Source: an optimization exercise on an open RTL-to-GDS flow (aim: small area and a short achievable clock period). Production flows keep margins and buffers that such runs may drop.
Where RTL was checked, it was by simulation tests only, not by an equivalence proof against the original.
Not every run is shown, and edits may drop behaviour that the tests do not exercise.
No functional check of the RTL was part of run 12.

===== config.mk =====
export PLATFORM = sky130hd
export DESIGN_NAME = ALU_TOP
export DESIGN_NICKNAME = ALU_TOP
export VERILOG_FILES = /design/flow/design.v
export SDC_FILE = /design/flow/constraint.sdc
export NUM_CORES = 4
export LEC_CHECK = 0
export ABC_CLOCK_PERIOD_IN_PS = 90000
export CAP_MARGIN = 20
export CORE_MARGIN = 2
export CORE_UTILIZATION = 40
export SLEW_MARGIN = 20

===== constraint.sdc =====
create_clock -name core_clock -period 90.0 [get_ports {CLK}]
set_input_delay 18.0000 -clock core_clock [delete_from_list [all_inputs] [get_ports {CLK}]]
set_output_delay 18.0000 -clock core_clock [all_outputs]
set_load 0.01 [all_outputs]

===== design.v =====
module Decoder (
    input wire [1:0] ALU_FUN_Upper,
    output reg Arith_Enable, Logic_Enable, CMP_Enable, SHIFT_Enable
);
    always @(*) begin
        Arith_Enable = 1'b0;
        Logic_Enable = 1'b0;
        CMP_Enable = 1'b0;
        SHIFT_Enable = 1'b0;
        case (ALU_FUN_Upper)
            2'b00: Arith_Enable = 1'b1;
            2'b01: Logic_Enable = 1'b1;
            2'b10: CMP_Enable = 1'b1;
            2'b11: SHIFT_Enable = 1'b1;
        endcase
    end
endmodule
module ARITHMETIC_UNIT #(parameter width = 16)
(
    input wire signed [width-1:0] A, B,
    input wire [1:0] ALU_FUN_Lower,
    input wire Arith_Enable, CLK, RST,
    output reg signed [(width*2)-1:0] Arith_OUT,
    output reg Carry_OUT,
    output reg Arith_Flag
);
    reg [(width*2)-1:0] Arith_OUT_Comb;
    wire Carry_OUT_Comb;
    assign Carry_OUT_Comb = Arith_OUT_Comb[width];
    always @(*) begin
        if (Arith_Enable) begin
            Arith_OUT_Comb = 'b0;
            case (ALU_FUN_Lower)
                2'b00: Arith_OUT_Comb = A + B;
                2'b01: Arith_OUT_Comb = A - B;
                2'b10: Arith_OUT_Comb = A * B;
                2'b11: if (B != 0) Arith_OUT_Comb = A / B;
            endcase
        end else begin
            Arith_OUT_Comb = 'b0;
        end
    end
    always @(posedge CLK, negedge RST) begin
        if (!RST) begin
            Arith_OUT <= 'b0;
            Carry_OUT <= 1'b0;
            Arith_Flag <= 1'b0;
        end else begin
            Arith_OUT <= Arith_OUT_Comb;
            Carry_OUT <= Carry_OUT_Comb;
            Arith_Flag <= Arith_Enable;
        end
    end
endmodule
module lOGIC_UNIT #(parameter width = 16)
(
    input wire [width-1:0] A, B,
    input wire [1:0] ALU_FUN_Lower,
    input wire Logic_Enable, CLK, RST,
    output reg [width-1:0] Logic_OUT,
    output reg Logic_Flag
);
    reg [width-1:0] Logic_OUT_Comb;
    always @(*) begin
        if (Logic_Enable) begin
            Logic_OUT_Comb = 'b0;
            case (ALU_FUN_Lower)
                2'b00: Logic_OUT_Comb = A & B;
                2'b01: Logic_OUT_Comb = A | B;
                2'b10: Logic_OUT_Comb = ~(A & B);
                2'b11: Logic_OUT_Comb = ~(A | B);
            endcase
        end else begin
            Logic_OUT_Comb = 'b0;
        end
    end
    always @(posedge CLK, negedge RST) begin
        if (!RST) begin
            Logic_OUT <= 'b0;
            Logic_Flag <= 1'b0;
        end else begin
            Logic_OUT <= Logic_OUT_Comb;
            Logic_Flag <= Logic_Enable;
        end
    end
endmodule
module CMP_UNIT #(parameter width = 16)
(
    input wire [width-1:0] A, B,
    input wire [1:0] ALU_FUN_Lower,
    input wire CMP_Enable, CLK, RST,
    output reg [width-1:0] CMP_OUT,
    output reg CMP_Flag
);
    reg [width-1:0] CMP_OUT_Comb;
    always @(*) begin
        if (CMP_Enable) begin
            CMP_OUT_Comb = 'b0;
            case (ALU_FUN_Lower)
                2'b00: CMP_OUT_Comb = 'b0;
                2'b01: begin
                    if (A == B)
                        CMP_OUT_Comb = 'b1;
                    else
                        CMP_OUT_Comb = 'b0;
                end
                2'b10: begin
                    if (A > B)
                        CMP_OUT_Comb = 'b10;
                    else
                        CMP_OUT_Comb = 'b0;
                end
                2'b11: begin
                    if (A < B)
                        CMP_OUT_Comb = 'b11;
                    else
                        CMP_OUT_Comb = 'b0;
                end
            endcase
        end else begin
            CMP_OUT_Comb = 'b0;
        end
    end
    always @(posedge CLK, negedge RST) begin
        if (!RST) begin
            CMP_OUT <= 'b0;
            CMP_Flag <= 1'b0;
        end else begin
            CMP_OUT <= CMP_OUT_Comb;
            CMP_Flag <= CMP_Enable;
        end
    end
endmodule
module SHIFT_UNIT #(parameter width = 16)
(
    input wire [width-1:0] A, B,
    input wire [1:0] ALU_FUN_Lower,
    input wire SHIFT_Enable, CLK, RST,
    output reg [width:0] SHIFT_OUT,
    output reg SHIFT_Flag
);
    reg [width:0] SHIFT_OUT_Comb;
    always @(*) begin
        if (SHIFT_Enable) begin
            SHIFT_OUT_Comb = 'b0;
            case (ALU_FUN_Lower)
                2'b00: SHIFT_OUT_Comb = A >> 1;
                2'b01: SHIFT_OUT_Comb = A << 1;
                2'b10: SHIFT_OUT_Comb = B >> 1;
                2'b11: SHIFT_OUT_Comb = B << 1;
            endcase
        end else begin
            SHIFT_OUT_Comb = 'b0;
        end
    end
    always @(posedge CLK, negedge RST) begin
        if (!RST) begin
            SHIFT_OUT <= 'b0;
            SHIFT_Flag <= 1'b0;
        end else begin
            SHIFT_OUT <= SHIFT_OUT_Comb;
            SHIFT_Flag <= SHIFT_Enable;
        end
    end
endmodule
module ALU_TOP #(parameter width = 16)
(
    input wire [width-1:0] A, B,
    input wire [3:0] ALU_FUN,
    input wire CLK, RST,
    output wire [(width*2)-1:0] Arith_OUT,
    output wire [width-1:0] Logic_OUT, CMP_OUT,
    output wire [width:0] SHIFT_OUT,
    output wire Carry_OUT, Arith_Flag, Logic_Flag, CMP_Flag, SHIFT_Flag
);
    wire Arith_Enable, Logic_Enable, CMP_Enable, SHIFT_Enable;
    wire [1:0] ALU_FUN_Upper, ALU_FUN_Lower;
    assign ALU_FUN_Upper = ALU_FUN[3:2];
    assign ALU_FUN_Lower = ALU_FUN[1:0];
    Decoder Decoder(.ALU_FUN_Upper(ALU_FUN_Upper), .Arith_Enable(Arith_Enable), .Logic_Enable(Logic_Enable), .CMP_Enable(CMP_Enable), .SHIFT_Enable(SHIFT_Enable));
    ARITHMETIC_UNIT #(.width(width)) ARITHMETIC_UNIT(.A(A), .B(B), .ALU_FUN_Lower(ALU_FUN_Lower), .Arith_Enable(Arith_Enable), .CLK(CLK), .RST(RST), .Arith_OUT(Arith_OUT), .Carry_OUT(Carry_OUT), .Arith_Flag(Arith_Flag));
    lOGIC_UNIT #(.width(width)) lOGIC_UNIT(.A(A), .B(B), .ALU_FUN_Lower(ALU_FUN_Lower), .Logic_Enable(Logic_Enable), .CLK(CLK), .RST(RST), .Logic_OUT(Logic_OUT), .Logic_Flag(Logic_Flag));
    CMP_UNIT #(.width(width)) CMP_UNIT(.A(A), .B(B), .ALU_FUN_Lower(ALU_FUN_Lower), .CMP_Enable(CMP_Enable), .CLK(CLK), .RST(RST), .CMP_OUT(CMP_OUT), .CMP_Flag(CMP_Flag));
    SHIFT_UNIT #(.width(width)) SHIFT_UNIT(.A(A), .B(B), .ALU_FUN_Lower(ALU_FUN_Lower), .SHIFT_Enable(SHIFT_Enable), .CLK(CLK), .RST(RST), .SHIFT_OUT(SHIFT_OUT), .SHIFT_Flag(SHIFT_Flag));
endmodule

===== run.sh =====
#!/bin/bash
# synth_recipe.tcl (not shown) runs the flow's synth.tcl, then flattens the netlist and writes it again
# the make line also repeats each setting of config.mk as NAME=value (left out here)
make -C /OpenROAD-flow-scripts/flow DESIGN_CONFIG=/design/flow/config.mk WORK_HOME=/design/flow/orfs CLKGATE_MAP_FILE= SYNTH_SCRIPT=/design/flow/synth_recipe.tcl finish

==> run summary, run 1 <==
* Initial DRC count at 4,903
* Non-filler instance count after layout at 8,135
* Max-Cap Viols at 0
* Nets at 7,594
* Yosys warnings at 5
* Most frequent cells in the layout: 659 x ha_1, 629 x nand2_1, 597 x nor2_1
* Detailed Place HPWL at 155 mm
* Min cycle time layout at 87.09 ns
* Initial antenna violation count at 1
* Fin crit share at 96.8%
* Final setup violation count at 0
* Share of layout cells above drive strength 1 at 10.3%
* Asr flop ratio synth at 100%
* Drt drc at 0
* Distinct cell type count of the synthesized netlist at 97
* Synth-to-layout area growth at 14.4%
* XOR/XNOR share of the synthesized area at 8.03%
* Synth Area per Inst at 7.29 µm²
* Req. time, crit path at 90.30 ns
* Mapped Area at 45,600 µm²
* Worst Path Arrival at 87.39 ns
* Slew Viols, Final at 0
* Post-route setup slack at 2.91 ns
* GP Congestion at 1.02
* Register area at 1780 µm²
* N_diodes at 0
* Critical Path End Type: register
* #FFs+latches synth at 71
* Buffers on Ports at 109
* CTS tree: built
* Post-CTS Setup Repair Bufs at 9
* CP Class: in -> reg
* CP Max Fanout at 31
* DRT Wirelength at 196 mm
* Adder-cell share of the synthesized area at 29.8%
* Fmax at 11.5 MHz
* Via/cell ratio at 6.13
* Hold violation count in the final report at 0
* Largest net degree at the start of global routing at 49
* Worst hold slack at 17.54 ns
* CP dominant cell by count: ha_1
* Die H at 342 µm
* Critical path launch point type: input port
* Worst Setup SP: B[1]
* Worst slew pin tran at 1.19 ns
* CTS Buf Count at 9
* CTS Sinks at 71
* Synth Area in Simple Gates at 22.1%
* Status: no timing/DRC/antenna violations
* Number of H-tree branching levels at 3
* Tot GR Track Use at 32.5%
* Avg WL per Cell at 24.1 µm
* Hold Path Class: in -> async
* Clock buffer depth at 2
* Slew headroom at 20.6%
* Pre-CTS WS at -2.70 ns
* First-pass GRT wire length at 293 mm
* Total gr overflow at 0
* Fill count at 11,530
* Post-cts sizing count at 36
* Routed Antenna Nets at 0
* Core area at 113,000 µm²
* Die Wd at 342 µm
* Post-Place Cell Area at 50,700 µm²
* Top_reg_cell synth: dfrtp_1
==> run 1: synthesized netlist by cell type, drive strengths merged, types with 87 or more instances <==
library cell | n | share of area [%]
a21oi | 490 | 5.4
o21a | 122 | 2.0
xnor2 | 285 | 5.5
nor3 | 173 | 1.9
nor2 | 610 | 5.0
nand2 | 633 | 5.2
fa | 264 | 12
xor2 | 133 | 2.6
ha | 662 | 18
a31oi | 87 | 1.2
clkbuf | 177 | 1.5
nand3 | 174 | 1.9
o21ai | 328 | 3.6
inv | 476 | 3.9
a21o | 171 | 2.8
==> run 1: worst paths after layout <==
kind | endpoint | cells past startpoint
min in group core_clock | SHIFT_UNIT.SHIFT_OUT[16] | 4
max in group asynchronous | CMP_UNIT.CMP_Flag | 2
min | ARITHMETIC_UNIT.Arith_OUT[17] | 1
max | ARITHMETIC_UNIT.Arith_OUT[18] | 290
==> run 1: worst max-delay path, delay by kind of cell <==
family	cells	cell delay, ns
muxes	9	2.53
and+or+nand+nor	82	17.00
xor gates and xnor gates	1	0.27
buffers and inverters	35	6.87
AOI/OAI and AO/OA	130	31.80
adders and majority gates	33	10.71
==> run 1: sequential cells by signal (all words and copies together), names as in the netlist <==
| name | flops |
|---|---|
| ARITHMETIC_UNIT.Arith_Flag | 1 |
| ARITHMETIC_UNIT.Arith_OUT | 32 |
| CMP_UNIT.CMP_Flag | 1 |
| CMP_UNIT.CMP_OUT | 2 |
| SHIFT_UNIT.SHIFT_Flag | 1 |
| SHIFT_UNIT.SHIFT_OUT | 17 |
| lOGIC_UNIT.Logic_Flag | 1 |
| lOGIC_UNIT.Logic_OUT | 16 |
==> run 1: cell type report <==
class / instances / share of cell area [%]
sequential: 71 / 3.41
clock inverter: 6 / 0.134
inverter: 486 / 3.51
tap: 1500 / 3.60
multi-input combinational: 5624 / 81.8
clock buffer: 10 / 0.439
timing repair buffer: 438 / 7.08
==> run 1: per-layer routing <==
| layer | vias up | wire [µm] | part of all wire (%) | global-route usage (%) |
|---|---|---|---|---|
| li1 | 23189 | - | - | - |
| met1 | 24219 | 87500 | 45 | 45.6 |
| met2 | 2164 | 84700 | 43 | 50.5 |
| met3 | 328 | 16300 | 8.3 | 4.99 |
| met4 | 2 | 7490 | 3.8 | 11.2 |
| met5 | - | 13 | 0.0066 | 0 |
Fig. 1: run 1, layout detail
Bar = 10 µm. Region (156, 156) to (186, 186) µm. Cells in grey, sequential cells in the stronger grey; small squares are vias.
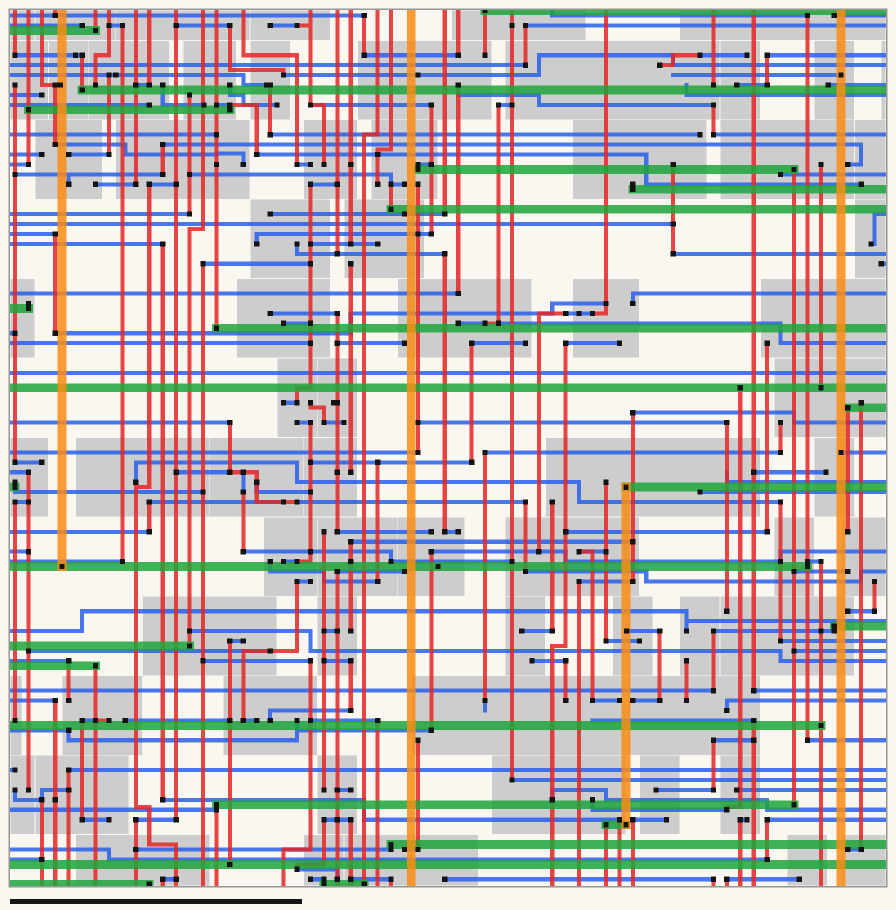
| colour | layer |
|---|---|
| green | metal 3 |
| blue | metal 1 |
| orange | metal 4 |
| red | metal 2 |
cells with their middle in the window: 56
most frequent: ha_1 (13), inv_1 (12), fa_1 (5)
sequential cells in the window: 0

Fig. 2: run 1, wiring heat map
The die is cut into 34 by 34 equal tiles; dark purple is low, yellow is high, scaled to the fullest tile. Values are wire area over tile area, all layers added.
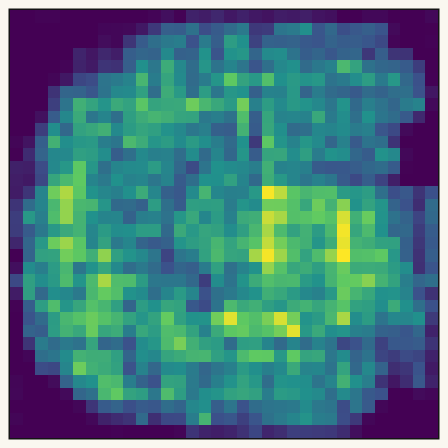
fullest tile: 0.71
nearly empty tiles: 13%
densest ninth of the die: centre
mean over tiles: 0.28

Fig. 3: run 1, finished layout with every layer on
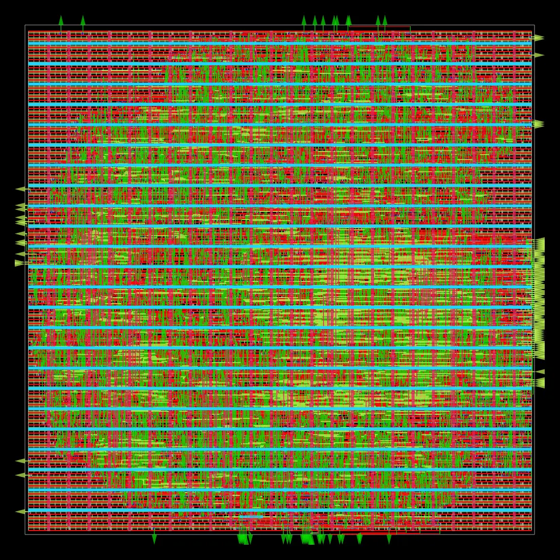
Die ar.: 117,000 µm²
site row count: 123

## Run 2: large edit since run 1, in outline
design.v: 185 -> 1590 lines; modules unchanged: 3
  ARITHMETIC_UNIT: edited, 37 -> 1458 lines
  CMP_UNIT: edited, 47 -> 30 lines
  ALU_TOP: edited, 20 -> 21 lines
==> module ALU_TOP as of run 2 <==
module ALU_TOP #(parameter width = 16)
(
    input wire [width-1:0] A, B,
    input wire [3:0] ALU_FUN,
    input wire CLK, RST,
    output wire [(width*2)-1:0] Arith_OUT,
    output wire [width-1:0] Logic_OUT, CMP_OUT,
    output wire [width:0] SHIFT_OUT,
    output wire Carry_OUT, Arith_Flag, Logic_Flag, CMP_Flag, SHIFT_Flag
);
    wire Arith_Enable, Logic_Enable, CMP_Enable, SHIFT_Enable;
    wire A_eq_B, A_lt_B;
    wire [1:0] ALU_FUN_Upper, ALU_FUN_Lower;
    assign ALU_FUN_Upper = ALU_FUN[3:2];
    assign ALU_FUN_Lower = ALU_FUN[1:0];
    Decoder Decoder(.ALU_FUN_Upper(ALU_FUN_Upper), .Arith_Enable(Arith_Enable), .Logic_Enable(Logic_Enable), .CMP_Enable(CMP_Enable), .SHIFT_Enable(SHIFT_Enable));
    ARITHMETIC_UNIT #(.width(width)) ARITHMETIC_UNIT(.A(A), .B(B), .ALU_FUN(ALU_FUN), .Arith_Enable(Arith_Enable), .CLK(CLK), .RST(RST), .Arith_OUT(Arith_OUT), .Carry_OUT(Carry_OUT), .Arith_Flag(Arith_Flag), .A_eq_B(A_eq_B), .A_lt_B(A_lt_B));
    lOGIC_UNIT #(.width(width)) lOGIC_UNIT(.A(A), .B(B), .ALU_FUN_Lower(ALU_FUN_Lower), .Logic_Enable(Logic_Enable), .CLK(CLK), .RST(RST), .Logic_OUT(Logic_OUT), .Logic_Flag(Logic_Flag));
    CMP_UNIT #(.width(width)) CMP_UNIT(.A_eq_B(A_eq_B), .A_lt_B(A_lt_B), .ALU_FUN_Lower(ALU_FUN_Lower), .CMP_Enable(CMP_Enable), .CLK(CLK), .RST(RST), .CMP_OUT(CMP_OUT), .CMP_Flag(CMP_Flag));
    SHIFT_UNIT #(.width(width)) SHIFT_UNIT(.A(A), .B(B), .ALU_FUN_Lower(ALU_FUN_Lower), .SHIFT_Enable(SHIFT_Enable), .CLK(CLK), .RST(RST), .SHIFT_OUT(SHIFT_OUT), .SHIFT_Flag(SHIFT_Flag));
endmodule
==> module CMP_UNIT as of run 2 <==
module CMP_UNIT #(parameter width = 16)
(
    input wire A_eq_B, A_lt_B,
    input wire [1:0] ALU_FUN_Lower,
    input wire CMP_Enable, CLK, RST,
    output wire [width-1:0] CMP_OUT,
    output reg CMP_Flag
);
    reg [1:0] cmp_bits;
    reg [1:0] CMP_Comb;
    always @(*) begin
        case (ALU_FUN_Lower)
            2'b01: CMP_Comb = A_eq_B ? 2'b01 : 2'b00;
            2'b10: CMP_Comb = (!A_eq_B && !A_lt_B) ? 2'b10 : 2'b00;
            2'b11: CMP_Comb = A_lt_B ? 2'b11 : 2'b00;
            default: CMP_Comb = 2'b00;
        endcase
        if (!CMP_Enable) CMP_Comb = 2'b00;
    end
    always @(posedge CLK, negedge RST) begin
        if (!RST) begin
            cmp_bits <= 2'b0;
            CMP_Flag <= 1'b0;
        end else begin
            cmp_bits <= CMP_Comb;
            CMP_Flag <= CMP_Enable;
        end
    end
    assign CMP_OUT = {{(width-2){1'b0}}, cmp_bits};
endmodule
--- a/config.mk
+++ b/config.mk
@@ -6,7 +6,9 @@
 export NUM_CORES = 4
 export LEC_CHECK = 0
+export ABC_AREA = 1
 export ABC_CLOCK_PERIOD_IN_PS = 90000
 export CAP_MARGIN = 20
 export CORE_MARGIN = 2
-export CORE_UTILIZATION = 40
+export CORE_UTILIZATION = 65
+export PLACE_DENSITY = 0.8
 export SLEW_MARGIN = 20
Fig. 4: run 2, layout detail
Bar = 10 µm. Region (66, 66) to (96, 96) µm. Cells in grey, sequential cells in the stronger grey; small squares are vias.
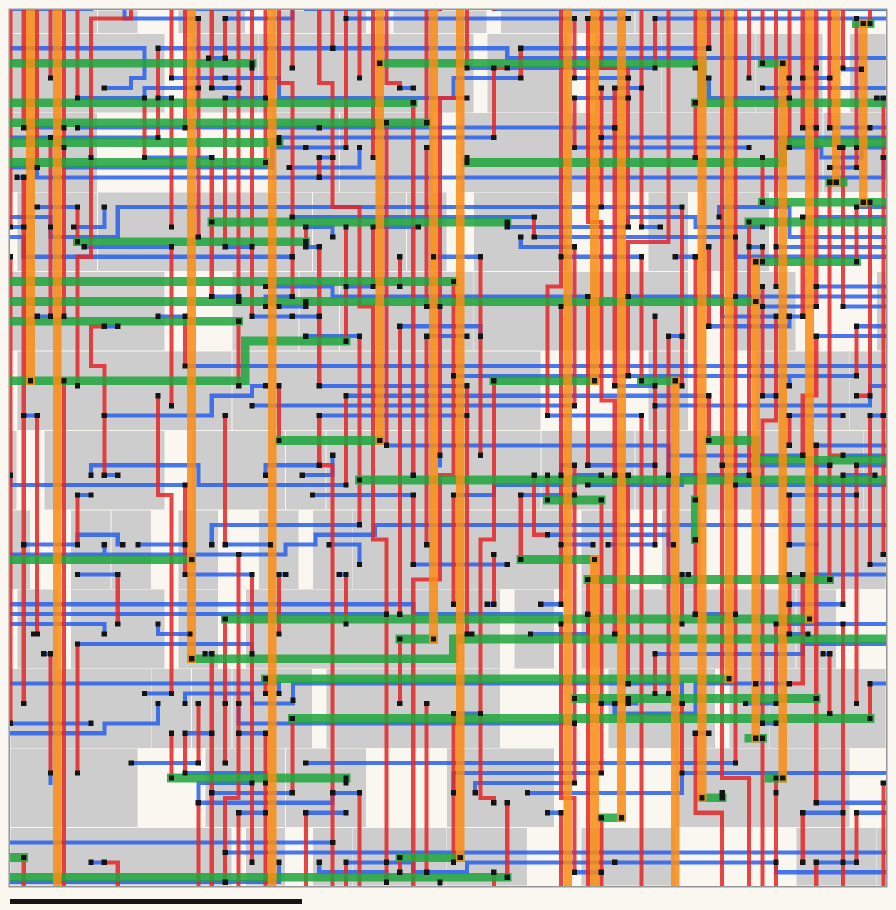
| colour | layer |
|---|---|
| red | metal 2 |
| green | metal 3 |
| blue | metal 1 |
| orange | metal 4 |
cells with their middle in the window: 79
most frequent: inv_1 (18), fa_1 (12), o22ai_1 (9)
sequential cells in the window: 0

Fig. 5: run 2, gate-type map
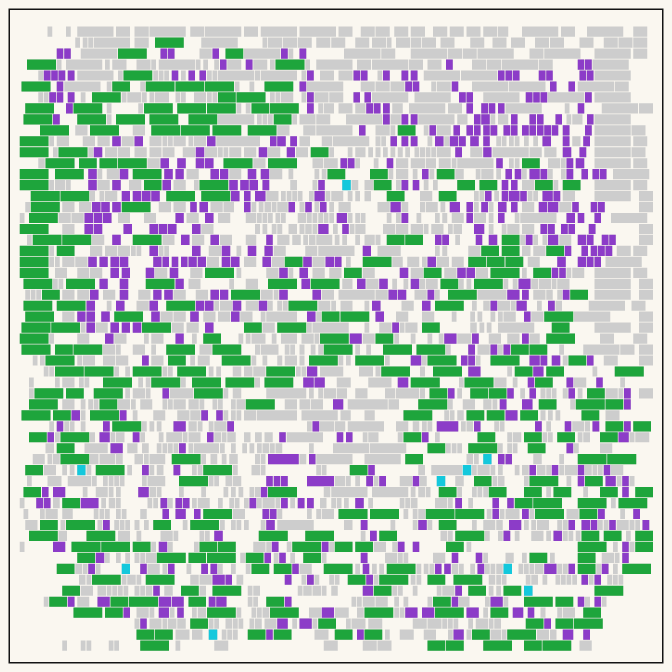
| colour | family | cells |
|---|---|---|
| cyan | AND and OR gates | 9 |
| purple | inverting AOI/OAI gates | 512 |
| green | adder and majority cells | 320 |
multi-input gate share of the layout cell area: 72.6%
non-filler instance count after layout: 2,433
commonest non-fill, non-tap cell in the layout: nand2_1

==> run 2 against run 1 <==
  * Sequential share of layout area is 6.6 points higher
  * Flip-flop and latch count unchanged
  * Fmax rose by 67%
  * Clock-buffer cell count decreased by 1
  * Synthesized area is 64% lower
  * Critical path depth decreased by 109
  * Largest cell class unchanged
  * Via count shrank 69%
  * Still clean
  * Die area shrank 78%
==> run summary, run 2 <==
* Fin crit share at 57.9%
* GP Congestion at 0.986
* Final setup violation count at 0
* Core area at 24,400 µm²
* Largest net degree at the start of global routing at 72
* Critical path launch point type: input port
* Top cells by area, synth: fa_1 22%, ha_1 11%, dfrtp_1 11%
* Yosys top cell by area: fa_1
* Number of H-tree branching levels at 3
* Max FFs per register at 32
* Total gr overflow at 0
* Die ar. at 26,200 µm²
* Synth top area share at 21.7%
* Post-CTS Setup Repair Bufs at 0
* Hold violation count in the final report at 0
* CP Class: in -> reg
* Min cycle time layout at 52.08 ns
* Worst Path Arrival at 52.28 ns
* Initial antenna violation count at 0
* Die H at 162 µm
* Post-cts sizing count at 0
* Synth-to-layout area growth at 9.60%
* Synth Area in Simple Gates at 14.0%
* Most common cell in the netlist: nand2_1
* Via/cell ratio at 6.27
* Drt drc at 0
* Status: no timing/DRC/antenna violations
* Hold Path Class: in -> async
* Most flops, register: ARITHMETIC_UNIT.Arith_OUT
* Mapped Area at 16,200 µm²
* Asr flop ratio synth at 100%
* Pre-CTS WS at 37.98 ns
* Slew headroom at 39.5%
* Slew Viols, Final at 0
* Biggest regs: ARITHMETIC_UNIT.Arith_OUT (32), SHIFT_UNIT.SHIFT_OUT (17), lOGIC_UNIT.Logic_OUT (16)
* #FFs+latches synth at 71
* N_diodes at 0
* Worst slew pin tran at 0.908 ns
* CTS tree: built
* XOR/XNOR share of the synthesized area at 13.3%
* Routed Antenna Nets at 0
* Initial DRC count at 2,012
* First-pass GRT wire length at 80.6 mm
* CTS Sinks at 71
* Fmax at 19.2 MHz
* Die Wd at 162 µm
* Yosys warnings at 5
* Clock buffer depth at 2
Fig. 6: run 2, wiring heat map
The die is cut into 32 by 32 equal tiles; dark purple is low, yellow is high, scaled to the fullest tile. Values are wire area over tile area, all layers added.
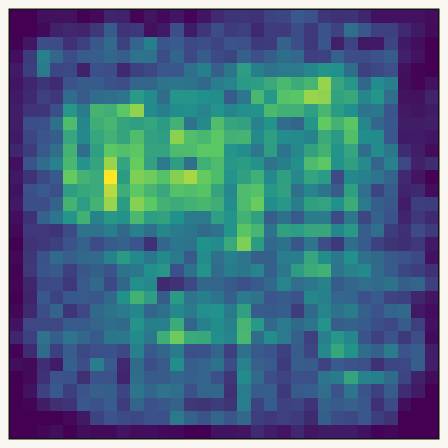
tiles over half the peak: 20%
fullest tile: 1.0
nearly empty tiles: 4.3%
mean over tiles: 0.34
Avg WL per Cell: 20.8 µm
via count: 15,251
Tot GR Track Use: 39.0%
DRT Wirelength: 50.7 mm

[run 2: path summary, 6_finish.rpt]
kind | from | end | slack [ns] | cells past startpoint
max in group asynchronous | RST | SHIFT_UNIT.SHIFT_OUT[5] | 71.64 | 1
min in group core_clock | ALU_FUN[2] | CMP_UNIT.CMP_Flag | 18.32 | 2
max | B[15] | ARITHMETIC_UNIT.Arith_OUT[16] | 37.92 | 181
min | RST | SHIFT_UNIT.SHIFT_OUT[0] | 17.77 | 1
[run 2: metrics by stage]
stage,hold slack (ns),util [%]
final,17.77,72.7
after global routing,17.85,72.7
after CTS,17.81,72.7
after detailed placement,18.18,71.4
after global placement,18.17,71.4
after floorplan,17.70,-
[run 2: worst max-delay path, delay by kind of cell]
family          cells  cell delay [ns]
compound gates     54             9.11
xor+xnor            8             1.24
fa+ha+maj          23             8.98
buf+inv            29             5.13
simple gates       67             9.71
[run 2: per-layer routing]
layer,up-vias,global-route usage (%),share of wire [%],wire [µm]
met5,-,0,0,0
met4,0,18.0,5.7,2880
met3,254,6.21,11,5740
met2,986,60.9,44,22300
met1,7164,53.7,39,19800
li1,6847,-,-,-
[run 2: cells by family after synthesis]
| logic type | Yosys count |
|---|---|
| other | 1 |
| multiplexers | 2 |
| adder cells (fa/ha/maj) | 320 |
| XOR/XNOR | 238 |
| AO/OA/AOI/OAI | 520 |
| flip-flops | 71 |
| buffers and inverters | 399 |
| AND/OR/NAND/NOR | 509 |
[run 2: area by class of cell]
class                      count  area, µm²
timing repair buffer         142       1330
tap                          324        405
clock inverter                 7       86.3
clock buffer                   9        225
sequential                    71       1780
multi-input combinational   1603      12900
inverter                     277       1040
fill                        1971       6660
==> run 3, diff against run 2 <==
--- a/config.mk
+++ b/config.mk
@@ -10,5 +10,4 @@
 export CAP_MARGIN = 20
 export CORE_MARGIN = 2
-export CORE_UTILIZATION = 65
-export PLACE_DENSITY = 0.8
+export CORE_UTILIZATION = 40
 export SLEW_MARGIN = 20
Fig. 7: run 3, layout detail
Bar = 10 µm. Region (88, 88) to (118, 118) µm. Cells in grey, sequential cells in the stronger grey; small squares are vias.
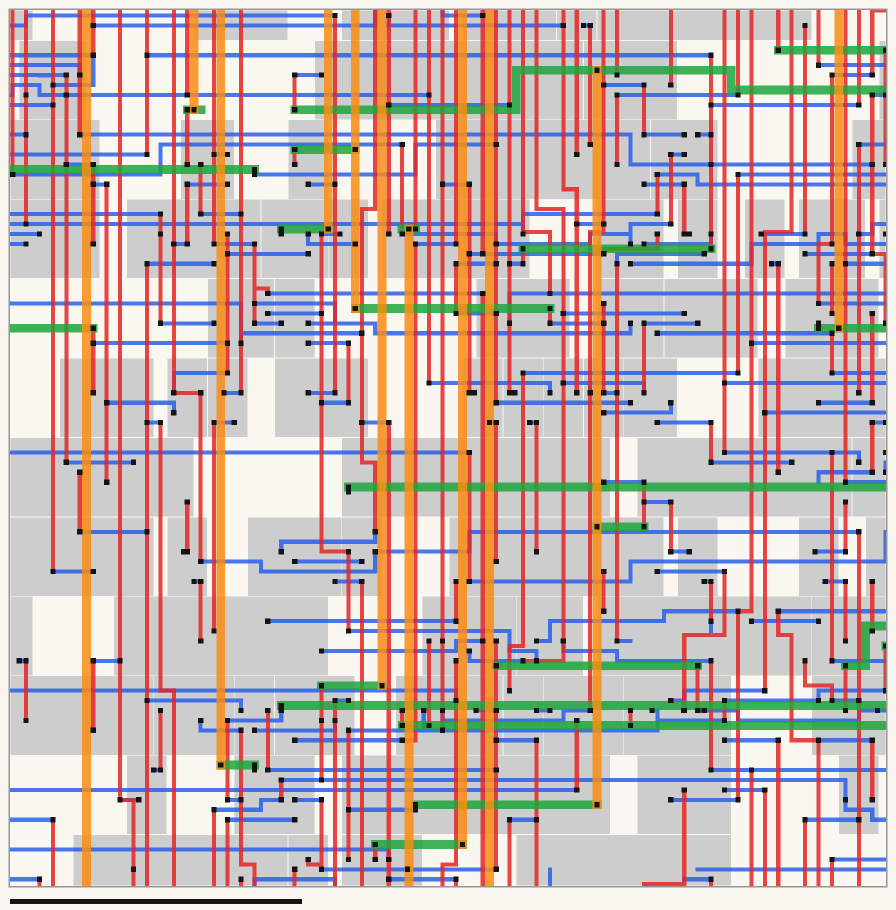
| colour | layer |
|---|---|
| red | metal 2 |
| blue | metal 1 |
| green | metal 3 |
| orange | metal 4 |
most frequent: inv_1 (11), fa_1 (10), xor2_1 (9)
sequential cells in the window: 0
cells with their middle in the window: 69

Fig. 8: run 3, gate-type map
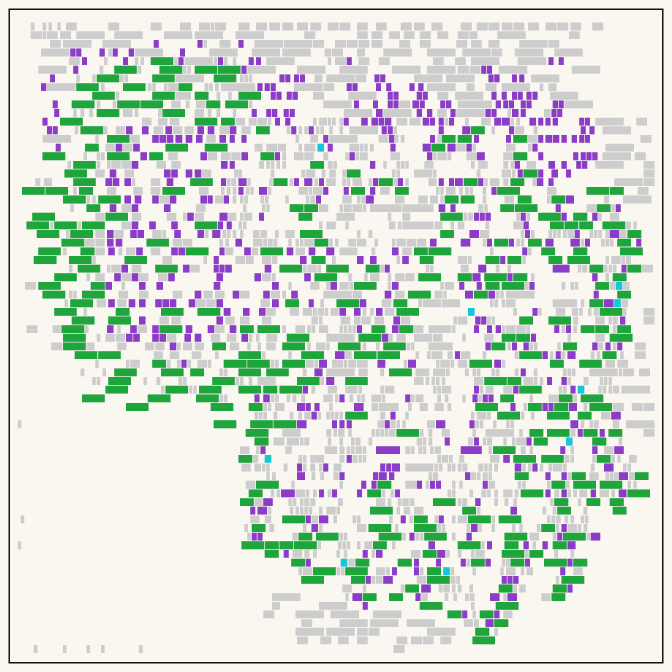
| colour | family | cells |
|---|---|---|
| green | adder and majority cells | 320 |
| cyan | AND and OR gates | 9 |
| purple | inverting AOI/OAI gates | 512 |

==> run 3 against run 2 <==
  * Still clean on timing, DRC and antenna
  * Worst hold slack better by 0.0037 ns
  * Sequential share of layout area shrank 0.16 points
  * Die area grew 61%
  * Setup slack got worse by 0.60 ns
  * Non-clock buffer count unchanged
  * Synthesized area unchanged
  * Cell area grew 1.6%
  * Critical endpoint is now ARITHMETIC_UNIT.Arith_OUT[20]
  * Largest cell class unchanged
  * Highest routed layer unchanged
==> run summary, run 3 <==
* Status: no timing/DRC/antenna violations
* Post-CTS Setup Repair Bufs at 0
* Total gr overflow at 0
* Top post-synthesis cells by count: 311 x nand2_1, 249 x inv_1, 184 x xor2_1, 175 x fa_1, 170 x a21oi_1
* Yosys warnings at 5
* Fmax at 19.0 MHz
* Top cells by area, synth: fa_1 22%, ha_1 11%, dfrtp_1 11%
* Final setup violation count at 0
* Fin crit share at 58.5%
* Req. time, crit path at 90.20 ns
* Yosys top cell by area: fa_1
* Die ar. at 42,100 µm²
* Critical Path End Type: register
* Share of layout cells above drive strength 1 at 6.69%
* Post-Place Cell Area at 17,700 µm²
* Via/cell ratio at 5.61
* Top Ports at 124
* Commonest non-fill, non-tap cell in the layout: nand2_1
* Critical path depth in cells at 177
* CTS Buf Count at 9
* DRT Wirelength at 53.5 mm
* Worst Path Arrival at 52.89 ns
* Max-Cap Viols at 0
* #FFs+latches synth at 71
* Synth Area per Inst at 7.85 µm²
* Drt drc at 0
* Slew Viols, Final at 0
* Setup TNS at 0 ns
* Site row count at 73
* CTS tree: built
* GP Congestion at 0.889
* Hold violation count in the final report at 0
* Detailed Place HPWL at 40.8 mm
* Synth top area share at 21.7%
* Tot GR Track Use at 26.1%
* Most frequent cells in the layout: 311 x nand2_1, 249 x inv_1, 184 x xor2_1
* Number of global-route vias before repair at 15,002
* Die H at 205 µm
* Largest net degree at the start of global routing at 72
* Hold buffers post-CTS at 0
* Asr flop ratio synth at 100%
* CP dominant cell by count: nand2_1
* Number of H-tree branching levels at 3
* Mapped Area at 16,200 µm²
* CP Class: in -> reg
* Root Buffer: clkbuf_16
* CTS Sinks at 71
* Top_reg_cell synth: dfrtp_1
* Die Wd at 205 µm
* Slew headroom at 25.2%
* Biggest regs: ARITHMETIC_UNIT.Arith_OUT (32), SHIFT_UNIT.SHIFT_OUT (17), lOGIC_UNIT.Logic_OUT (16)
* Fill count at 4,030
* CP Max Fanout at 23
* Initial antenna violation count at 0
* Via count at 14,765
* Avg WL per Cell at 20.3 µm
* Gate Count Post-Synth at 2,060
* Min cycle time layout at 52.68 ns
* Max FFs per register at 32
* Buf/Inv on CP at 23
* Final instance area at 18,000 µm²
* Buffers on Ports at 109
* Distinct cell type count of the synthesized netlist at 63
* Slowest cell on crit path: clkdlybuf4s50_1
* Hold Path Class: in -> async
* Post-cts sizing count at 0
* Initial DRC count at 1,171
* First-pass GRT wire length at 84.5 mm
* Nets at 2,462
* Register clock-pin slew on the reported worst setup and hold paths at 0.07 ns
* N_diodes at 0
* Synth-to-layout area growth at 11.3%
* CP top delay family: simple AND/OR/NAND/NOR gates
* Clock buffer depth at 2
* Worst slew pin tran at 1.12 ns
* Core area at 39,800 µm²
* Unrepaired setup endpoints after global routing: false
* Most common cell in the netlist: nand2_1
* Critical path launch point type: input port
* Routed Antenna Nets at 0
* Most flops, register: ARITHMETIC_UNIT.Arith_OUT
Fig. 9: run 3, wiring heat map
The die is cut into 21 by 21 equal tiles; dark purple is low, yellow is high, scaled to the fullest tile. Values are wire area over tile area, all layers added.
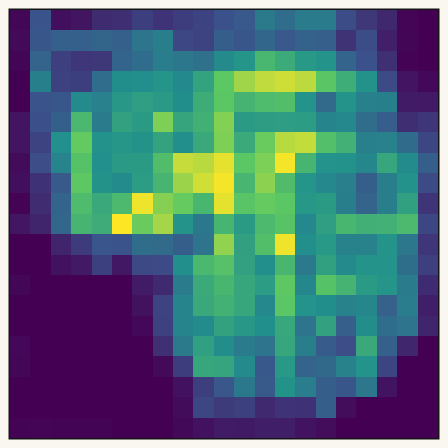
densest ninth of the die: centre
nearly empty tiles: 19%
tiles over half the peak: 32%

[run 3: logic make-up (layout without fill, tap and decap cells)]
kind of cell,Yosys count,count (layout),share of synthesized area (%)
AOI/OAI and AO/OA,520,520,18.7
and+or+nand+nor,509,509,14.0
buffers and inverters,399,435,9.98
adders and majority gates,320,320,32.9
xor gates and xnor gates,238,238,13.3
DFF,71,71,11.0
muxes,2,2,0.124
other,1,14,0.0232
[run 3: layout make-up]
class                           count  area, µm²  area share, %
Multi-Input combinational cell   1603      12900           71.5
Sequential cell                    71       1780           9.86
Timing Repair Buffer              142       1330           7.39
Inverter                          277       1040           5.77
Tap cell                          525        657           3.65
Clock buffer                       10        239           1.33
Clock inverter                      6       92.6          0.514
[run 3: per-stage QoR]
step | setup WS, ns | utilization, % | std cells | hold slack, ns
after floorplan | 42.45 | - | 2073 | 17.70
after global placement | 38.63 | 44.4 | 2618 | 18.21
after detailed placement | 37.31 | 44.4 | 2618 | 18.22
after CTS | 37.63 | 45.2 | 2634 | 17.81
after global routing | 33.79 | 45.2 | 2634 | 17.87
final | 37.32 | 45.2 | 2634 | 17.77
[run 3: path summary, 6_finish.rpt]
| check | start | endpoint | slack, ns |
|---|---|---|---|
| setup / recovery | A[7] | ARITHMETIC_UNIT.Arith_OUT[20] | 37.32 |
| hold / removal | RST | SHIFT_UNIT.SHIFT_OUT[9] | 17.77 |
| max in group asynchronous | RST | ARITHMETIC_UNIT.Arith_OUT[13] | 71.60 |
| min in group core_clock | ALU_FUN[2] | CMP_UNIT.CMP_Flag | 18.31 |
[run 3: routing by layer]
layer / routed length (µm) / global-route usage [%] / up-vias
met5: 0 / 0 / -
met4: 2410 / 12.2 / 0
met3: 3220 / 3.15 / 127
met2: 25700 / 43.4 / 548
met1: 22100 / 33.6 / 7227
li1: - / - / 6863
--- run 4: outline of the changes from run 3 ---
design.v: 1590 -> 1334 lines; modules unchanged: 5
  ARITHMETIC_UNIT: edited, 1458 -> 1202 lines
==> flow/run.sh (new file) <==
#!/bin/bash
# The standard layout (standard.sh: ORFS synthesis through finish), with
# ORFS's timing repair asked for extra setup slack.  The clock period and the
# constraints are the design's; the margin only makes repair_timing work on the
# paths to the registers, which otherwise have slack to spare.
set -euo pipefail
export SETUP_SLACK_MARGIN=56
bash standard.sh > standard.log 2>&1
==> standard.sh (new file) <==
#!/bin/bash
# synth_recipe.tcl (not shown) runs the flow's synth.tcl, then flattens the netlist and writes it again
# the make line also repeats each setting of config.mk as NAME=value (left out here)
make -C /OpenROAD-flow-scripts/flow DESIGN_CONFIG=/design/flow/config.mk WORK_HOME=/design/flow/orfs CLKGATE_MAP_FILE= SYNTH_SCRIPT=/design/flow/synth_recipe.tcl "${@:-finish}"
removed: run.sh
Fig. 10: run 4, layout detail
Bar = 10 µm. Region (94, 94) to (124, 124) µm. Cells in grey, sequential cells in the stronger grey; small squares are vias.
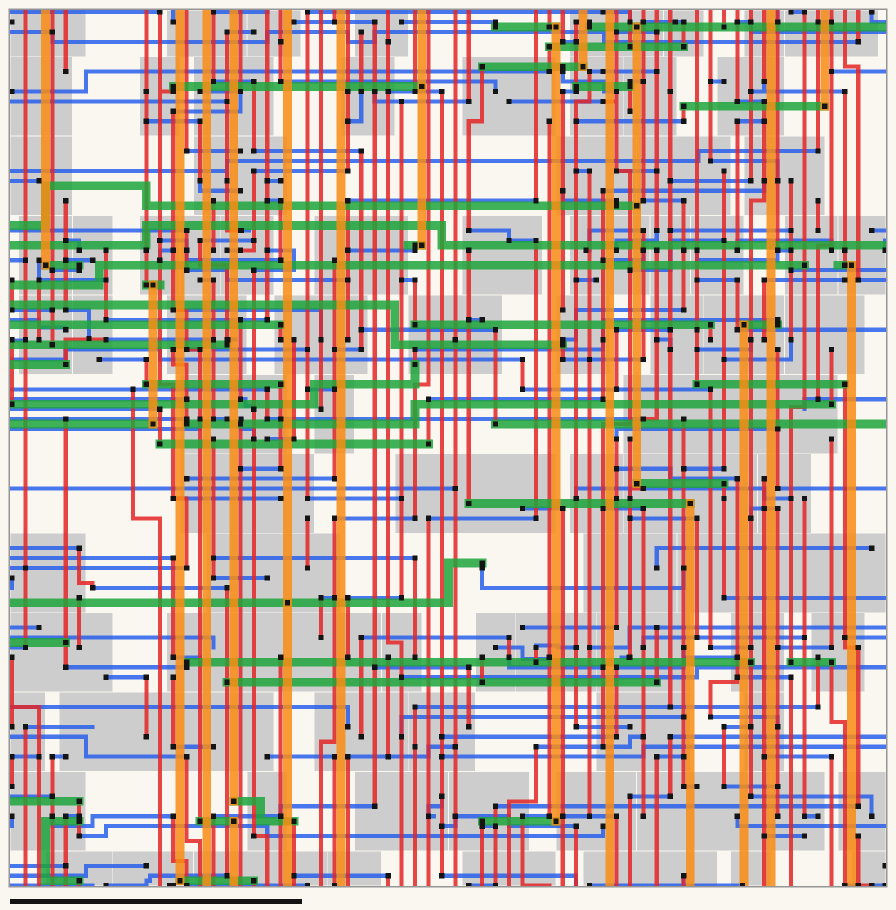
| colour | layer |
|---|---|
| red | metal 2 |
| orange | metal 4 |
| green | metal 3 |
| blue | metal 1 |
cells with their middle in the window: 75
most frequent: a21oi_1 (13), xor2_1 (8)
sequential cells in the window: 0

Fig. 11: run 4, wiring heat map
The die is cut into 22 by 22 equal tiles; dark purple is low, yellow is high, scaled to the fullest tile. Values are wire area over tile area, all layers added.
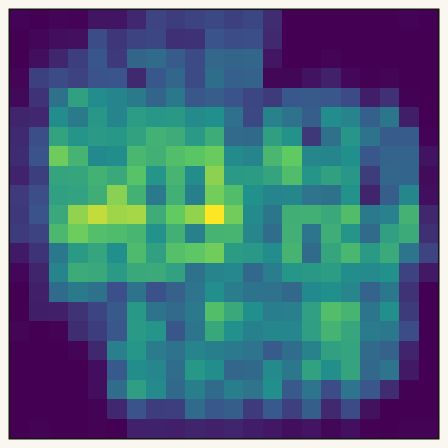
emptiest ninth of the die: north-east
densest ninth of the die: centre
nearly empty tiles: 18%
fullest tile: 0.80
mean over tiles: 0.26
tiles over half the peak: 25%

==> run 4 against run 3 <==
  * Cell count rose by 37%
  * Still clean
  * Die area rose by 13%
  * Clock-buffer cell count unchanged
  * Critical path depth fell by 33
  * Utilization grew 6.0 points
  * Flip-flop and latch count did not move
  * Fmax increased by 58%
  * Global-route usage rose by 2.3 points
==> run summary, run 4 <==
* Post-Place Cell Area at 19,400 µm²
* CP top delay family: simple AND/OR/NAND/NOR gates
* Number of H-tree branching levels at 3
* CP Max Fanout at 19
* Fill count at 4,460
* Top cells by area, synth: nand2_1 15%, fa_1 12%, xor2_1 10%
* Most frequent cells in the layout: 576 x nand2_1, 316 x inv_1, 206 x xor2_1
* Most common cell in the netlist: nand2_1
* WL met2 at 34.5 mm
* First-pass GRT wire length at 105 mm
* Worst slew pin tran at 1.18 ns
* Buf/Inv on CP at 12
* Clock buffer depth at 2
* Gate Count Post-Synth at 2,827
* Register clock-pin slew on the reported worst setup and hold paths at 0.08 ns
* CP dominant cell by count: nand2_2
* Post-route setup slack at 56.56 ns
* Via/cell ratio at 5.70
* Yosys top cell by area: nand2_1
* CTS tree: built
* Root Buffer: clkbuf_16
* Synth Area per Inst at 6.48 µm²
* Biggest regs: ARITHMETIC_UNIT.Arith_OUT (32), SHIFT_UNIT.SHIFT_OUT (17), lOGIC_UNIT.Logic_OUT (16)
* Initial DRC count at 1,926
* GR peak layer: met2
* Req. time, crit path at 90.21 ns
* Largest net degree at the start of global routing at 72
* Distinct cell type count of the synthesized netlist at 65
* CTS Sinks at 71
* Buffers on Ports at 109
* Synth-to-layout area growth at 26.6%
* Met3 Use GR at 4.48%
* GP Congestion at 0.922
* Synth top area share at 15.2%
* Asr flop ratio synth at 100%
* Top post-synthesis cells by count: 741 x nand2_1, 335 x inv_1, 256 x nand3_1, 212 x xor2_1, 128 x nor2_1
* Share of layout cells above drive strength 1 at 26.7%
* Hold Path Class: in -> async
* Slowest cell on crit path: dlygate4sd2_1
* Detailed Place HPWL at 50.0 mm
* Number of global-route vias before repair at 18,991
* Worst Setup SP: A[7]
* Max FFs per register at 32
* Slew Viols, Final at 0
* Via count at 20,642
* CTS Buf Count at 9
* Top sig layer: met5
* Yosys warnings at 5
* Critical Path End Type: register
* Max-Cap Viols at 0
* Slew headroom at 21.2%
* Initial antenna violation count at 2
* Top Ports at 124
* Fin crit share at 37.2%
* Post-cts sizing count at 99
* Worst Path Arrival at 33.65 ns
* Tot GR Track Use at 28.4%
* Total gr overflow at 0
* Commonest non-fill, non-tap cell in the layout: nand2_1
* Unrepaired setup endpoints after global routing: true
* Status: no timing/DRC/antenna violations
* Fmax at 29.9 MHz
* Met3 Routed Length at 5.84 mm
Fig. 12: run 4, finished layout with every layer on
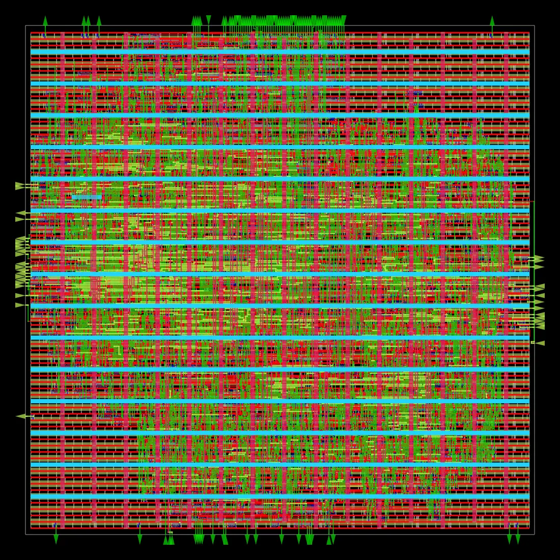
final instance area: 23,200 µm²
Die Wd: 218 µm
site row count: 78
Die ar.: 47,500 µm²
DRT Wirelength: 72.5 mm

-- run 4: cell types whose count changed in the layout (fill, tap and decap cells not counted), moves of 63 or more --
cell and change:
nand4_1 +74, nand3_1 +130, buf_4 +137, nand3_2 +71
inv_1 +67, nand2_1 +265, fa_1 -63, nand2_2 +167
a21oi_1 -70, ha_1 -99
-- run 4: cell type report --
| cell class | instances | share of cell area, % |
|---|---|---|
| inverters | 401 | 6.94 |
| repair inverters | 7 | 0.167 |
| clock inverters | 6 | 0.297 |
| clock buffers | 10 | 0.987 |
| well taps | 600 | 3.24 |
| multi-input cells | 2212 | 68.3 |
| repair buffers | 312 | 12.4 |
| flip-flops and latches | 71 | 7.66 |
| diodes | 1 | 0.0108 |
-- run 4: logic make-up after synthesis --
| family | count (synthesis) | share of synthesized area, % |
|---|---|---|
| simple gates | 1362 | 34.3 |
| buf+inv | 568 | 14.5 |
| compound gates | 435 | 14.4 |
| xor+xnor | 229 | 11.6 |
| fa+ha+maj | 159 | 15.4 |
| flops | 71 | 9.70 |
| mux | 2 | 0.109 |
| other cells | 1 | 0.0205 |
-- run 4: through the flow --
step | util (%) | cells | hold slack [ns]
floorplan | - | 2840 | 17.70
global placement | 42.8 | 3427 | 18.21
detailed placement | 42.8 | 3427 | 18.21
CTS | 44.9 | 3484 | 17.81
global route | 51.2 | 3620 | 17.87
finish | 51.2 | 3620 | 17.78
-- run 4: worst max path at each step --
| stage | end | slack, ns | cells past startpoint |
|---|---|---|---|
| floorplan | ARITHMETIC_UNIT.Arith_OUT[21] | 57.87 | 156 |
| global placement | ARITHMETIC_UNIT.Arith_OUT[20] | 53.62 | 139 |
| detailed placement | ARITHMETIC_UNIT.Arith_OUT[17] | 53.18 | 141 |
| CTS | ARITHMETIC_UNIT.Arith_OUT[14] | 56.00 | 146 |
| global route | ARITHMETIC_UNIT.Arith_OUT[28] | 55.53 | 147 |
| finish | ARITHMETIC_UNIT.Arith_OUT[16] | 56.56 | 144 |
==> run 5, diff against run 4 <==
--- a/flow/run.sh
+++ b/flow/run.sh
@@ -5,4 +5,4 @@
 # paths to the registers, which otherwise have slack to spare.
 set -euo pipefail
-export SETUP_SLACK_MARGIN=56
+export SETUP_SLACK_MARGIN=55
 bash standard.sh > standard.log 2>&1
--- a/config.mk
+++ b/config.mk
@@ -12,2 +12,3 @@
 export CORE_UTILIZATION = 40
 export SLEW_MARGIN = 20
+export TNS_END_PERCENT = 0
Fig. 13: run 5, layout detail
Bar = 10 µm. Region (94, 94) to (124, 124) µm. Cells in grey, sequential cells in the stronger grey; small squares are vias.
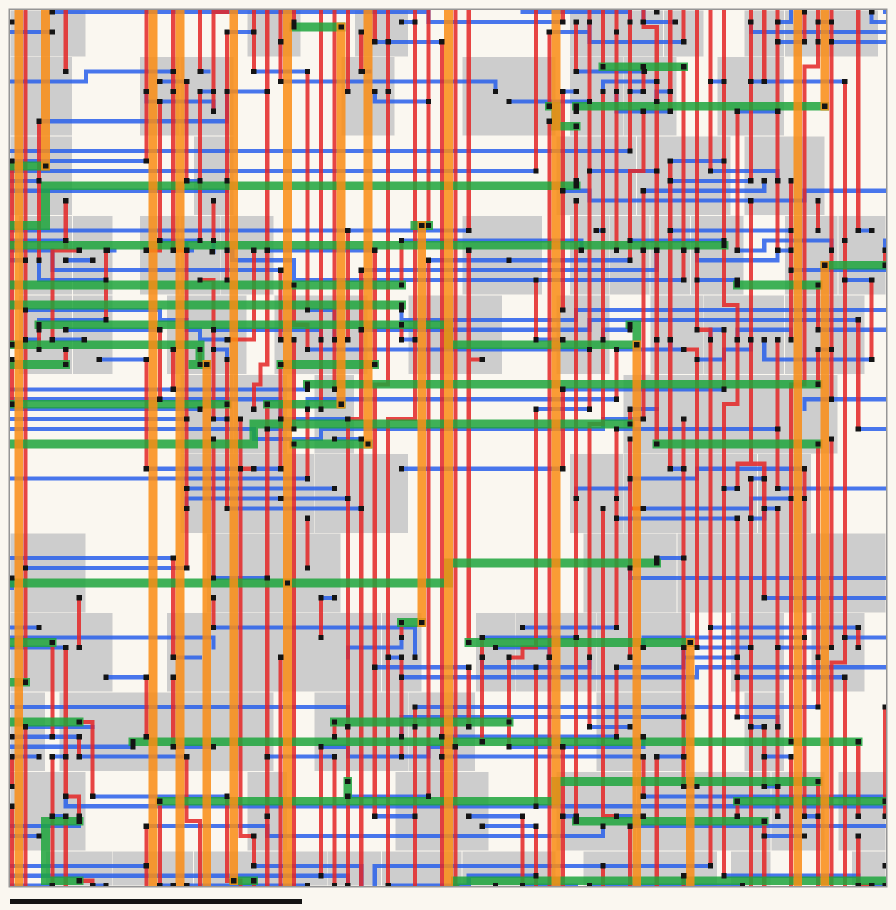
| colour | layer |
|---|---|
| green | metal 3 |
| blue | metal 1 |
| orange | metal 4 |
| red | metal 2 |
sequential cells in the window: 0
most frequent: a21oi_1 (13), xor2_1 (8), nand2_1 (7)
cells with their middle in the window: 72

Fig. 14: run 5, met3 routing
Bar = 50 µm.
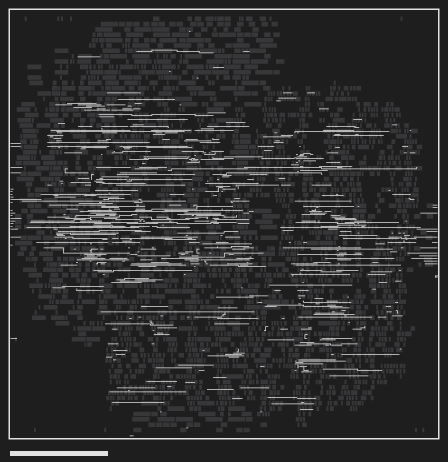
share of all routed wire: 8.4%
nets with wire on the layer: 291
longest straight run: 78.2 µm
main direction: horizontal
met3 Use GR: 3.71%
via count: 20,035
DRT Wirelength: 69.4 mm

==> run 5 against run 4 <==
  * Global-route usage fell by 0.54 points
  * Sequential share of layout area increased by 0.69 points
  * Critical path depth is 4 lower
  * Synthesized area unchanged
  * Critical endpoint is now ARITHMETIC_UNIT.Arith_OUT[6]
  * Setup slack lost 0.31 ns
  * Synthesized cell count is the same
  * First-iteration DRC count is 3.7% higher
  * Via count shrank 2.9%
  * Cell count fell by 2.3%
  * Highest routed layer is now met4
==> run summary, run 5 <==
* Status: no timing/DRC/antenna violations
* Post-route setup slack at 56.25 ns
* Most frequent cells in the layout: 691 x nand2_1, 329 x inv_1, 243 x nand3_1
* Initial antenna violation count at 1
* Root Buffer: clkbuf_16
* Top_reg_cell synth: dfrtp_1
* CP dominant cell by count: nand2_1
* Number of global-route vias before repair at 18,647
* Slowest cell on crit path: a21oi_4
* Synth top area share at 15.2%
* Main combinational cell family by area after synthesis: simple AND/OR/NAND/NOR gates
* Final setup violation count at 0
* Hold Path Class: in -> async
* Yosys top cell by area: nand2_1
* Die ar. at 47,500 µm²
* Die Wd at 218 µm
* Initial DRC count at 1,998
* Fraction of the mapped netlist area in compound gates at 14.4%
* Avg WL per Cell at 19.6 µm
* Core area at 45,300 µm²
* Pre-CTS WS at 53.18 ns
* Register clock-pin slew on the reported worst setup and hold paths at 0.08 ns
* CP Class: in -> reg
* Detailed Place HPWL at 50.0 mm
* Synth Area in Simple Gates at 34.3%
* Die H at 218 µm
* Slew Viols, Final at 0
* Unrepaired setup endpoints after global routing: false
* Asr flop ratio synth at 100%
* Max-Cap Viols at 0
* CTS Buf Count at 9
* Top Ports at 124
* Tot GR Track Use at 27.8%
* Final instance area at 21,300 µm²
* Top cells by area, synth: nand2_1 15%, fa_1 12%, xor2_1 10%
* Worst hold slack at 17.78 ns
* Fin crit share at 37.5%
* Synth-to-layout area growth at 16.1%
* Yosys warnings at 5
* Commonest non-fill, non-tap cell in the layout: nand2_1
* Critical path launch point type: input port
* Gate Count Post-Synth at 2,827
* Synth Area per Inst at 6.48 µm²
* Core Util, Final at 47.0%
* Slew headroom at 16.0%
* Site row count at 78
* Nets at 3,127
* Post-synthesis mux area share at 0.109%
* Adder-cell share of the synthesized area at 15.4%
* Dpl cells at 3,427
* Worst slew pin tran at 1.25 ns
* Drt drc at 0
* Min cycle time layout at 33.75 ns
* First-pass GRT wire length at 103 mm
* Req. time, crit path at 90.23 ns
* Top post-synthesis cells by count: 741 x nand2_1, 335 x inv_1, 256 x nand3_1, 212 x xor2_1, 128 x nor2_1
* Buffers on Ports at 109
* Number of H-tree branching levels at 3
* CTS tree: built
* Most common cell in the netlist: nand2_1
* Max FFs per register at 32
* Total gr overflow at 0
* Via/cell ratio at 5.67
* Largest net degree at the start of global routing at 72
* Setup TNS at 0 ns
Fig. 15: run 5, gate-type map
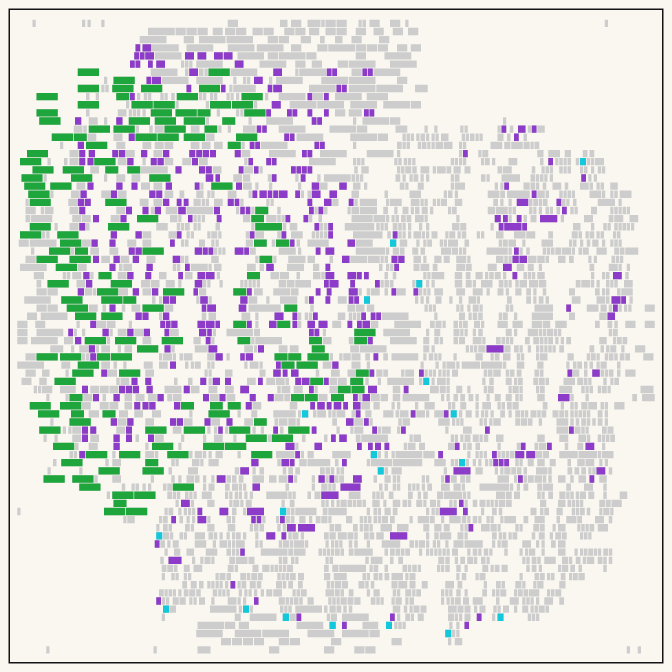
| colour | family | cells |
|---|---|---|
| green | adder and majority cells | 159 |
| purple | inverting AOI/OAI gates | 431 |
| cyan | AND and OR gates | 19 |
multi-input gate share of the layout cell area: 69.0%
non-filler instance count after layout: 3,536

[run 5: cell counts after synthesis]
Identical to the previous run, type by type.
[run 5: cell type report]
cell class / count / area, µm²
fill: 4624 / 24000
clock inverter: 6 / 68.8
inverter: 401 / 1580
clock buffer: 10 / 229
sequential: 71 / 1780
timing repair inverter: 4 / 20.0
tap: 600 / 751
timing repair buffer: 233 / 2160
multi-input combinational: 2210 / 14700
antenna: 1 / 2.50
[run 5: kinds of logic after synthesis]
family / count (synthesis)
DFF: 71
and+or+nand+nor: 1362
other: 1
xor gates and xnor gates: 229
adders and majority gates: 159
AOI/OAI and AO/OA: 435
muxes: 2
buffers and inverters: 568
[run 5: worst min path at each step]
stage | start | to | slack [ns] | cells after the start
global placement | RST | SHIFT_UNIT.SHIFT_OUT[11] | 18.21 | 1
detailed placement | RST | SHIFT_UNIT.SHIFT_OUT[11] | 18.21 | 1
global route | RST | lOGIC_UNIT.Logic_OUT[9] | 17.87 | 1
floorplan | RST | ARITHMETIC_UNIT.Arith_Flag | 17.70 | 0
finish | RST | lOGIC_UNIT.Logic_OUT[12] | 17.78 | 1
CTS | RST | lOGIC_UNIT.Logic_OUT[9] | 17.81 | 1
[run 5: worst max-delay path: cells and delay by family]
family                 cells  cell delay (ns)
AND/OR/NAND/NOR          115            11.56
AO/OA/AOI/OAI             10             2.11
buffers and inverters     13             1.76
XOR/XNOR                   2             0.48
[run 5: repair_timing]
action | CTS | global route
pin swaps | 2 | 64
hold endpoints to repair | 0 | 0
gates cloned | 2 | 12
endpoints found under the setup margin | 32 | 32
resized for setup | 25 | 214
hold buffers | 0 | 0
setup buffers | 5 | 72
[run 5: routing by layer]
layer / vias up / part of all wire [%] / routed length (µm) / GRT usage, %
li1: 9357 / - / - / -
met1: 9466 / 39 / 27100 / 34.7
met2: 994 / 48 / 33000 / 47.5
met3: 218 / 8.4 / 5840 / 3.71
met4: 0 / 4.8 / 3360 / 12.9
met5: - / 0 / 0 / 0
==> run 6, diff against run 5 <==
==> run.sh (new file) <==
#!/bin/bash
# synth_recipe.tcl (not shown) runs the flow's synth.tcl, then flattens the netlist and writes it again
# the make line also repeats each setting of config.mk as NAME=value (left out here)
make -C /OpenROAD-flow-scripts/flow DESIGN_CONFIG=/design/flow/config.mk WORK_HOME=/design/flow/orfs CLKGATE_MAP_FILE= SYNTH_SCRIPT=/design/flow/synth_recipe.tcl finish
--- a/config.mk
+++ b/config.mk
@@ -10,5 +10,5 @@
 export CAP_MARGIN = 20
 export CORE_MARGIN = 2
-export CORE_UTILIZATION = 40
+export CORE_UTILIZATION = 65
+export PLACE_DENSITY = 0.8
 export SLEW_MARGIN = 20
-export TNS_END_PERCENT = 0
removed: flow/run.sh
removed: standard.sh
Fig. 16: run 6, met3 routing
Bar = 50 µm.
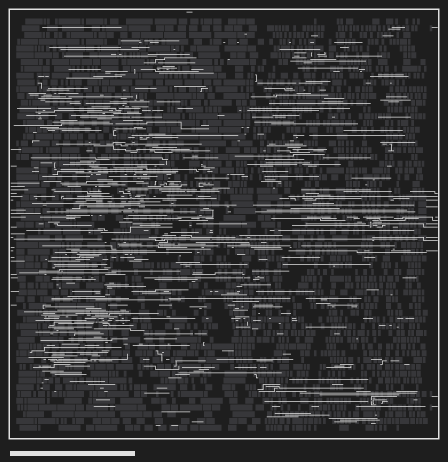
main direction: horizontal
longest straight run: 82.3 µm
met3 Use GR: 9.86%
DRT Wirelength: 64.2 mm
via count: 19,854

Fig. 17: run 6, gate-type map
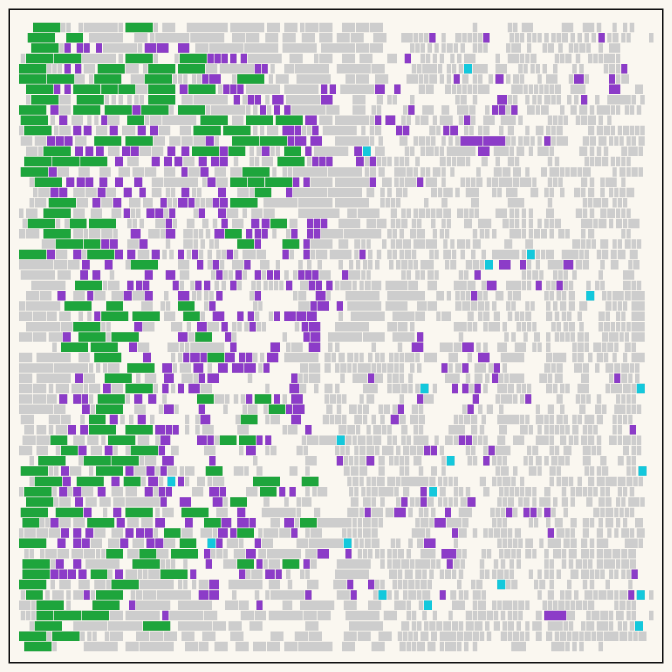
| colour | family | cells |
|---|---|---|
| cyan | AND and OR gates | 19 |
| purple | inverting AOI/OAI gates | 431 |
| green | adder and majority cells | 159 |
multi-input gate share of the layout cell area: 71.6%
non-filler instance count after layout: 3,226

==> run 6 against run 5 <==
  * Flip-flop and latch count unchanged
  * Non-clock buffer count decreased by 76
  * Utilization increased by 23 points
==> run summary, run 6 <==
* Top post-synthesis cells by count: 741 x nand2_1, 335 x inv_1, 256 x nand3_1, 212 x xor2_1, 128 x nor2_1
* Distinct cell type count of the synthesized netlist at 65
* Clock buffer depth at 2
* Post-cts sizing count at 0
* Most common cell in the netlist: nand2_1
* Post-route setup slack at 53.02 ns
* Setup TNS at 0 ns
* Die Wd at 172 µm
* Slew Viols, Final at 0
* Largest net degree at the start of global routing at 72
* Total gr overflow at 0
* Synth Area per Inst at 6.48 µm²
* Hold buffers post-CTS at 0
* Initial antenna violation count at 2
* Max-Cap Viols at 0
* CTS tree: built
* Root Buffer: clkbuf_16
* Drt drc at 0
* Detailed Place HPWL at 47.3 mm
* Site row count at 61
* Worst hold slack at 17.77 ns
* Worst slew pin tran at 1.12 ns
* Die ar. at 29,500 µm²
* CP Class: in -> reg
* CP Max Fanout at 25
* Top_reg_cell synth: dfrtp_1
* Fill count at 2,494
* Final setup violation count at 0
* First-pass GRT wire length at 98.5 mm
* Share of layout cells above drive strength 1 at 9.91%
* Die H at 172 µm
* Mapped Area at 18,300 µm²
* CTS Buf Count at 9
* Yosys warnings at 5
* Status: no timing/DRC/antenna violations
* Number of global-route vias before repair at 18,698
* Dpl cells at 3,208
* Commonest non-fill, non-tap cell in the layout: nand2_1
* Buffers on Ports at 109
* CP dominant cell by count: nand2_1
* Number of H-tree branching levels at 3
* Slowest cell on crit path: a21oi_1
* Fmax at 27.0 MHz
* Synth-to-layout area growth at 6.32%
* Min cycle time layout at 36.98 ns
* Asr flop ratio synth at 100%
* Tot GR Track Use at 43.4%
* Critical path launch point type: input port
* CTS Sinks at 71
* Most frequent cells in the layout: 741 x nand2_1, 335 x inv_1, 256 x nand3_1
* Pre-CTS WS at 53.25 ns
* Top Ports at 124
* Critical Path End Type: register
* Hold Path Class: in -> async
* Post-CTS Setup Repair Bufs at 0
* Via/cell ratio at 6.15
* Hold violation count in the final report at 0
* Top cells by area, synth: nand2_1 15%, fa_1 12%, xor2_1 10%
* Biggest regs: ARITHMETIC_UNIT.Arith_OUT (32), SHIFT_UNIT.SHIFT_OUT (17), lOGIC_UNIT.Logic_OUT (16)
* Gate Count Post-Synth at 2,827
Fig. 18: run 6, layout detail
Bar = 10 µm. Region (71, 71) to (101, 101) µm. Cells in grey, sequential cells in the stronger grey; small squares are vias.
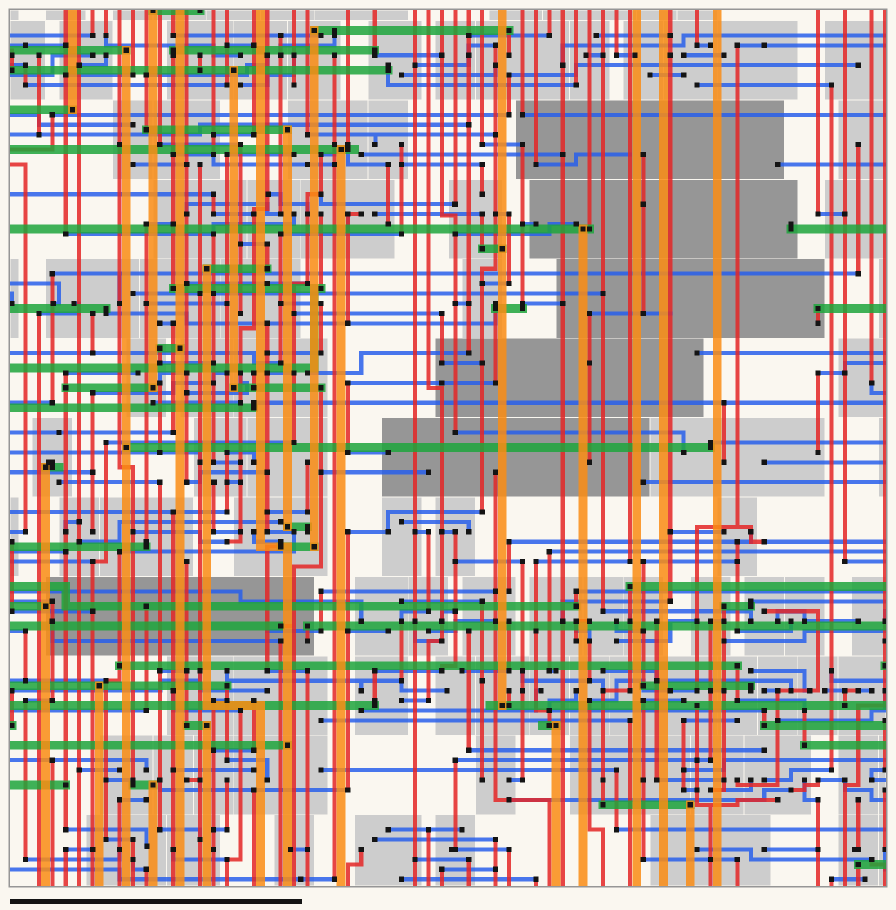
| colour | layer |
|---|---|
| blue | metal 1 |
| green | metal 3 |
| red | metal 2 |
| orange | metal 4 |
netlist names of flops here include: SHIFT_UNIT.SHIFT_OUT (6)
cells with their middle in the window: 82
sequential cells in the window: 6
most frequent: nand2_1 (18), inv_1 (10), a21oi_1 (8)

run 6: path summary, 6_finish.rpt:
| kind | startpoint | endpoint | slack [ns] | depth (start not counted) |
|---|---|---|---|---|
| min in group core_clock | B[15] | SHIFT_UNIT.SHIFT_OUT[16] | 18.33 | 4 |
| min | RST | ARITHMETIC_UNIT.Arith_OUT[21] | 17.77 | 1 |
| max in group asynchronous | RST | SHIFT_UNIT.SHIFT_OUT[13] | 71.58 | 1 |
| max | B[15] | ARITHMETIC_UNIT.Arith_OUT[20] | 53.02 | 142 |
run 6: final cells by class:
type / instances / area (µm²) / area share, %
multi-input combinational: 2201 / 13900 / 71.6
sequential: 71 / 1780 / 9.12
inverter: 401 / 1510 / 7.76
timing repair buffer: 157 / 1440 / 7.39
tap: 378 / 473 / 2.43
clock buffer: 9 / 225 / 1.16
clock inverter: 7 / 103 / 0.527
antenna: 2 / 5.00 / 0.0257
run 6: kinds of logic (layout without fill, tap and decap cells):
| group | after synthesis | count (layout) | synth area share, % |
|---|---|---|---|
| other | 1 | 16 | 0.0205 |
| flip-flops | 71 | 71 | 9.70 |
| AO/OA/AOI/OAI | 435 | 435 | 14.4 |
| buffers and inverters | 568 | 574 | 14.5 |
| multiplexers | 2 | 2 | 0.109 |
| XOR/XNOR | 229 | 229 | 11.6 |
| AND/OR/NAND/NOR | 1362 | 1362 | 34.3 |
| adder cells (fa/ha/maj) | 159 | 159 | 15.4 |
run 6: critical path, delay by kind of cell:
kind	cells	cell delay (ns)
buffers and inverters	17	2.70
AO/OA/AOI/OAI	10	2.94
AND/OR/NAND/NOR	114	13.00
adder cells (fa/ha/maj)	1	0.51
run 6: through the flow:
| step | utilization [%] | instance area (µm²) |
|---|---|---|
| floorplan | - | 18400 |
| global placement | 68.9 | 19100 |
| detailed placement | 68.9 | 19100 |
| CTS | 70.1 | 19500 |
| global route | 70.1 | 19500 |
| finish | 70.1 | 19500 |
run 6: metal layers:
layer  routed length (µm)  track usage [%]
met2                29400             72.2
met5                    0                0
met3                 6980             9.86
met4                 4560             26.9
met1                23300             50.9
==> run 7, diff against run 6 <==
--- a/config.mk
+++ b/config.mk
@@ -10,5 +10,5 @@
 export CAP_MARGIN = 20
 export CORE_MARGIN = 2
-export CORE_UTILIZATION = 65
-export PLACE_DENSITY = 0.8
+export CORE_UTILIZATION = 40
+export PLACE_DENSITY = 0.75
 export SLEW_MARGIN = 20
Fig. 19: run 7, gate-type map
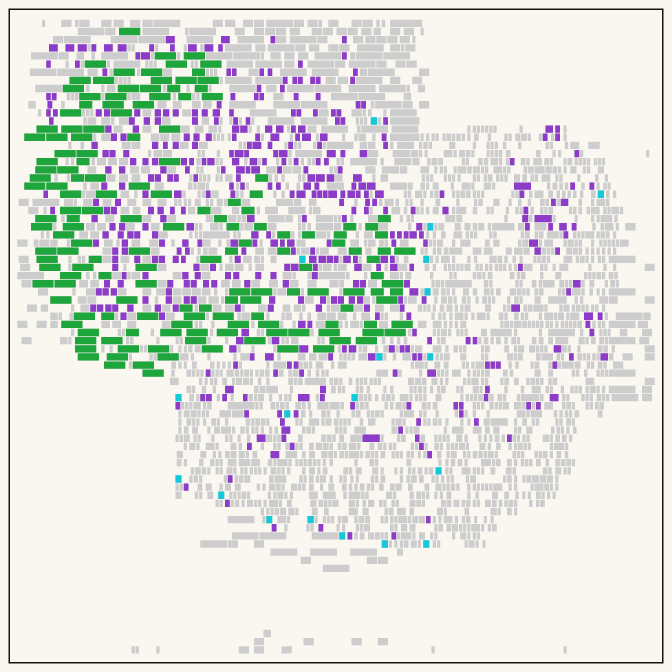
| colour | family | cells |
|---|---|---|
| cyan | AND and OR gates | 19 |
| purple | inverting AOI/OAI gates | 431 |
| green | adder and majority cells | 159 |

Fig. 20: run 7, finished layout with every layer on
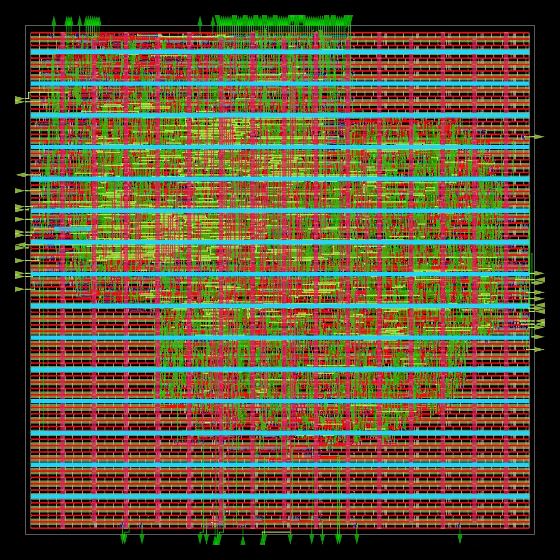
Die H: 218 µm
Core Util, Final: 43.5%
non-filler instance count after layout: 3,441

==> run 7 against run 6 <==
  * Largest cell class unchanged
  * Sequential share of layout area decreased by 0.094 points
  * Die area up 61%
  * Global-route usage is 19 points lower
  * Cell count rose by 6.7%
  * Setup slack gained 0.49 ns
  * Non-clock buffer count decreased by 6
==> run summary, run 7 <==
* EDFF count, synth at 0
* Root Buffer: clkbuf_16
* CTS tree: built
* Post-route setup slack at 53.51 ns
* Via/cell ratio at 5.59
* Status: no timing/DRC/antenna violations
* Die ar. at 47,500 µm²
* Synth Area per Inst at 6.48 µm²
* Met2 Usage GRT at 41.1%
* Pre-CTS WS at 53.47 ns
* Slowest cell on crit path: a21oi_1
* Fmax at 27.4 MHz
* Buffers on Ports at 109
* Distinct cell type count of the synthesized netlist at 65
* Synth top area share at 15.2%
* Total gr overflow at 0
* Detailed Place HPWL at 44.3 mm
* Sequential element share of the synthesized area at 9.70%
* Fin crit share at 40.5%
* Top Ports at 124
* CP Class: in -> reg
* Biggest regs: ARITHMETIC_UNIT.Arith_OUT (32), SHIFT_UNIT.SHIFT_OUT (17), lOGIC_UNIT.Logic_OUT (16)
* Drt drc at 0
* Initial antenna violation count at 2
* Fill count at 4,718
* Critical path launch point type: input port
* Critical Path End Type: register
* CTS Buf Count at 9
* Iteration count of the initial detailed-routing pass at 7
* GR peak layer: met2
* CP top delay family: simple AND/OR/NAND/NOR gates
* CTS Sinks at 71
* Clock buffer depth at 2
* Post-cts sizing count at 0
* Asr flop ratio synth at 100%
* Site row count at 78
* Yosys top cell by area: nand2_1
* Die Wd at 218 µm
* Final setup violation count at 0
* GP Congestion at 0.967
* Gate Count Post-Synth at 2,827
* Yosys warnings at 5
* Initial DRC count at 2,068
* First-pass GRT wire length at 93.4 mm
* Share of layout cells above drive strength 1 at 9.72%
* Commonest non-fill, non-tap cell in the layout: nand2_1
* Met1 GRT Util at 30.6%
* Setup TNS at 0 ns
* Post-CTS Setup Repair Bufs at 0
* Worst Path Arrival at 36.76 ns
* Most flops, register: ARITHMETIC_UNIT.Arith_OUT
* Hold Path Class: in -> async
* Number of global-route vias before repair at 18,030
* Routed Antenna Nets at 0
* Slew headroom at 25.0%
* Hold buffers post-CTS at 0
* Min cycle time layout at 36.49 ns
* CP Max Fanout at 25
* Crit path largest cell delay at 0.72 ns
* Top_reg_cell synth: dfrtp_1
* Met3 Use GR at 3.81%
* Unrepaired setup endpoints after global routing: false
* CP dominant cell by count: nand2_1
* Most common cell in the netlist: nand2_1
* Req. time, crit path at 90.27 ns
* Buf/Inv on CP at 15
* Mapped Area at 18,300 µm²
* Max FFs per register at 32
* #FFs+latches synth at 71
* Largest net degree at the start of global routing at 63
* Slew Viols, Final at 0
* Worst slew pin tran at 1.12 ns
* Nets at 3,032
* Register clock-pin slew on the reported worst setup and hold paths at 0.09 ns
* Number of H-tree branching levels at 3
* Top post-synthesis cells by count: 741 x nand2_1, 335 x inv_1, 256 x nand3_1, 212 x xor2_1, 128 x nor2_1
* Hold violation count in the final report at 0
* Initial core utilization at 40.5%
* Max-Cap Viols at 0
* Synth-to-layout area growth at 7.42%
* Most frequent cells in the layout: 741 x nand2_1, 335 x inv_1, 256 x nand3_1
* Top cells by area, synth: nand2_1 15%, fa_1 12%, xor2_1 10%
* Core area at 45,300 µm²
Fig. 21: run 7, wiring heat map
The die is cut into 22 by 22 equal tiles; dark purple is low, yellow is high, scaled to the fullest tile. Values are wire area over tile area, all layers added.
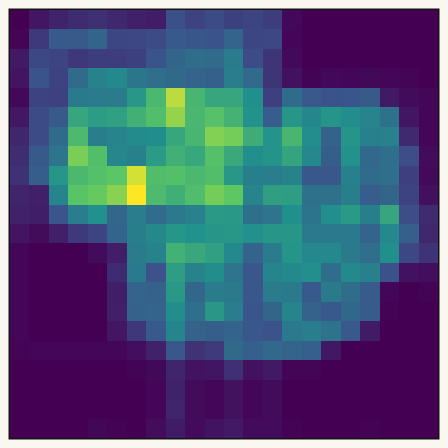
mean over tiles: 0.22
fullest tile: 0.87
tiles over half the peak: 16%
emptiest ninth of the die: south-west
densest ninth of the die: centre
nearly empty tiles: 29%
DRT Wirelength: 59.4 mm
Tot GR Track Use: 24.8%
via count: 19,247
Avg WL per Cell: 17.3 µm

run 7: worst paths after layout:
kind | depth (start not counted) | slack [ns] | to | start
setup / recovery | 145 | 53.51 | ARITHMETIC_UNIT.Arith_OUT[16] | B[15]
min in group core_clock | 2 | 18.28 | CMP_UNIT.CMP_Flag | ALU_FUN[2]
hold / removal | 1 | 17.47 | ARITHMETIC_UNIT.Arith_OUT[9] | RST
max in group asynchronous | 2 | 71.49 | ARITHMETIC_UNIT.Arith_OUT[4] | RST
run 7: cell families after synthesis:
| group | synth area share, % |
|---|---|
| buf+inv | 14.5 |
| xor+xnor | 11.6 |
| flops | 9.70 |
| mux | 0.109 |
| simple gates | 34.3 |
| other cells | 0.0205 |
| fa+ha+maj | 15.4 |
| compound gates | 14.4 |
run 7: stage by stage:
stage | util, % | std cells | hold slack (ns) | instance area [µm²]
5_1_grt | 43.5 | 3441 | 17.49 | 19700
4_1_cts | 43.4 | 3440 | 17.48 | 19700
3_3_place_gp | 42.8 | 3424 | 17.89 | 19400
6_report | 43.5 | 3441 | 17.47 | 19700
3_5_place_dp | 42.8 | 3424 | 17.90 | 19400
2_1_floorplan | - | 2840 | 17.70 | 18400
run 7: layer usage:
metal	up-vias	share of wire (%)
met2	924	46
met5	-	0.022
met4	2	6.4
met3	250	8.4
li1	9162	-
met1	8909	39
run 7: final cells by class:
cell class | instances | area, µm² | share of cell area [%]
sequential | 71 | 1780 | 9.03
clock buffer | 10 | 229 | 1.16
multi-input combinational | 2201 | 13900 | 70.9
clock inverter | 6 | 68.8 | 0.350
timing repair buffer | 151 | 1390 | 7.08
inverter | 401 | 1510 | 7.68
antenna | 1 | 2.50 | 0.0127
tap | 600 | 751 | 3.81
==> run 8, diff against run 7 <==
--- a/config.mk
+++ b/config.mk
@@ -11,4 +11,3 @@
 export CORE_MARGIN = 2
 export CORE_UTILIZATION = 40
-export PLACE_DENSITY = 0.75
 export SLEW_MARGIN = 20
Fig. 22: run 8, met3 routing
Bar = 50 µm.
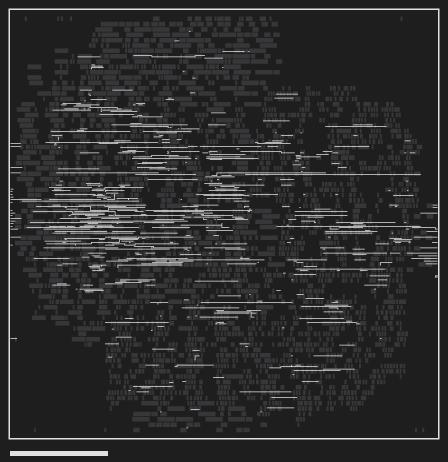
share of all routed wire: 7.2%
nets with wire on the layer: 227
wire length on this layer: 4,790 µm
main direction: horizontal
longest straight run: 89.2 µm

Fig. 23: run 8, wiring heat map
The die is cut into 22 by 22 equal tiles; dark purple is low, yellow is high, scaled to the fullest tile. Values are wire area over tile area, all layers added.
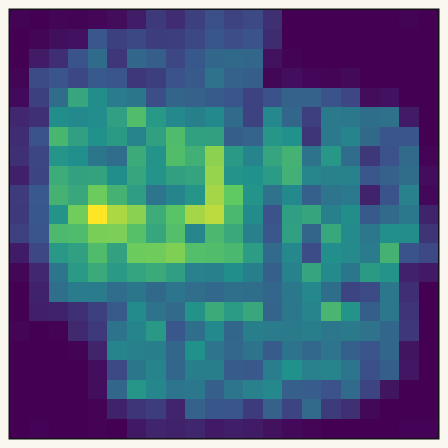
fullest tile: 0.76
tiles over half the peak: 20%
emptiest ninth of the die: north-east
nearly empty tiles: 19%

==> run 8 against run 7 <==
  * Still clean on timing, DRC and antenna
  * Global-route usage increased by 2.9 points
  * Flip-flop and latch count did not move
  * First-iteration DRC count is 11% lower
  * Non-clock buffer count rose by 3
  * Clock-buffer cell count did not move
  * Synthesized cell count unchanged
  * Die area unchanged
==> run summary, run 8 <==
* Main combinational cell family by area after synthesis: simple AND/OR/NAND/NOR gates
* Hold violation count in the final report at 0
* Top cells by area, synth: nand2_1 15%, fa_1 12%, xor2_1 10%
* Setup TNS at 0 ns
* Most flops, register: ARITHMETIC_UNIT.Arith_OUT
* Yosys top cell by area: nand2_1
* Core area at 45,300 µm²
* EDFF count, synth at 0
* Tot GR Track Use at 27.7%
* Nets at 3,035
* Core Util, Final at 43.5%
* Initial DRC count at 1,832
* Met1 GRT Util at 34.6%
* Slowest cell on crit path: a21oi_1
* Crit path largest cell delay at 0.78 ns
* Die ar. at 47,500 µm²
* Critical Path End Type: register
* Status: no timing/DRC/antenna violations
* Most frequent cells in the layout: 741 x nand2_1, 335 x inv_1, 256 x nand3_1
* Gate Count Post-Synth at 2,827
* Unrepaired setup endpoints after global routing: false
* Via/cell ratio at 5.58
* Max FFs per register at 32
* Via count at 19,225
* Initial antenna violation count at 0
* Drt drc at 0
* CTS Buf Count at 9
* Final setup violation count at 0
* Fraction of the mapped netlist area in compound gates at 14.4%
* Pre-CTS WS at 53.18 ns
* Synth Area per Inst at 6.48 µm²
* Post-cts sizing count at 0
* Hold buffers post-CTS at 0
* Most common cell in the netlist: nand2_1
* Distinct cell type count of the synthesized netlist at 65
* First-pass GRT wire length at 102 mm
* Sequential element share of the synthesized area at 9.70%
* Post-route setup slack at 53.25 ns
* Total gr overflow at 0
* Initial core utilization at 40.5%
* Detailed Place HPWL at 50.0 mm
* Met2 Usage GRT at 47.3%
* Synth Area in Simple Gates at 34.3%
* Slew Viols, Final at 0
* Share of layout cells above drive strength 1 at 9.88%
* Site row count at 78
* Max-Cap Viols at 0
* Mapped Area at 18,300 µm²
* DRT Wirelength at 66.3 mm
* Iteration count of the initial detailed-routing pass at 6
* Buffers on Ports at 109
* N_diodes at 0
* Hold Path Class: in -> async
* Biggest regs: ARITHMETIC_UNIT.Arith_OUT (32), SHIFT_UNIT.SHIFT_OUT (17), lOGIC_UNIT.Logic_OUT (16)
* Fin crit share at 40.8%
* Met3 Use GR at 3.17%
Fig. 24: run 8, layout detail
Bar = 10 µm. Region (94, 94) to (124, 124) µm. Cells in grey, sequential cells in the stronger grey; small squares are vias.
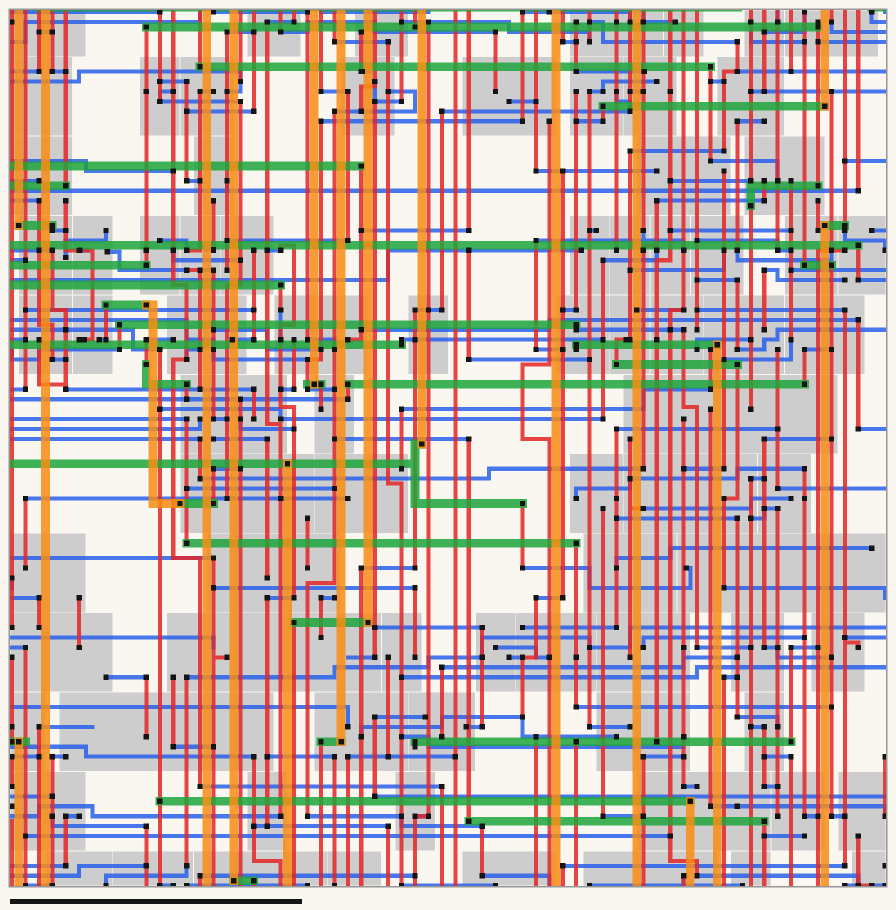
| colour | layer |
|---|---|
| orange | metal 4 |
| red | metal 2 |
| blue | metal 1 |
| green | metal 3 |
cells with their middle in the window: 70
most frequent: a21oi_1 (13), xor2_1 (8), nand2_1 (7)
sequential cells in the window: 0

## run 8: cell counts after synthesis
No cell type changed its count.
## run 8: worst max-delay path: cells and delay by family
family	cells	cell delay, ns
buffers and inverters	16	2.60
adder cells (fa/ha/maj)	1	0.54
AND/OR/NAND/NOR	117	12.92
AO/OA/AOI/OAI	9	2.84
## run 8: cell type report
class	count	area [µm²]	share of cell area, %
multi-input combinational	2201	14000	70.8
sequential	71	1780	9.02
inverter	401	1510	7.67
timing repair buffer	154	1420	7.19
tap	600	751	3.81
clock buffer	10	229	1.16
clock inverter	6	68.8	0.349
## run 8: worst max-delay path by stage
stage	cells after the start	end	startpoint	slack, ns
floorplan	156	ARITHMETIC_UNIT.Arith_OUT[21]	B[15]	57.87
global placement	139	ARITHMETIC_UNIT.Arith_OUT[20]	B[15]	53.62
detailed placement	141	ARITHMETIC_UNIT.Arith_OUT[17]	B[15]	53.18
CTS	141	ARITHMETIC_UNIT.Arith_OUT[17]	B[15]	53.50
global route	141	ARITHMETIC_UNIT.Arith_OUT[31]	B[15]	50.88
finish	143	ARITHMETIC_UNIT.Arith_OUT[18]	B[15]	53.25
## run 8: per-stage QoR
step	area (µm²)	hold WS, ns
3_3_place_gp	19400	18.21
3_5_place_dp	19400	18.21
4_1_cts	19700	17.81
2_1_floorplan	18400	17.70
5_1_grt	19700	17.87
6_report	19700	17.78
## run 8: per-layer routing
metal	vias up	wire, µm
met3	173	4790
met1	9081	26800
met5	-	0
li1	9146	-
met4	0	2950
met2	825	31700
## run 8: cell families after synthesis
logic type                 count (synthesis)
muxes                                      2
adders and majority gates                159
AOI/OAI and AO/OA                        435
other                                      1
buffers and inverters                    568
and+or+nand+nor                         1362
xor gates and xnor gates                 229
DFF                                       71
--- run 9: outline of the changes from run 8 ---
design.v: 1334 -> 1260 lines; modules unchanged: 5
  ARITHMETIC_UNIT: edited, 1202 -> 1128 lines
Fig. 25: run 9, met3 routing
Bar = 50 µm.
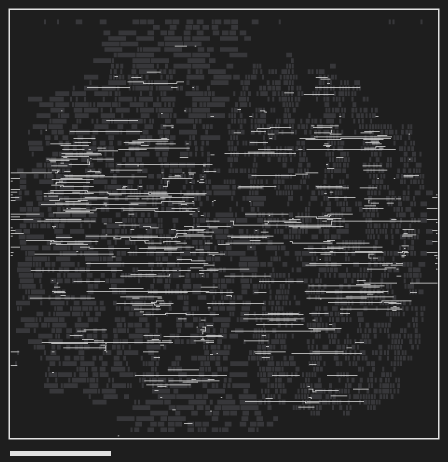
nets with wire on the layer: 279
share of all routed wire: 7.5%
wire length on this layer: 4,810 µm
main direction: horizontal
longest straight run: 64.4 µm

Fig. 26: run 9, finished layout with every layer on
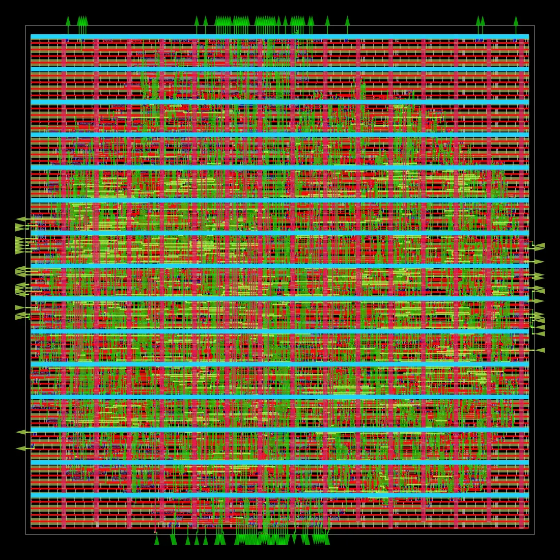
Top Ports: 124
Die ar.: 44,600 µm²

==> run 9 against run 8 <==
  * Still clean on timing, DRC and antenna
  * Worst hold slack got worse by 0.28 ns
  * First-iteration DRC count increased by 2.8%
  * Setup slack got worse by 1.4 ns
  * Highest routed layer unchanged
==> run summary, run 9 <==
* Status: no timing/DRC/antenna violations
* Post-CTS Setup Repair Bufs at 0
* CP top delay family: simple AND/OR/NAND/NOR gates
* Unrepaired setup endpoints after global routing: false
* Hold buffers post-CTS at 0
* Initial core utilization at 40.8%
* Via/cell ratio at 5.69
* #FFs+latches synth at 71
* CTS tree: built
* EDFF count, synth at 0
* Top cells by area, synth: nand2_1 14%, fa_1 13%, xor2_1 11%
* Iteration count of the initial detailed-routing pass at 5
* Min cycle time layout at 38.13 ns
* Commonest non-fill, non-tap cell in the layout: nand2_1
* Drt drc at 0
* Top_reg_cell synth: dfrtp_1
* Routed Antenna Nets at 0
* Register clock-pin slew on the reported worst setup and hold paths at 0.08 ns
* Critical Path End Type: register
* Gate Count Post-Synth at 2,677
* Initial DRC count at 1,883
* First-pass GRT wire length at 100 mm
* Fill count at 4,395
* CTS Buf Count at 9
* Worst slew pin tran at 1.01 ns
* Slowest cell on crit path: nor2_1
* Met1 GRT Util at 36.6%
* DRT Wirelength at 64.2 mm
* Critical path launch point type: input port
* Clock buffer depth at 2
* Die Wd at 211 µm
* Share of layout cells above drive strength 1 at 8.52%
* CP dominant cell by count: nand2_1
* Avg WL per Cell at 19.8 µm
* Initial antenna violation count at 0
* Final setup violation count at 0
* Slew headroom at 32.1%
* N_diodes at 0
* Max-Cap Viols at 0
* Tot GR Track Use at 29.0%
* Mapped Area at 17,200 µm²
* GP Congestion at 0.967
* Hold violation count in the final report at 0
* Top post-synthesis cells by count: 645 x nand2_1, 312 x inv_1, 233 x nand3_1, 217 x xor2_1
* Synth-to-layout area growth at 10.0%
* Root Buffer: clkbuf_16
* Nets at 2,918
* Req. time, crit path at 90.27 ns
* Met2 Usage GRT at 49.3%
* Yosys warnings at 5
* Slew Viols, Final at 0
* Synth top area share at 14.1%
* Most common cell in the netlist: nand2_1
* Core area at 42,100 µm²
* Crit path largest cell delay at 0.77 ns
* Number of H-tree branching levels at 3
* Distinct cell type count of the synthesized netlist at 57
* Max FFs per register at 32
* Buffers on Ports at 109
* Via count at 18,486
* Met3 Use GR at 3.35%
* Number of global-route vias before repair at 18,042
* Worst Path Arrival at 38.40 ns
* Fmax at 26.2 MHz
* Setup TNS at 0 ns
* CTS Sinks at 71
* Biggest regs: ARITHMETIC_UNIT.Arith_OUT (32), SHIFT_UNIT.SHIFT_OUT (17), lOGIC_UNIT.Logic_OUT (16)
* Site row count at 75
* CP Class: in -> reg
* Sequential element share of the synthesized area at 10.3%
* Post-cts sizing count at 0
* Synth Area per Inst at 6.42 µm²
* Buf/Inv on CP at 16
* Total gr overflow at 0
* Asr flop ratio synth at 100%
* Most frequent cells in the layout: 645 x nand2_1, 312 x inv_1, 233 x nand3_1
* Largest net degree at the start of global routing at 58
Fig. 27: run 9, layout detail
Bar = 10 µm. Region (91, 91) to (121, 121) µm. Cells in grey, sequential cells in the stronger grey; small squares are vias.
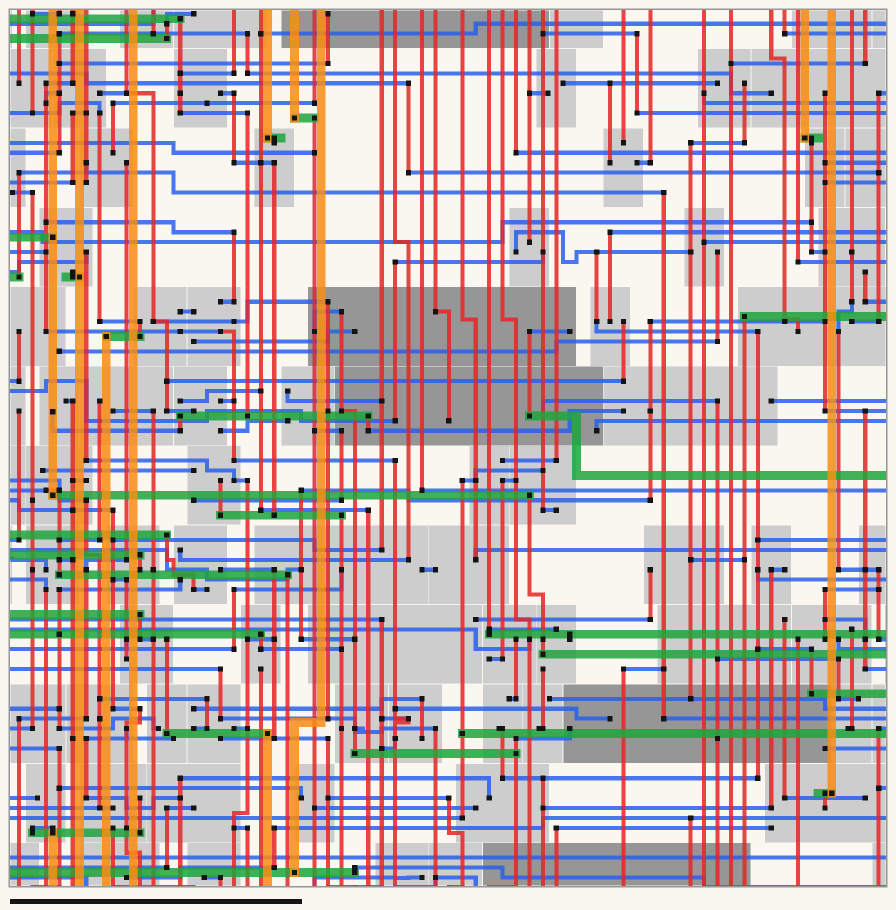
| colour | layer |
|---|---|
| green | metal 3 |
| blue | metal 1 |
| orange | metal 4 |
| red | metal 2 |
most frequent: a21oi_1 (15), inv_1 (7), o21ai_0 (7)
cells with their middle in the window: 66
netlist names of flops here include: SHIFT_UNIT.SHIFT_OUT (4)
sequential cells in the window: 4

## run 9: cell types whose count changed after synthesis, moves of 16 or more
cell and change:
a21oi_1 +35, nand3_1 -23, ha_1 +16, nor2_1 +23, inv_1 -23, clkbuf_1 +26
nand2_1 -96
## run 9: stage by stage
stage	hold WS [ns]	utilization [%]	setup WS, ns	instance area (µm²)	std cells
after detailed placement	17.90	44.2	51.42	18600	3233
after CTS	17.50	44.9	51.75	18900	3249
after global placement	17.90	44.2	52.06	18600	3233
after floorplan	17.70	-	55.56	17200	2690
after global routing	17.51	44.9	49.79	18900	3249
final	17.50	44.9	51.87	18900	3249
## run 9: layout make-up
class | count | area, µm² | area share [%]
clock buffer | 9 | 225 | 1.19
clock inverter | 7 | 61.3 | 0.324
inverter | 377 | 1420 | 7.50
multi-input combinational | 2090 | 13300 | 70.4
sequential | 71 | 1780 | 9.40
tap | 539 | 674 | 3.57
timing repair buffer | 156 | 1430 | 7.57
## run 9: routing by layer
| metal | vias to the layer above | routed length, µm |
|---|---|---|
| li1 | 8722 | - |
| met1 | 8713 | 25900 |
| met2 | 868 | 30500 |
| met3 | 183 | 4810 |
| met4 | 0 | 3020 |
| met5 | - | 0 |
## run 9: worst max-delay path by stage
stage / slack [ns] / cells after the start / end / startpoint
floorplan: 55.56 / 163 / ARITHMETIC_UNIT.Arith_OUT[24] / B[15]
global placement: 52.06 / 136 / ARITHMETIC_UNIT.Arith_OUT[19] / B[9]
detailed placement: 51.42 / 142 / ARITHMETIC_UNIT.Arith_OUT[30] / B[9]
CTS: 51.75 / 142 / ARITHMETIC_UNIT.Arith_OUT[30] / B[9]
global route: 49.79 / 151 / ARITHMETIC_UNIT.Arith_OUT[24] / B[9]
finish: 51.87 / 143 / ARITHMETIC_UNIT.Arith_OUT[30] / B[9]
## run 9: kinds of logic after synthesis
family / share of synthesized area, %
AO/OA/AOI/OAI: 14.6
XOR/XNOR: 12.6
flip-flops: 10.3
multiplexers: 0.117
other: 0.0218
AND/OR/NAND/NOR: 32.1
adder cells (fa/ha/maj): 17.6
buffers and inverters: 12.6
==> run 10, diff against run 9 <==
==> flow/run.sh (new file) <==
#!/bin/bash
# The standard layout (standard.sh: ORFS synthesis through finish).
# The one change: every input and output port still gets its own buffer, but a
# plain sky130_fd_sc_hd__buf_1 instead of the delay cell buffer_ports picks by itself.
set -euo pipefail
export BUFFER_PORTS_ARGS="-buffer_cell sky130_fd_sc_hd__buf_1"
bash standard.sh > standard.log 2>&1
==> standard.sh (new file) <==
#!/bin/bash
# synth_recipe.tcl (not shown) runs the flow's synth.tcl, then flattens the netlist and writes it again
# the make line also repeats each setting of config.mk as NAME=value (left out here)
make -C /OpenROAD-flow-scripts/flow DESIGN_CONFIG=/design/flow/config.mk WORK_HOME=/design/flow/orfs CLKGATE_MAP_FILE= SYNTH_SCRIPT=/design/flow/synth_recipe.tcl "${@:-finish}"
removed: run.sh
Fig. 28: run 10, gate-type map
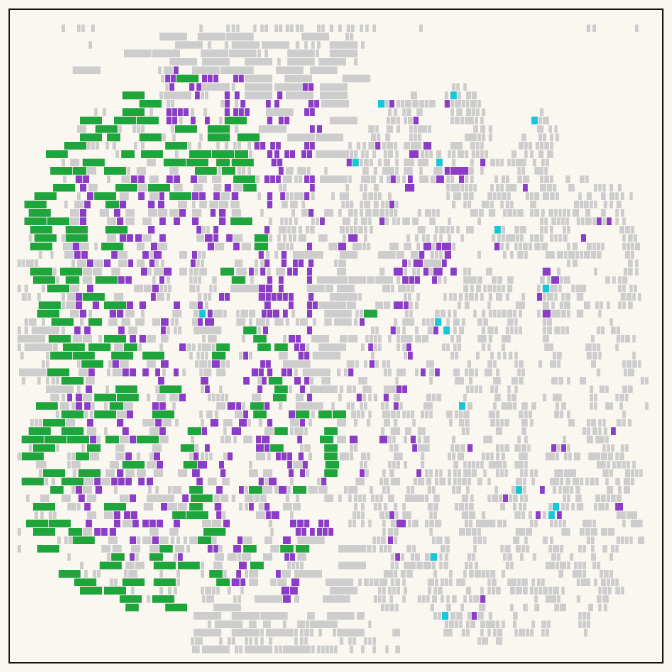
| colour | family | cells |
|---|---|---|
| green | adder and majority cells | 175 |
| purple | inverting AOI/OAI gates | 431 |
| cyan | AND and OR gates | 16 |

Fig. 29: run 10, finished layout with every layer on
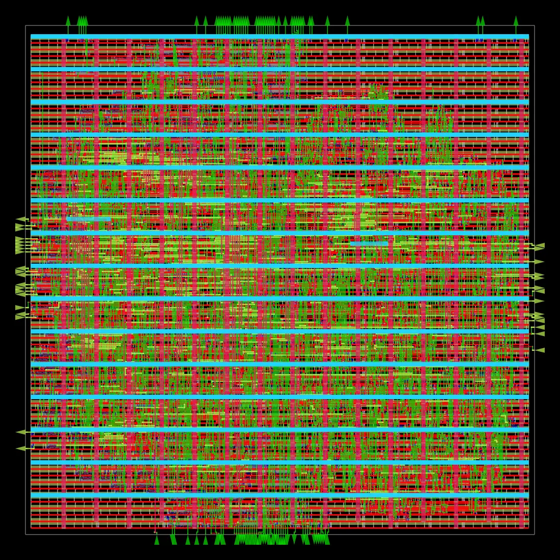
site row count: 75
Core Util, Final: 43.6%

==> run 10 against run 9 <==
  * Die area did not move
  * Flip-flop and latch count did not move
  * Critical endpoint is now ARITHMETIC_UNIT.Arith_OUT[16]
  * Critical path depth rose by 3
  * Via count barely moved
  * Largest cell class unchanged
==> run summary, run 10 <==
* Status: no timing/DRC/antenna violations
* Avg WL per Cell at 20.3 µm
* Max FFs per register at 32
* Routed Antenna Nets at 0
* Synth top area share at 14.1%
* CTS Buf Count at 9
* Post-Place Cell Area at 18,000 µm²
* Die ar. at 44,600 µm²
* Top post-synthesis cells by count: 645 x nand2_1, 312 x inv_1, 233 x nand3_1, 217 x xor2_1
* Register clock-pin slew on the reported worst setup and hold paths at 0.07 ns
* Top_reg_cell synth: dfrtp_1
* Synth Area in Simple Gates at 32.1%
* Unrepaired setup endpoints after global routing: false
* Detailed Place HPWL at 50.4 mm
* Critical path launch point type: input port
* Drt drc at 0
* CP dominant cell by count: nand2_1
* Distinct cell type count of the synthesized netlist at 57
* Setup TNS at 0 ns
* Via/cell ratio at 5.67
* Initial DRC count at 1,699
* Via count at 18,490
* Die Wd at 211 µm
* Sequential element share of the synthesized area at 10.3%
* Yosys warnings at 5
* Critical path depth in cells at 146
* EDFF count, synth at 0
* Min cycle time layout at 37.89 ns
* Pre-CTS WS at 51.77 ns
* Fmax at 26.4 MHz
* Worst Path Arrival at 38.17 ns
* Buffers on Ports at 109
* Post-synthesis mux area share at 0.117%
* Hold violation count in the final report at 0
* Post-route setup slack at 52.11 ns
* Fraction of the mapped netlist area in compound gates at 14.6%
* CP Class: in -> reg
* Largest net degree at the start of global routing at 72
* Slew headroom at 29.3%
* Adder-cell share of the synthesized area at 17.6%
* CP Max Fanout at 26
* Initial antenna violation count at 3
* Asr flop ratio synth at 100%
* Slowest cell on crit path: nor2_1
* Nets at 2,931
* Commonest non-fill, non-tap cell in the layout: nand2_1
* Buf/Inv on CP at 13
* Initial core utilization at 40.8%
* Share of layout cells above drive strength 1 at 8.96%
* Dpl cells at 3,244
* #FFs+latches synth at 71
* Post-CTS Setup Repair Bufs at 0
* Top Ports at 124
* Die H at 211 µm
* Most flops, register: ARITHMETIC_UNIT.Arith_OUT
* Max-Cap Viols at 0
* Post-cts sizing count at 0
* GP Congestion at 0.991
* Top cells by area, synth: nand2_1 14%, fa_1 13%, xor2_1 11%
* Number of global-route vias before repair at 17,902
* Final instance area at 18,400 µm²
* CTS tree: built
* Slew Viols, Final at 0
* Root Buffer: clkbuf_16
Fig. 30: run 10, wiring heat map
The die is cut into 21 by 21 equal tiles; dark purple is low, yellow is high, scaled to the fullest tile. Values are wire area over tile area, all layers added.
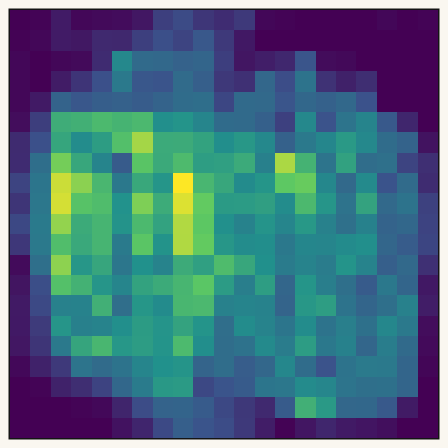
fullest tile: 0.72
densest ninth of the die: centre
nearly empty tiles: 13%
tiles over half the peak: 25%

[run 10: changes by cell type in the layout (fill, tap and decap cells not counted), sizes merged]
cell / delta
buf: +115
bufinv: +2
clkbuf: +4
clkdlybuf4s50: -106
clkinv: +1
clkinvlp: -2
diode: +1
inv: -1
[run 10: area by class of cell]
| cell class | count | area (µm²) |
|---|---|---|
| diodes | 1 | 2.50 |
| clock buffers | 9 | 225 |
| inverters | 377 | 1420 |
| well taps | 539 | 674 |
| clock inverters | 7 | 103 |
| fillers | 4485 | 23800 |
| flip-flops and latches | 71 | 1780 |
| multi-input cells | 2090 | 13300 |
| repair buffers | 169 | 867 |
[run 10: per-layer routing]
metal | global-route usage (%) | part of all wire, % | wire length (µm) | vias up
met5 | 0 | 0.045 | 30 | -
met4 | 14.7 | 5.2 | 3430 | 4
met3 | 4.30 | 7.2 | 4770 | 209
met2 | 51.1 | 48 | 31700 | 800
met1 | 36.3 | 40 | 26200 | 8727
li1 | - | - | - | 8750
[run 10: final timing paths]
path,from,end
worst min-delay path,RST,ARITHMETIC_UNIT.Arith_OUT[15]
worst max-delay path,B[15],ARITHMETIC_UNIT.Arith_OUT[16]
min in group core_clock,ALU_FUN[3],CMP_UNIT.cmp_bits[1]
max in group asynchronous,RST,ARITHMETIC_UNIT.Arith_OUT[31]
[run 10: cell families (layout without fill, tap and decap cells)]
kind of cell             Yosys count  in the layout
other                              1             15
adder cells (fa/ha/maj)          175            175
AND/OR/NAND/NOR                 1226           1226
XOR/XNOR                         237            237
buffers and inverters            529            562
multiplexers                       2              2
flip-flops                        71             71
AO/OA/AOI/OAI                    436            436
[run 10: stage by stage]
stage	hold WS [ns]
finish	17.85
floorplan	17.70
global placement	18.29
detailed placement	18.30
CTS	17.89
global route	17.94
==> run 11, diff against run 10 <==
--- a/config.mk
+++ b/config.mk
@@ -11,3 +11,6 @@
 export CORE_MARGIN = 2
 export CORE_UTILIZATION = 40
+export CTS_BUF_LIST = sky130_fd_sc_hd__clkbuf_8
+export CTS_CLUSTER_SIZE = 10
+export PLACE_DENSITY = 0.75
 export SLEW_MARGIN = 20
Fig. 31: run 11, met3 routing
Bar = 50 µm.
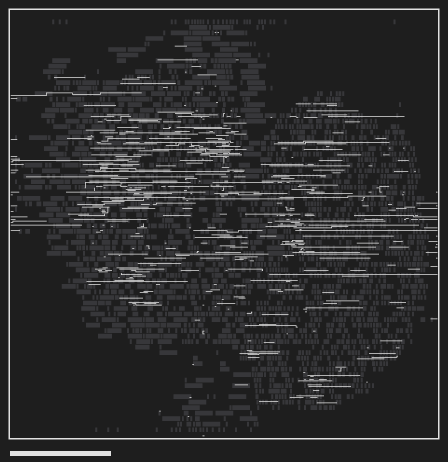
wire length on this layer: 4,490 µm
share of all routed wire: 7.9%
longest straight run: 82.8 µm
met3 Use GR: 4.64%
via count: 18,017

Fig. 32: run 11, layout detail
Bar = 10 µm. Region (91, 91) to (121, 121) µm. Cells in grey, sequential cells in the stronger grey; small squares are vias.
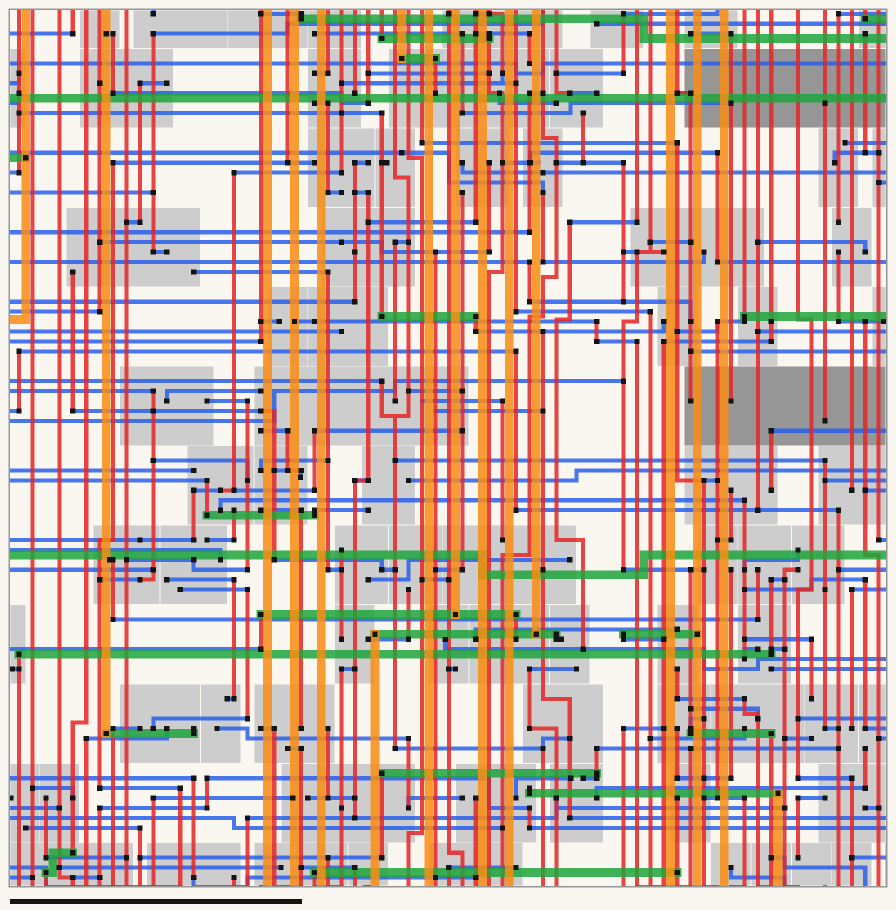
| colour | layer |
|---|---|
| red | metal 2 |
| green | metal 3 |
| orange | metal 4 |
| blue | metal 1 |
cells with their middle in the window: 67
sequential cells in the window: 2
most frequent: inv_1 (10), a21oi_1 (10), xor2_1 (9)
netlist names of flops here include: SHIFT_UNIT.SHIFT_OUT (2)

==> run 11 against run 10 <==
  * Still clean on timing, DRC and antenna
  * Cell area down 1.1%
  * Flip-flop and latch count unchanged
  * First-iteration DRC count is 5.2% higher
  * Synthesized cell count unchanged
  * Die area is the same
  * Via count shrank 2.6%
  * Routed wire length down 14%
  * Critical path depth down 5
==> run summary, run 11 <==
* Commonest non-fill, non-tap cell in the layout: nand2_1
* Critical path depth in cells at 141
* Top_reg_cell synth: dfrtp_1
* Final setup violation count at 0
* Post-cts sizing count at 0
* Most common cell in the netlist: nand2_1
* Share of layout cells above drive strength 1 at 8.55%
* Max FFs per register at 32
* Most frequent cells in the layout: 645 x nand2_1, 312 x inv_1, 233 x nand3_1
* Buffers on Ports at 109
* GP Congestion at 0.989
* Fmax at 26.9 MHz
* Top Ports at 124
* Core area at 42,100 µm²
* #FFs+latches synth at 71
* Worst Path Arrival at 37.48 ns
* Hold buffers post-CTS at 0
* Slew Viols, Final at 0
* Initial antenna violation count at 5
* Initial DRC count at 1,788
* Min cycle time layout at 37.17 ns
* Max-Cap Viols at 0
* Die ar. at 44,600 µm²
* Largest net degree at the start of global routing at 72
* Crit path largest cell delay at 0.72 ns
* Number of global-route vias before repair at 16,903
* Hold violation count in the final report at 0
* Buf/Inv on CP at 16
* Synth Area per Inst at 6.42 µm²
* Post-CTS Setup Repair Bufs at 0
* Status: no timing/DRC/antenna violations
* Initial core utilization at 40.8%
* Total gr overflow at 0
* Top cells by area, synth: nand2_1 14%, fa_1 13%, xor2_1 11%
* Routed Antenna Nets at 0
* Yosys top cell by area: nand2_1
* Biggest regs: ARITHMETIC_UNIT.Arith_OUT (32), SHIFT_UNIT.SHIFT_OUT (17), lOGIC_UNIT.Logic_OUT (16)
* Slew headroom at 30.6%
* Req. time, crit path at 90.31 ns
* Setup TNS at 0 ns
* CTS tree: built
* Mapped Area at 17,200 µm²
* Slowest cell on crit path: nor2_1
* CP top delay family: simple AND/OR/NAND/NOR gates
* Number of H-tree branching levels at 3
* Synth top area share at 14.1%
* Gate Count Post-Synth at 2,677
* CTS Buf Count at 9
* CTS Sinks at 71
* CP Max Fanout at 26
* Distinct cell type count of the synthesized netlist at 57
* Tot GR Track Use at 25.7%
* Critical Path End Type: register
* Root Buffer: clkbuf_8
* Hold Path Class: in -> async
* CP Class: in -> reg
* Clock buffer depth at 2
* Critical path launch point type: input port
* Synth-to-layout area growth at 5.82%
* Drt drc at 0
* Worst slew pin tran at 1.04 ns
* Detailed Place HPWL at 43.3 mm
* EDFF count, synth at 0
* Unrepaired setup endpoints after global routing: false
* Avg WL per Cell at 17.5 µm
* Yosys warnings at 5
* Via/cell ratio at 5.54
* Fin crit share at 41.3%
* Asr flop ratio synth at 100%
* CP dominant cell by count: nand2_1
* Most flops, register: ARITHMETIC_UNIT.Arith_OUT
* Top post-synthesis cells by count: 645 x nand2_1, 312 x inv_1, 233 x nand3_1, 217 x xor2_1
* Nets at 2,921
* Register clock-pin slew on the reported worst setup and hold paths at 0.09 ns
* Iteration count of the initial detailed-routing pass at 6
* Site row count at 75
* Sequential element share of the synthesized area at 10.3%
* First-pass GRT wire length at 90.0 mm
Fig. 33: run 11, finished layout with every layer on
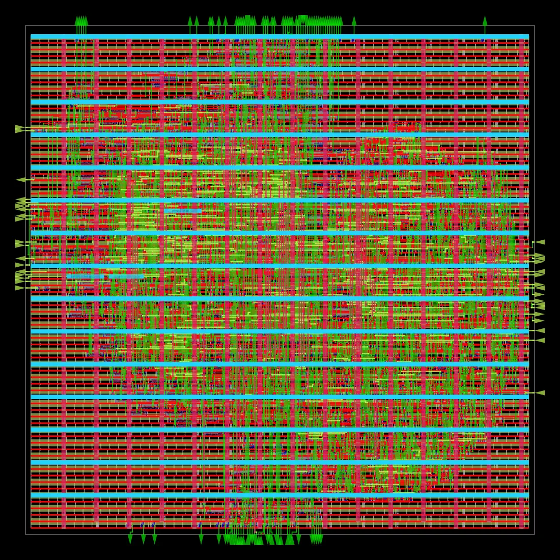
DRT Wirelength: 56.8 mm
Die H: 211 µm
Die Wd: 211 µm
Core Util, Final: 43.2%
non-filler instance count after layout: 3,255

## run 11: cell counts after synthesis
Identical to the previous run, type by type.
## run 11: worst max path at each step
stage,from,endpoint,slack (ns)
2_1_floorplan,B[15],ARITHMETIC_UNIT.Arith_OUT[24],55.56
3_3_place_gp,B[15],ARITHMETIC_UNIT.Arith_OUT[20],52.70
3_5_place_dp,B[15],ARITHMETIC_UNIT.Arith_OUT[20],52.38
4_1_cts,B[15],ARITHMETIC_UNIT.Arith_OUT[20],52.76
5_1_grt,B[15],ARITHMETIC_UNIT.Arith_OUT[17],50.65
6_report,B[15],ARITHMETIC_UNIT.Arith_OUT[20],52.83
## run 11: stage by stage
stage	instance area, µm²	worst slack, ns	hold WS [ns]	utilization, %	std cells
2_1_floorplan	17200	55.56	17.70	-	2690
3_3_place_gp	18000	52.70	18.31	42.6	3235
3_5_place_dp	18000	52.38	18.29	42.6	3235
4_1_cts	18200	52.76	17.82	43.1	3251
5_1_grt	18200	50.65	17.86	43.1	3253
6_report	18200	52.83	17.81	43.2	3255
## run 11: layout make-up
type / instances / area, µm²
Sequential cell: 71 / 1780
Fill cell: 4465 / 24000
Timing Repair Buffer: 159 / 791
Tap cell: 539 / 674
Multi-Input combinational cell: 2090 / 13300
Clock inverter: 7 / 77.6
Antenna cell: 3 / 7.51
Inverter: 377 / 1420
Clock buffer: 9 / 124
## run 11: logic make-up (layout without fill, tap and decap cells)
logic type / Yosys count / in the layout / share of synthesized area [%]
AO/OA/AOI/OAI: 436 / 436 / 14.6
XOR/XNOR: 237 / 237 / 12.6
adder cells (fa/ha/maj): 175 / 175 / 17.6
buffers and inverters: 529 / 552 / 12.6
flip-flops: 71 / 71 / 10.3
multiplexers: 2 / 2 / 0.117
other: 1 / 17 / 0.0218
AND/OR/NAND/NOR: 1226 / 1226 / 32.1
## run 11: metal layers
layer  wire length, µm  vias to the layer above  GRT usage [%]
li1                  -                     8736              -
met1             22700                     8275           31.6
met2             26600                      810           43.0
met3              4490                      190           4.64
met4              2960                        6           13.4
met5                40                        -              0
==> run 12, diff against run 11 <==
--- a/design.v
+++ b/design.v
@@ -1113,13 +1113,12 @@
     wire d15_G861 = d15_g815 | (d15_t830 & d15_G854);
     assign q[0] = d15_G861;    
+    wire [15:0] qq = {1'b0, q} ^ ({16{qinc}} & {q, 1'b1});
     wire sq = sa ^ sb;
-    wire [16:0] qv = {2'b00, q} ^ {17{sq}};
-    wire qci = qinc ^ sq;
-    wire [16:0] qall;
-    assign qall[0] = qci;
-    generate for (gi = 1; gi < 17; gi = gi + 1) begin : incq
-        assign qall[gi] = qall[gi-1] & qv[gi-1];
+    wire [15:0] qlo;
+    assign qlo[0] = 1'b0;
+    generate for (gi = 1; gi < 16; gi = gi + 1) begin : negq
+        assign qlo[gi] = qlo[gi-1] | qq[gi-1];
     end endgenerate
-    wire [16:0] quo = qv ^ qall;
+    wire [16:0] quo = {sq & (|qq), qq ^ ({16{sq}} & qlo)};
     wire bnz = |B;
     reg [31:0] res;
==> run.sh (new file) <==
#!/bin/bash
# synth_recipe.tcl (not shown) runs the flow's synth.tcl, then flattens the netlist and writes it again
# the make line also repeats each setting of config.mk as NAME=value (left out here)
make -C /OpenROAD-flow-scripts/flow DESIGN_CONFIG=/design/flow/config.mk WORK_HOME=/design/flow/orfs CLKGATE_MAP_FILE= SYNTH_SCRIPT=/design/flow/synth_recipe.tcl finish
--- a/config.mk
+++ b/config.mk
@@ -11,6 +11,3 @@
 export CORE_MARGIN = 2
 export CORE_UTILIZATION = 40
-export CTS_BUF_LIST = sky130_fd_sc_hd__clkbuf_8
-export CTS_CLUSTER_SIZE = 10
-export PLACE_DENSITY = 0.75
 export SLEW_MARGIN = 20
removed: flow/run.sh
removed: standard.sh
Fig. 34: run 12, wiring heat map
The die is cut into 22 by 22 equal tiles; dark purple is low, yellow is high, scaled to the fullest tile. Values are wire area over tile area, all layers added.
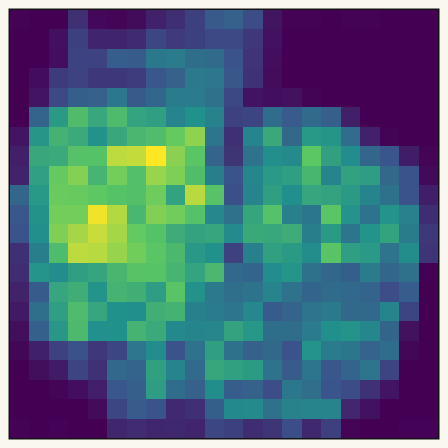
nearly empty tiles: 19%
densest ninth of the die: west
emptiest ninth of the die: north-east
tiles over half the peak: 28%
mean over tiles: 0.23

Fig. 35: run 12, finished layout with every layer on
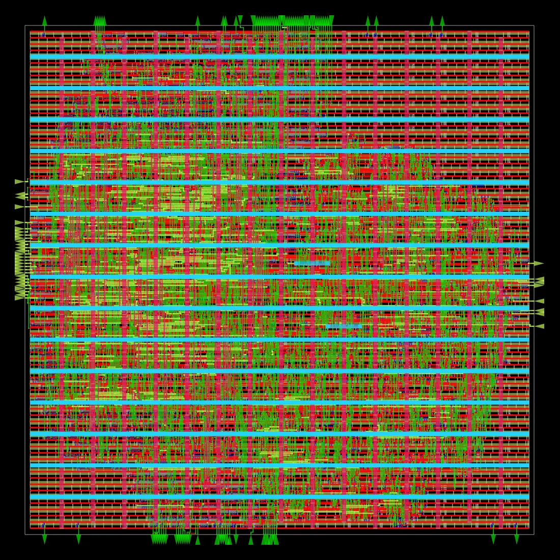
Core Util, Final: 43.6%
Die ar.: 48,500 µm²

==> run 12 against run 11 <==
  * Fmax is 1.2% higher
  * Utilization is 0.40 points higher
  * Clock-buffer cell count stayed put
  * Flip-flop and latch count stayed put
  * First-iteration DRC count is 9.1% lower
  * Routed wire length is 17% higher
  * Synthesized area is 8.8% higher
==> run summary, run 12 <==
* Post-cts sizing count at 0
* Setup TNS at 0 ns
* Unrepaired setup endpoints after global routing: false
* CTS Sinks at 71
* Hold violation count in the final report at 0
* Root Buffer: clkbuf_16
* Mapped Area at 18,700 µm²
* Gate Count Post-Synth at 2,756
* Initial core utilization at 40.3%
* Fmax at 27.2 MHz
* Asr flop ratio synth at 100%
* Synth-to-layout area growth at 7.97%
* Routed Antenna Nets at 0
* Most frequent cells in the layout: 624 x nand2_1, 339 x inv_1, 221 x nand3_1
* Top post-synthesis cells by count: 624 x nand2_1, 340 x inv_1, 221 x nand3_1, 213 x xor2_1, 136 x nor2_1
* Iteration count of the initial detailed-routing pass at 6
* Synth Area per Inst at 6.79 µm²
* Number of H-tree branching levels at 3
* Die H at 220 µm
* Top Ports at 124
* Nets at 2,976
* Top cells by area, synth: nand2_1 13%, fa_1 12%, xor2_1 10%
* Yosys top cell by area: nand2_1
* EDFF count, synth at 0
* Largest net degree at the start of global routing at 72
* Req. time, crit path at 90.22 ns
* Distinct cell type count of the synthesized netlist at 77
* Tot GR Track Use at 27.5%
* Avg WL per Cell at 19.6 µm
* CTS Buf Count at 9
* Worst slew pin tran at 1.11 ns
* Biggest regs: ARITHMETIC_UNIT.Arith_OUT (32), SHIFT_UNIT.SHIFT_OUT (17), lOGIC_UNIT.Logic_OUT (16)
* Slew Viols, Final at 0
* Site row count at 79
* Drt drc at 0
* Initial DRC count at 1,626
* First-pass GRT wire length at 103 mm
* Multi-input combinational cell area at 14,200 µm²
* Fill count at 4,747
* Status: no timing/DRC/antenna violations
* CP Max Fanout at 28
* Synth top area share at 12.5%
* CP Class: in -> reg
* Hold Path Class: in -> async
* Initial antenna violation count at 2
* N_diodes at 0
* Worst Path Arrival at 36.94 ns
* Crit path largest cell delay at 0.88 ns
* Core area at 46,400 µm²
* Most common cell in the netlist: nand2_1
* Register area at 1780 µm²
* Post-Place Cell Area at 19,900 µm²
* Commonest non-fill, non-tap cell in the layout: nand2_1
* Slew headroom at 25.8%
* Yosys warnings at 5
* GP Congestion at 0.973
* Die Wd at 220 µm
* Detailed Place HPWL at 49.6 mm
* Post-CTS Setup Repair Bufs at 0
* Sequential element share of the synthesized area at 9.50%
* Most flops, register: ARITHMETIC_UNIT.Arith_OUT
* Critical path launch point type: input port
* Critical Path End Type: register
* Final setup violation count at 0
* Total gr overflow at 0
* CTS tree: built
* Max-Cap Viols at 0
* Min cycle time layout at 36.73 ns
* Slowest cell on crit path: clkinv_1
* Final instance area at 20,200 µm²
* Share of layout cells above drive strength 1 at 13.0%
* CP dominant cell by count: nand2_1
* Fin crit share at 40.8%
* Top_reg_cell synth: dfrtp_1
* #FFs+latches synth at 71
* Number of global-route vias before repair at 18,370
* Clock buffer depth at 2
* Register clock-pin slew on the reported worst setup and hold paths at 0.07 ns
* Buffers on Ports at 109
* Worst hold slack at 17.77 ns
* Hold buffers post-CTS at 0
* Via/cell ratio at 5.63
* Max FFs per register at 32
Fig. 36: run 12, met3 routing
Bar = 50 µm.
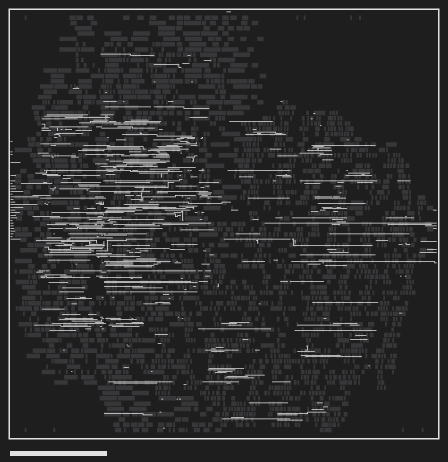
wire length on this layer: 5,070 µm
nets with wire on the layer: 238
share of all routed wire: 7.6%
via count: 19,080
met3 Use GR: 3.29%
DRT Wirelength: 66.6 mm

-- run 12: cells by family after synthesis --
| kind of cell | after synthesis | share of synthesized area [%] |
|---|---|---|
| buf+inv | 560 | 14.8 |
| other cells | 1 | 0.0201 |
| mux | 2 | 0.107 |
| flops | 71 | 9.50 |
| compound gates | 443 | 14.7 |
| simple gates | 1286 | 33.8 |
| fa+ha+maj | 161 | 15.3 |
| xor+xnor | 232 | 11.8 |
-- run 12: final timing paths --
path / startpoint / endpoint / slack, ns / cells after the start
max: B[15] / ARITHMETIC_UNIT.Arith_OUT[18] / 53.27 / 131
min: RST / ARITHMETIC_UNIT.Arith_OUT[17] / 17.77 / 1
max in group asynchronous: RST / ARITHMETIC_UNIT.Arith_Flag / 71.59 / 1
min in group core_clock: ALU_FUN[1] / lOGIC_UNIT.Logic_OUT[0] / 18.30 / 3
-- run 12: metal layers --
metal,wire length (µm),GRT usage [%],vias up
li1,-,-,8958
met2,31400,46.7,862
met4,3140,13.2,4
met5,27,0,-
met3,5070,3.29,199
met1,27000,34.6,9057
-- run 12: cell type report --
type,instances,share of cell area (%)
inverter,389,7.82
clock buffer,9,1.12
clock inverter,7,0.397
tap,607,3.76
sequential,71,8.80
multi-input combinational,2138,70.4
timing repair buffer,169,7.67
-- run 12: through the flow --
stage | cells | setup slack, ns
3_5_place_dp | 3373 | 53.14
5_1_grt | 3390 | 51.29
4_1_cts | 3389 | 53.51
3_3_place_gp | 3373 | 53.80
2_1_floorplan | 2769 | 57.89
6_report | 3390 | 53.27
-- run 12: critical path, delay by kind of cell --
kind / cells / cell delay, ns
simple gates: 100 / 10.59
compound gates: 10 / 3.74
buf+inv: 18 / 3.16
fa+ha+maj: 2 / 0.97
xor+xnor: 1 / 0.28

-- static timing again, ports no longer ideal --
Ports are ideal in the flow. The routed layouts listed here were re-timed in OpenROAD.
Step 1 (the two cells are an assumption about what drives the block):
set clk [get_ports {CLK}]
set_driving_cell -lib_cell sky130_fd_sc_hd__clkbuf_16 $clk
set_driving_cell -lib_cell sky130_fd_sc_hd__buf_2 [delete_from_list [all_inputs] $clk]
Step 2 adds t to the input delays and takes it off the output delays; t is the mean of the earliest and latest rising clock arrival at the registers after step 1. Input paths then give back, and output paths get back, about the clock's delay inside the block.
Three values: ideal, step 1, step 2; two values: the first two.
| run | t, ns | slack for setup (ns) | worst setup path after step 2 | clock arrival spread, ns | worst data-port slew with drivers (ns) |
|---|---|---|---|---|---|
| run 1 | 0.455 | 2.911 / 2.876 / 2.421 | input to register | 0.024 / 0.025 | 0.16 |
| run 2 | 0.394 | 37.915 / 37.935 / 37.542 | input to register | 0.011 / 0.011 | 0.07 |
| run 3 | 0.418 | 37.317 / 37.333 / 36.915 | input to register | 0.018 / 0.017 | 0.05 |
| run 4 | 0.417 | 56.559 / 56.581 / 56.164 | input to register | 0.020 / 0.020 | 0.11 |
| run 5 | 0.416 | 56.246 / 56.270 / 55.854 | input to register | 0.023 / 0.022 | 0.11 |
| run 6 | 0.408 | 53.023 / 53.047 / 52.639 | input to register | 0.011 / 0.012 | 0.09 |
| run 7 | 0.430 | 53.512 / 53.542 / 53.112 | input to register | 0.030 / 0.030 | 0.15 |
| run 8 | 0.413 | 53.248 / 53.275 / 52.862 | input to register | 0.018 / 0.018 | 0.10 |
| run 9 | 0.412 | 51.872 / 51.894 / 51.482 | input to register | 0.016 / 0.016 | 0.09 |
| run 10 | 0.409 | 52.112 / 52.130 / 51.721 | input to register | 0.012 / 0.012 | 0.12 |
| run 11 | 0.438 | 52.835 / 52.846 / 52.408 | input to register | 0.019 / 0.019 | 0.11 |
| run 12 | 0.415 | 53.272 / 53.298 / 52.883 | input to register | 0.013 / 0.013 | 0.13 |
After both steps setup and hold are still met in every run listed. For run 1, which loses most, drivers alone change the setup slack by -0.035 ns; drivers and shift together by -0.490 ns.
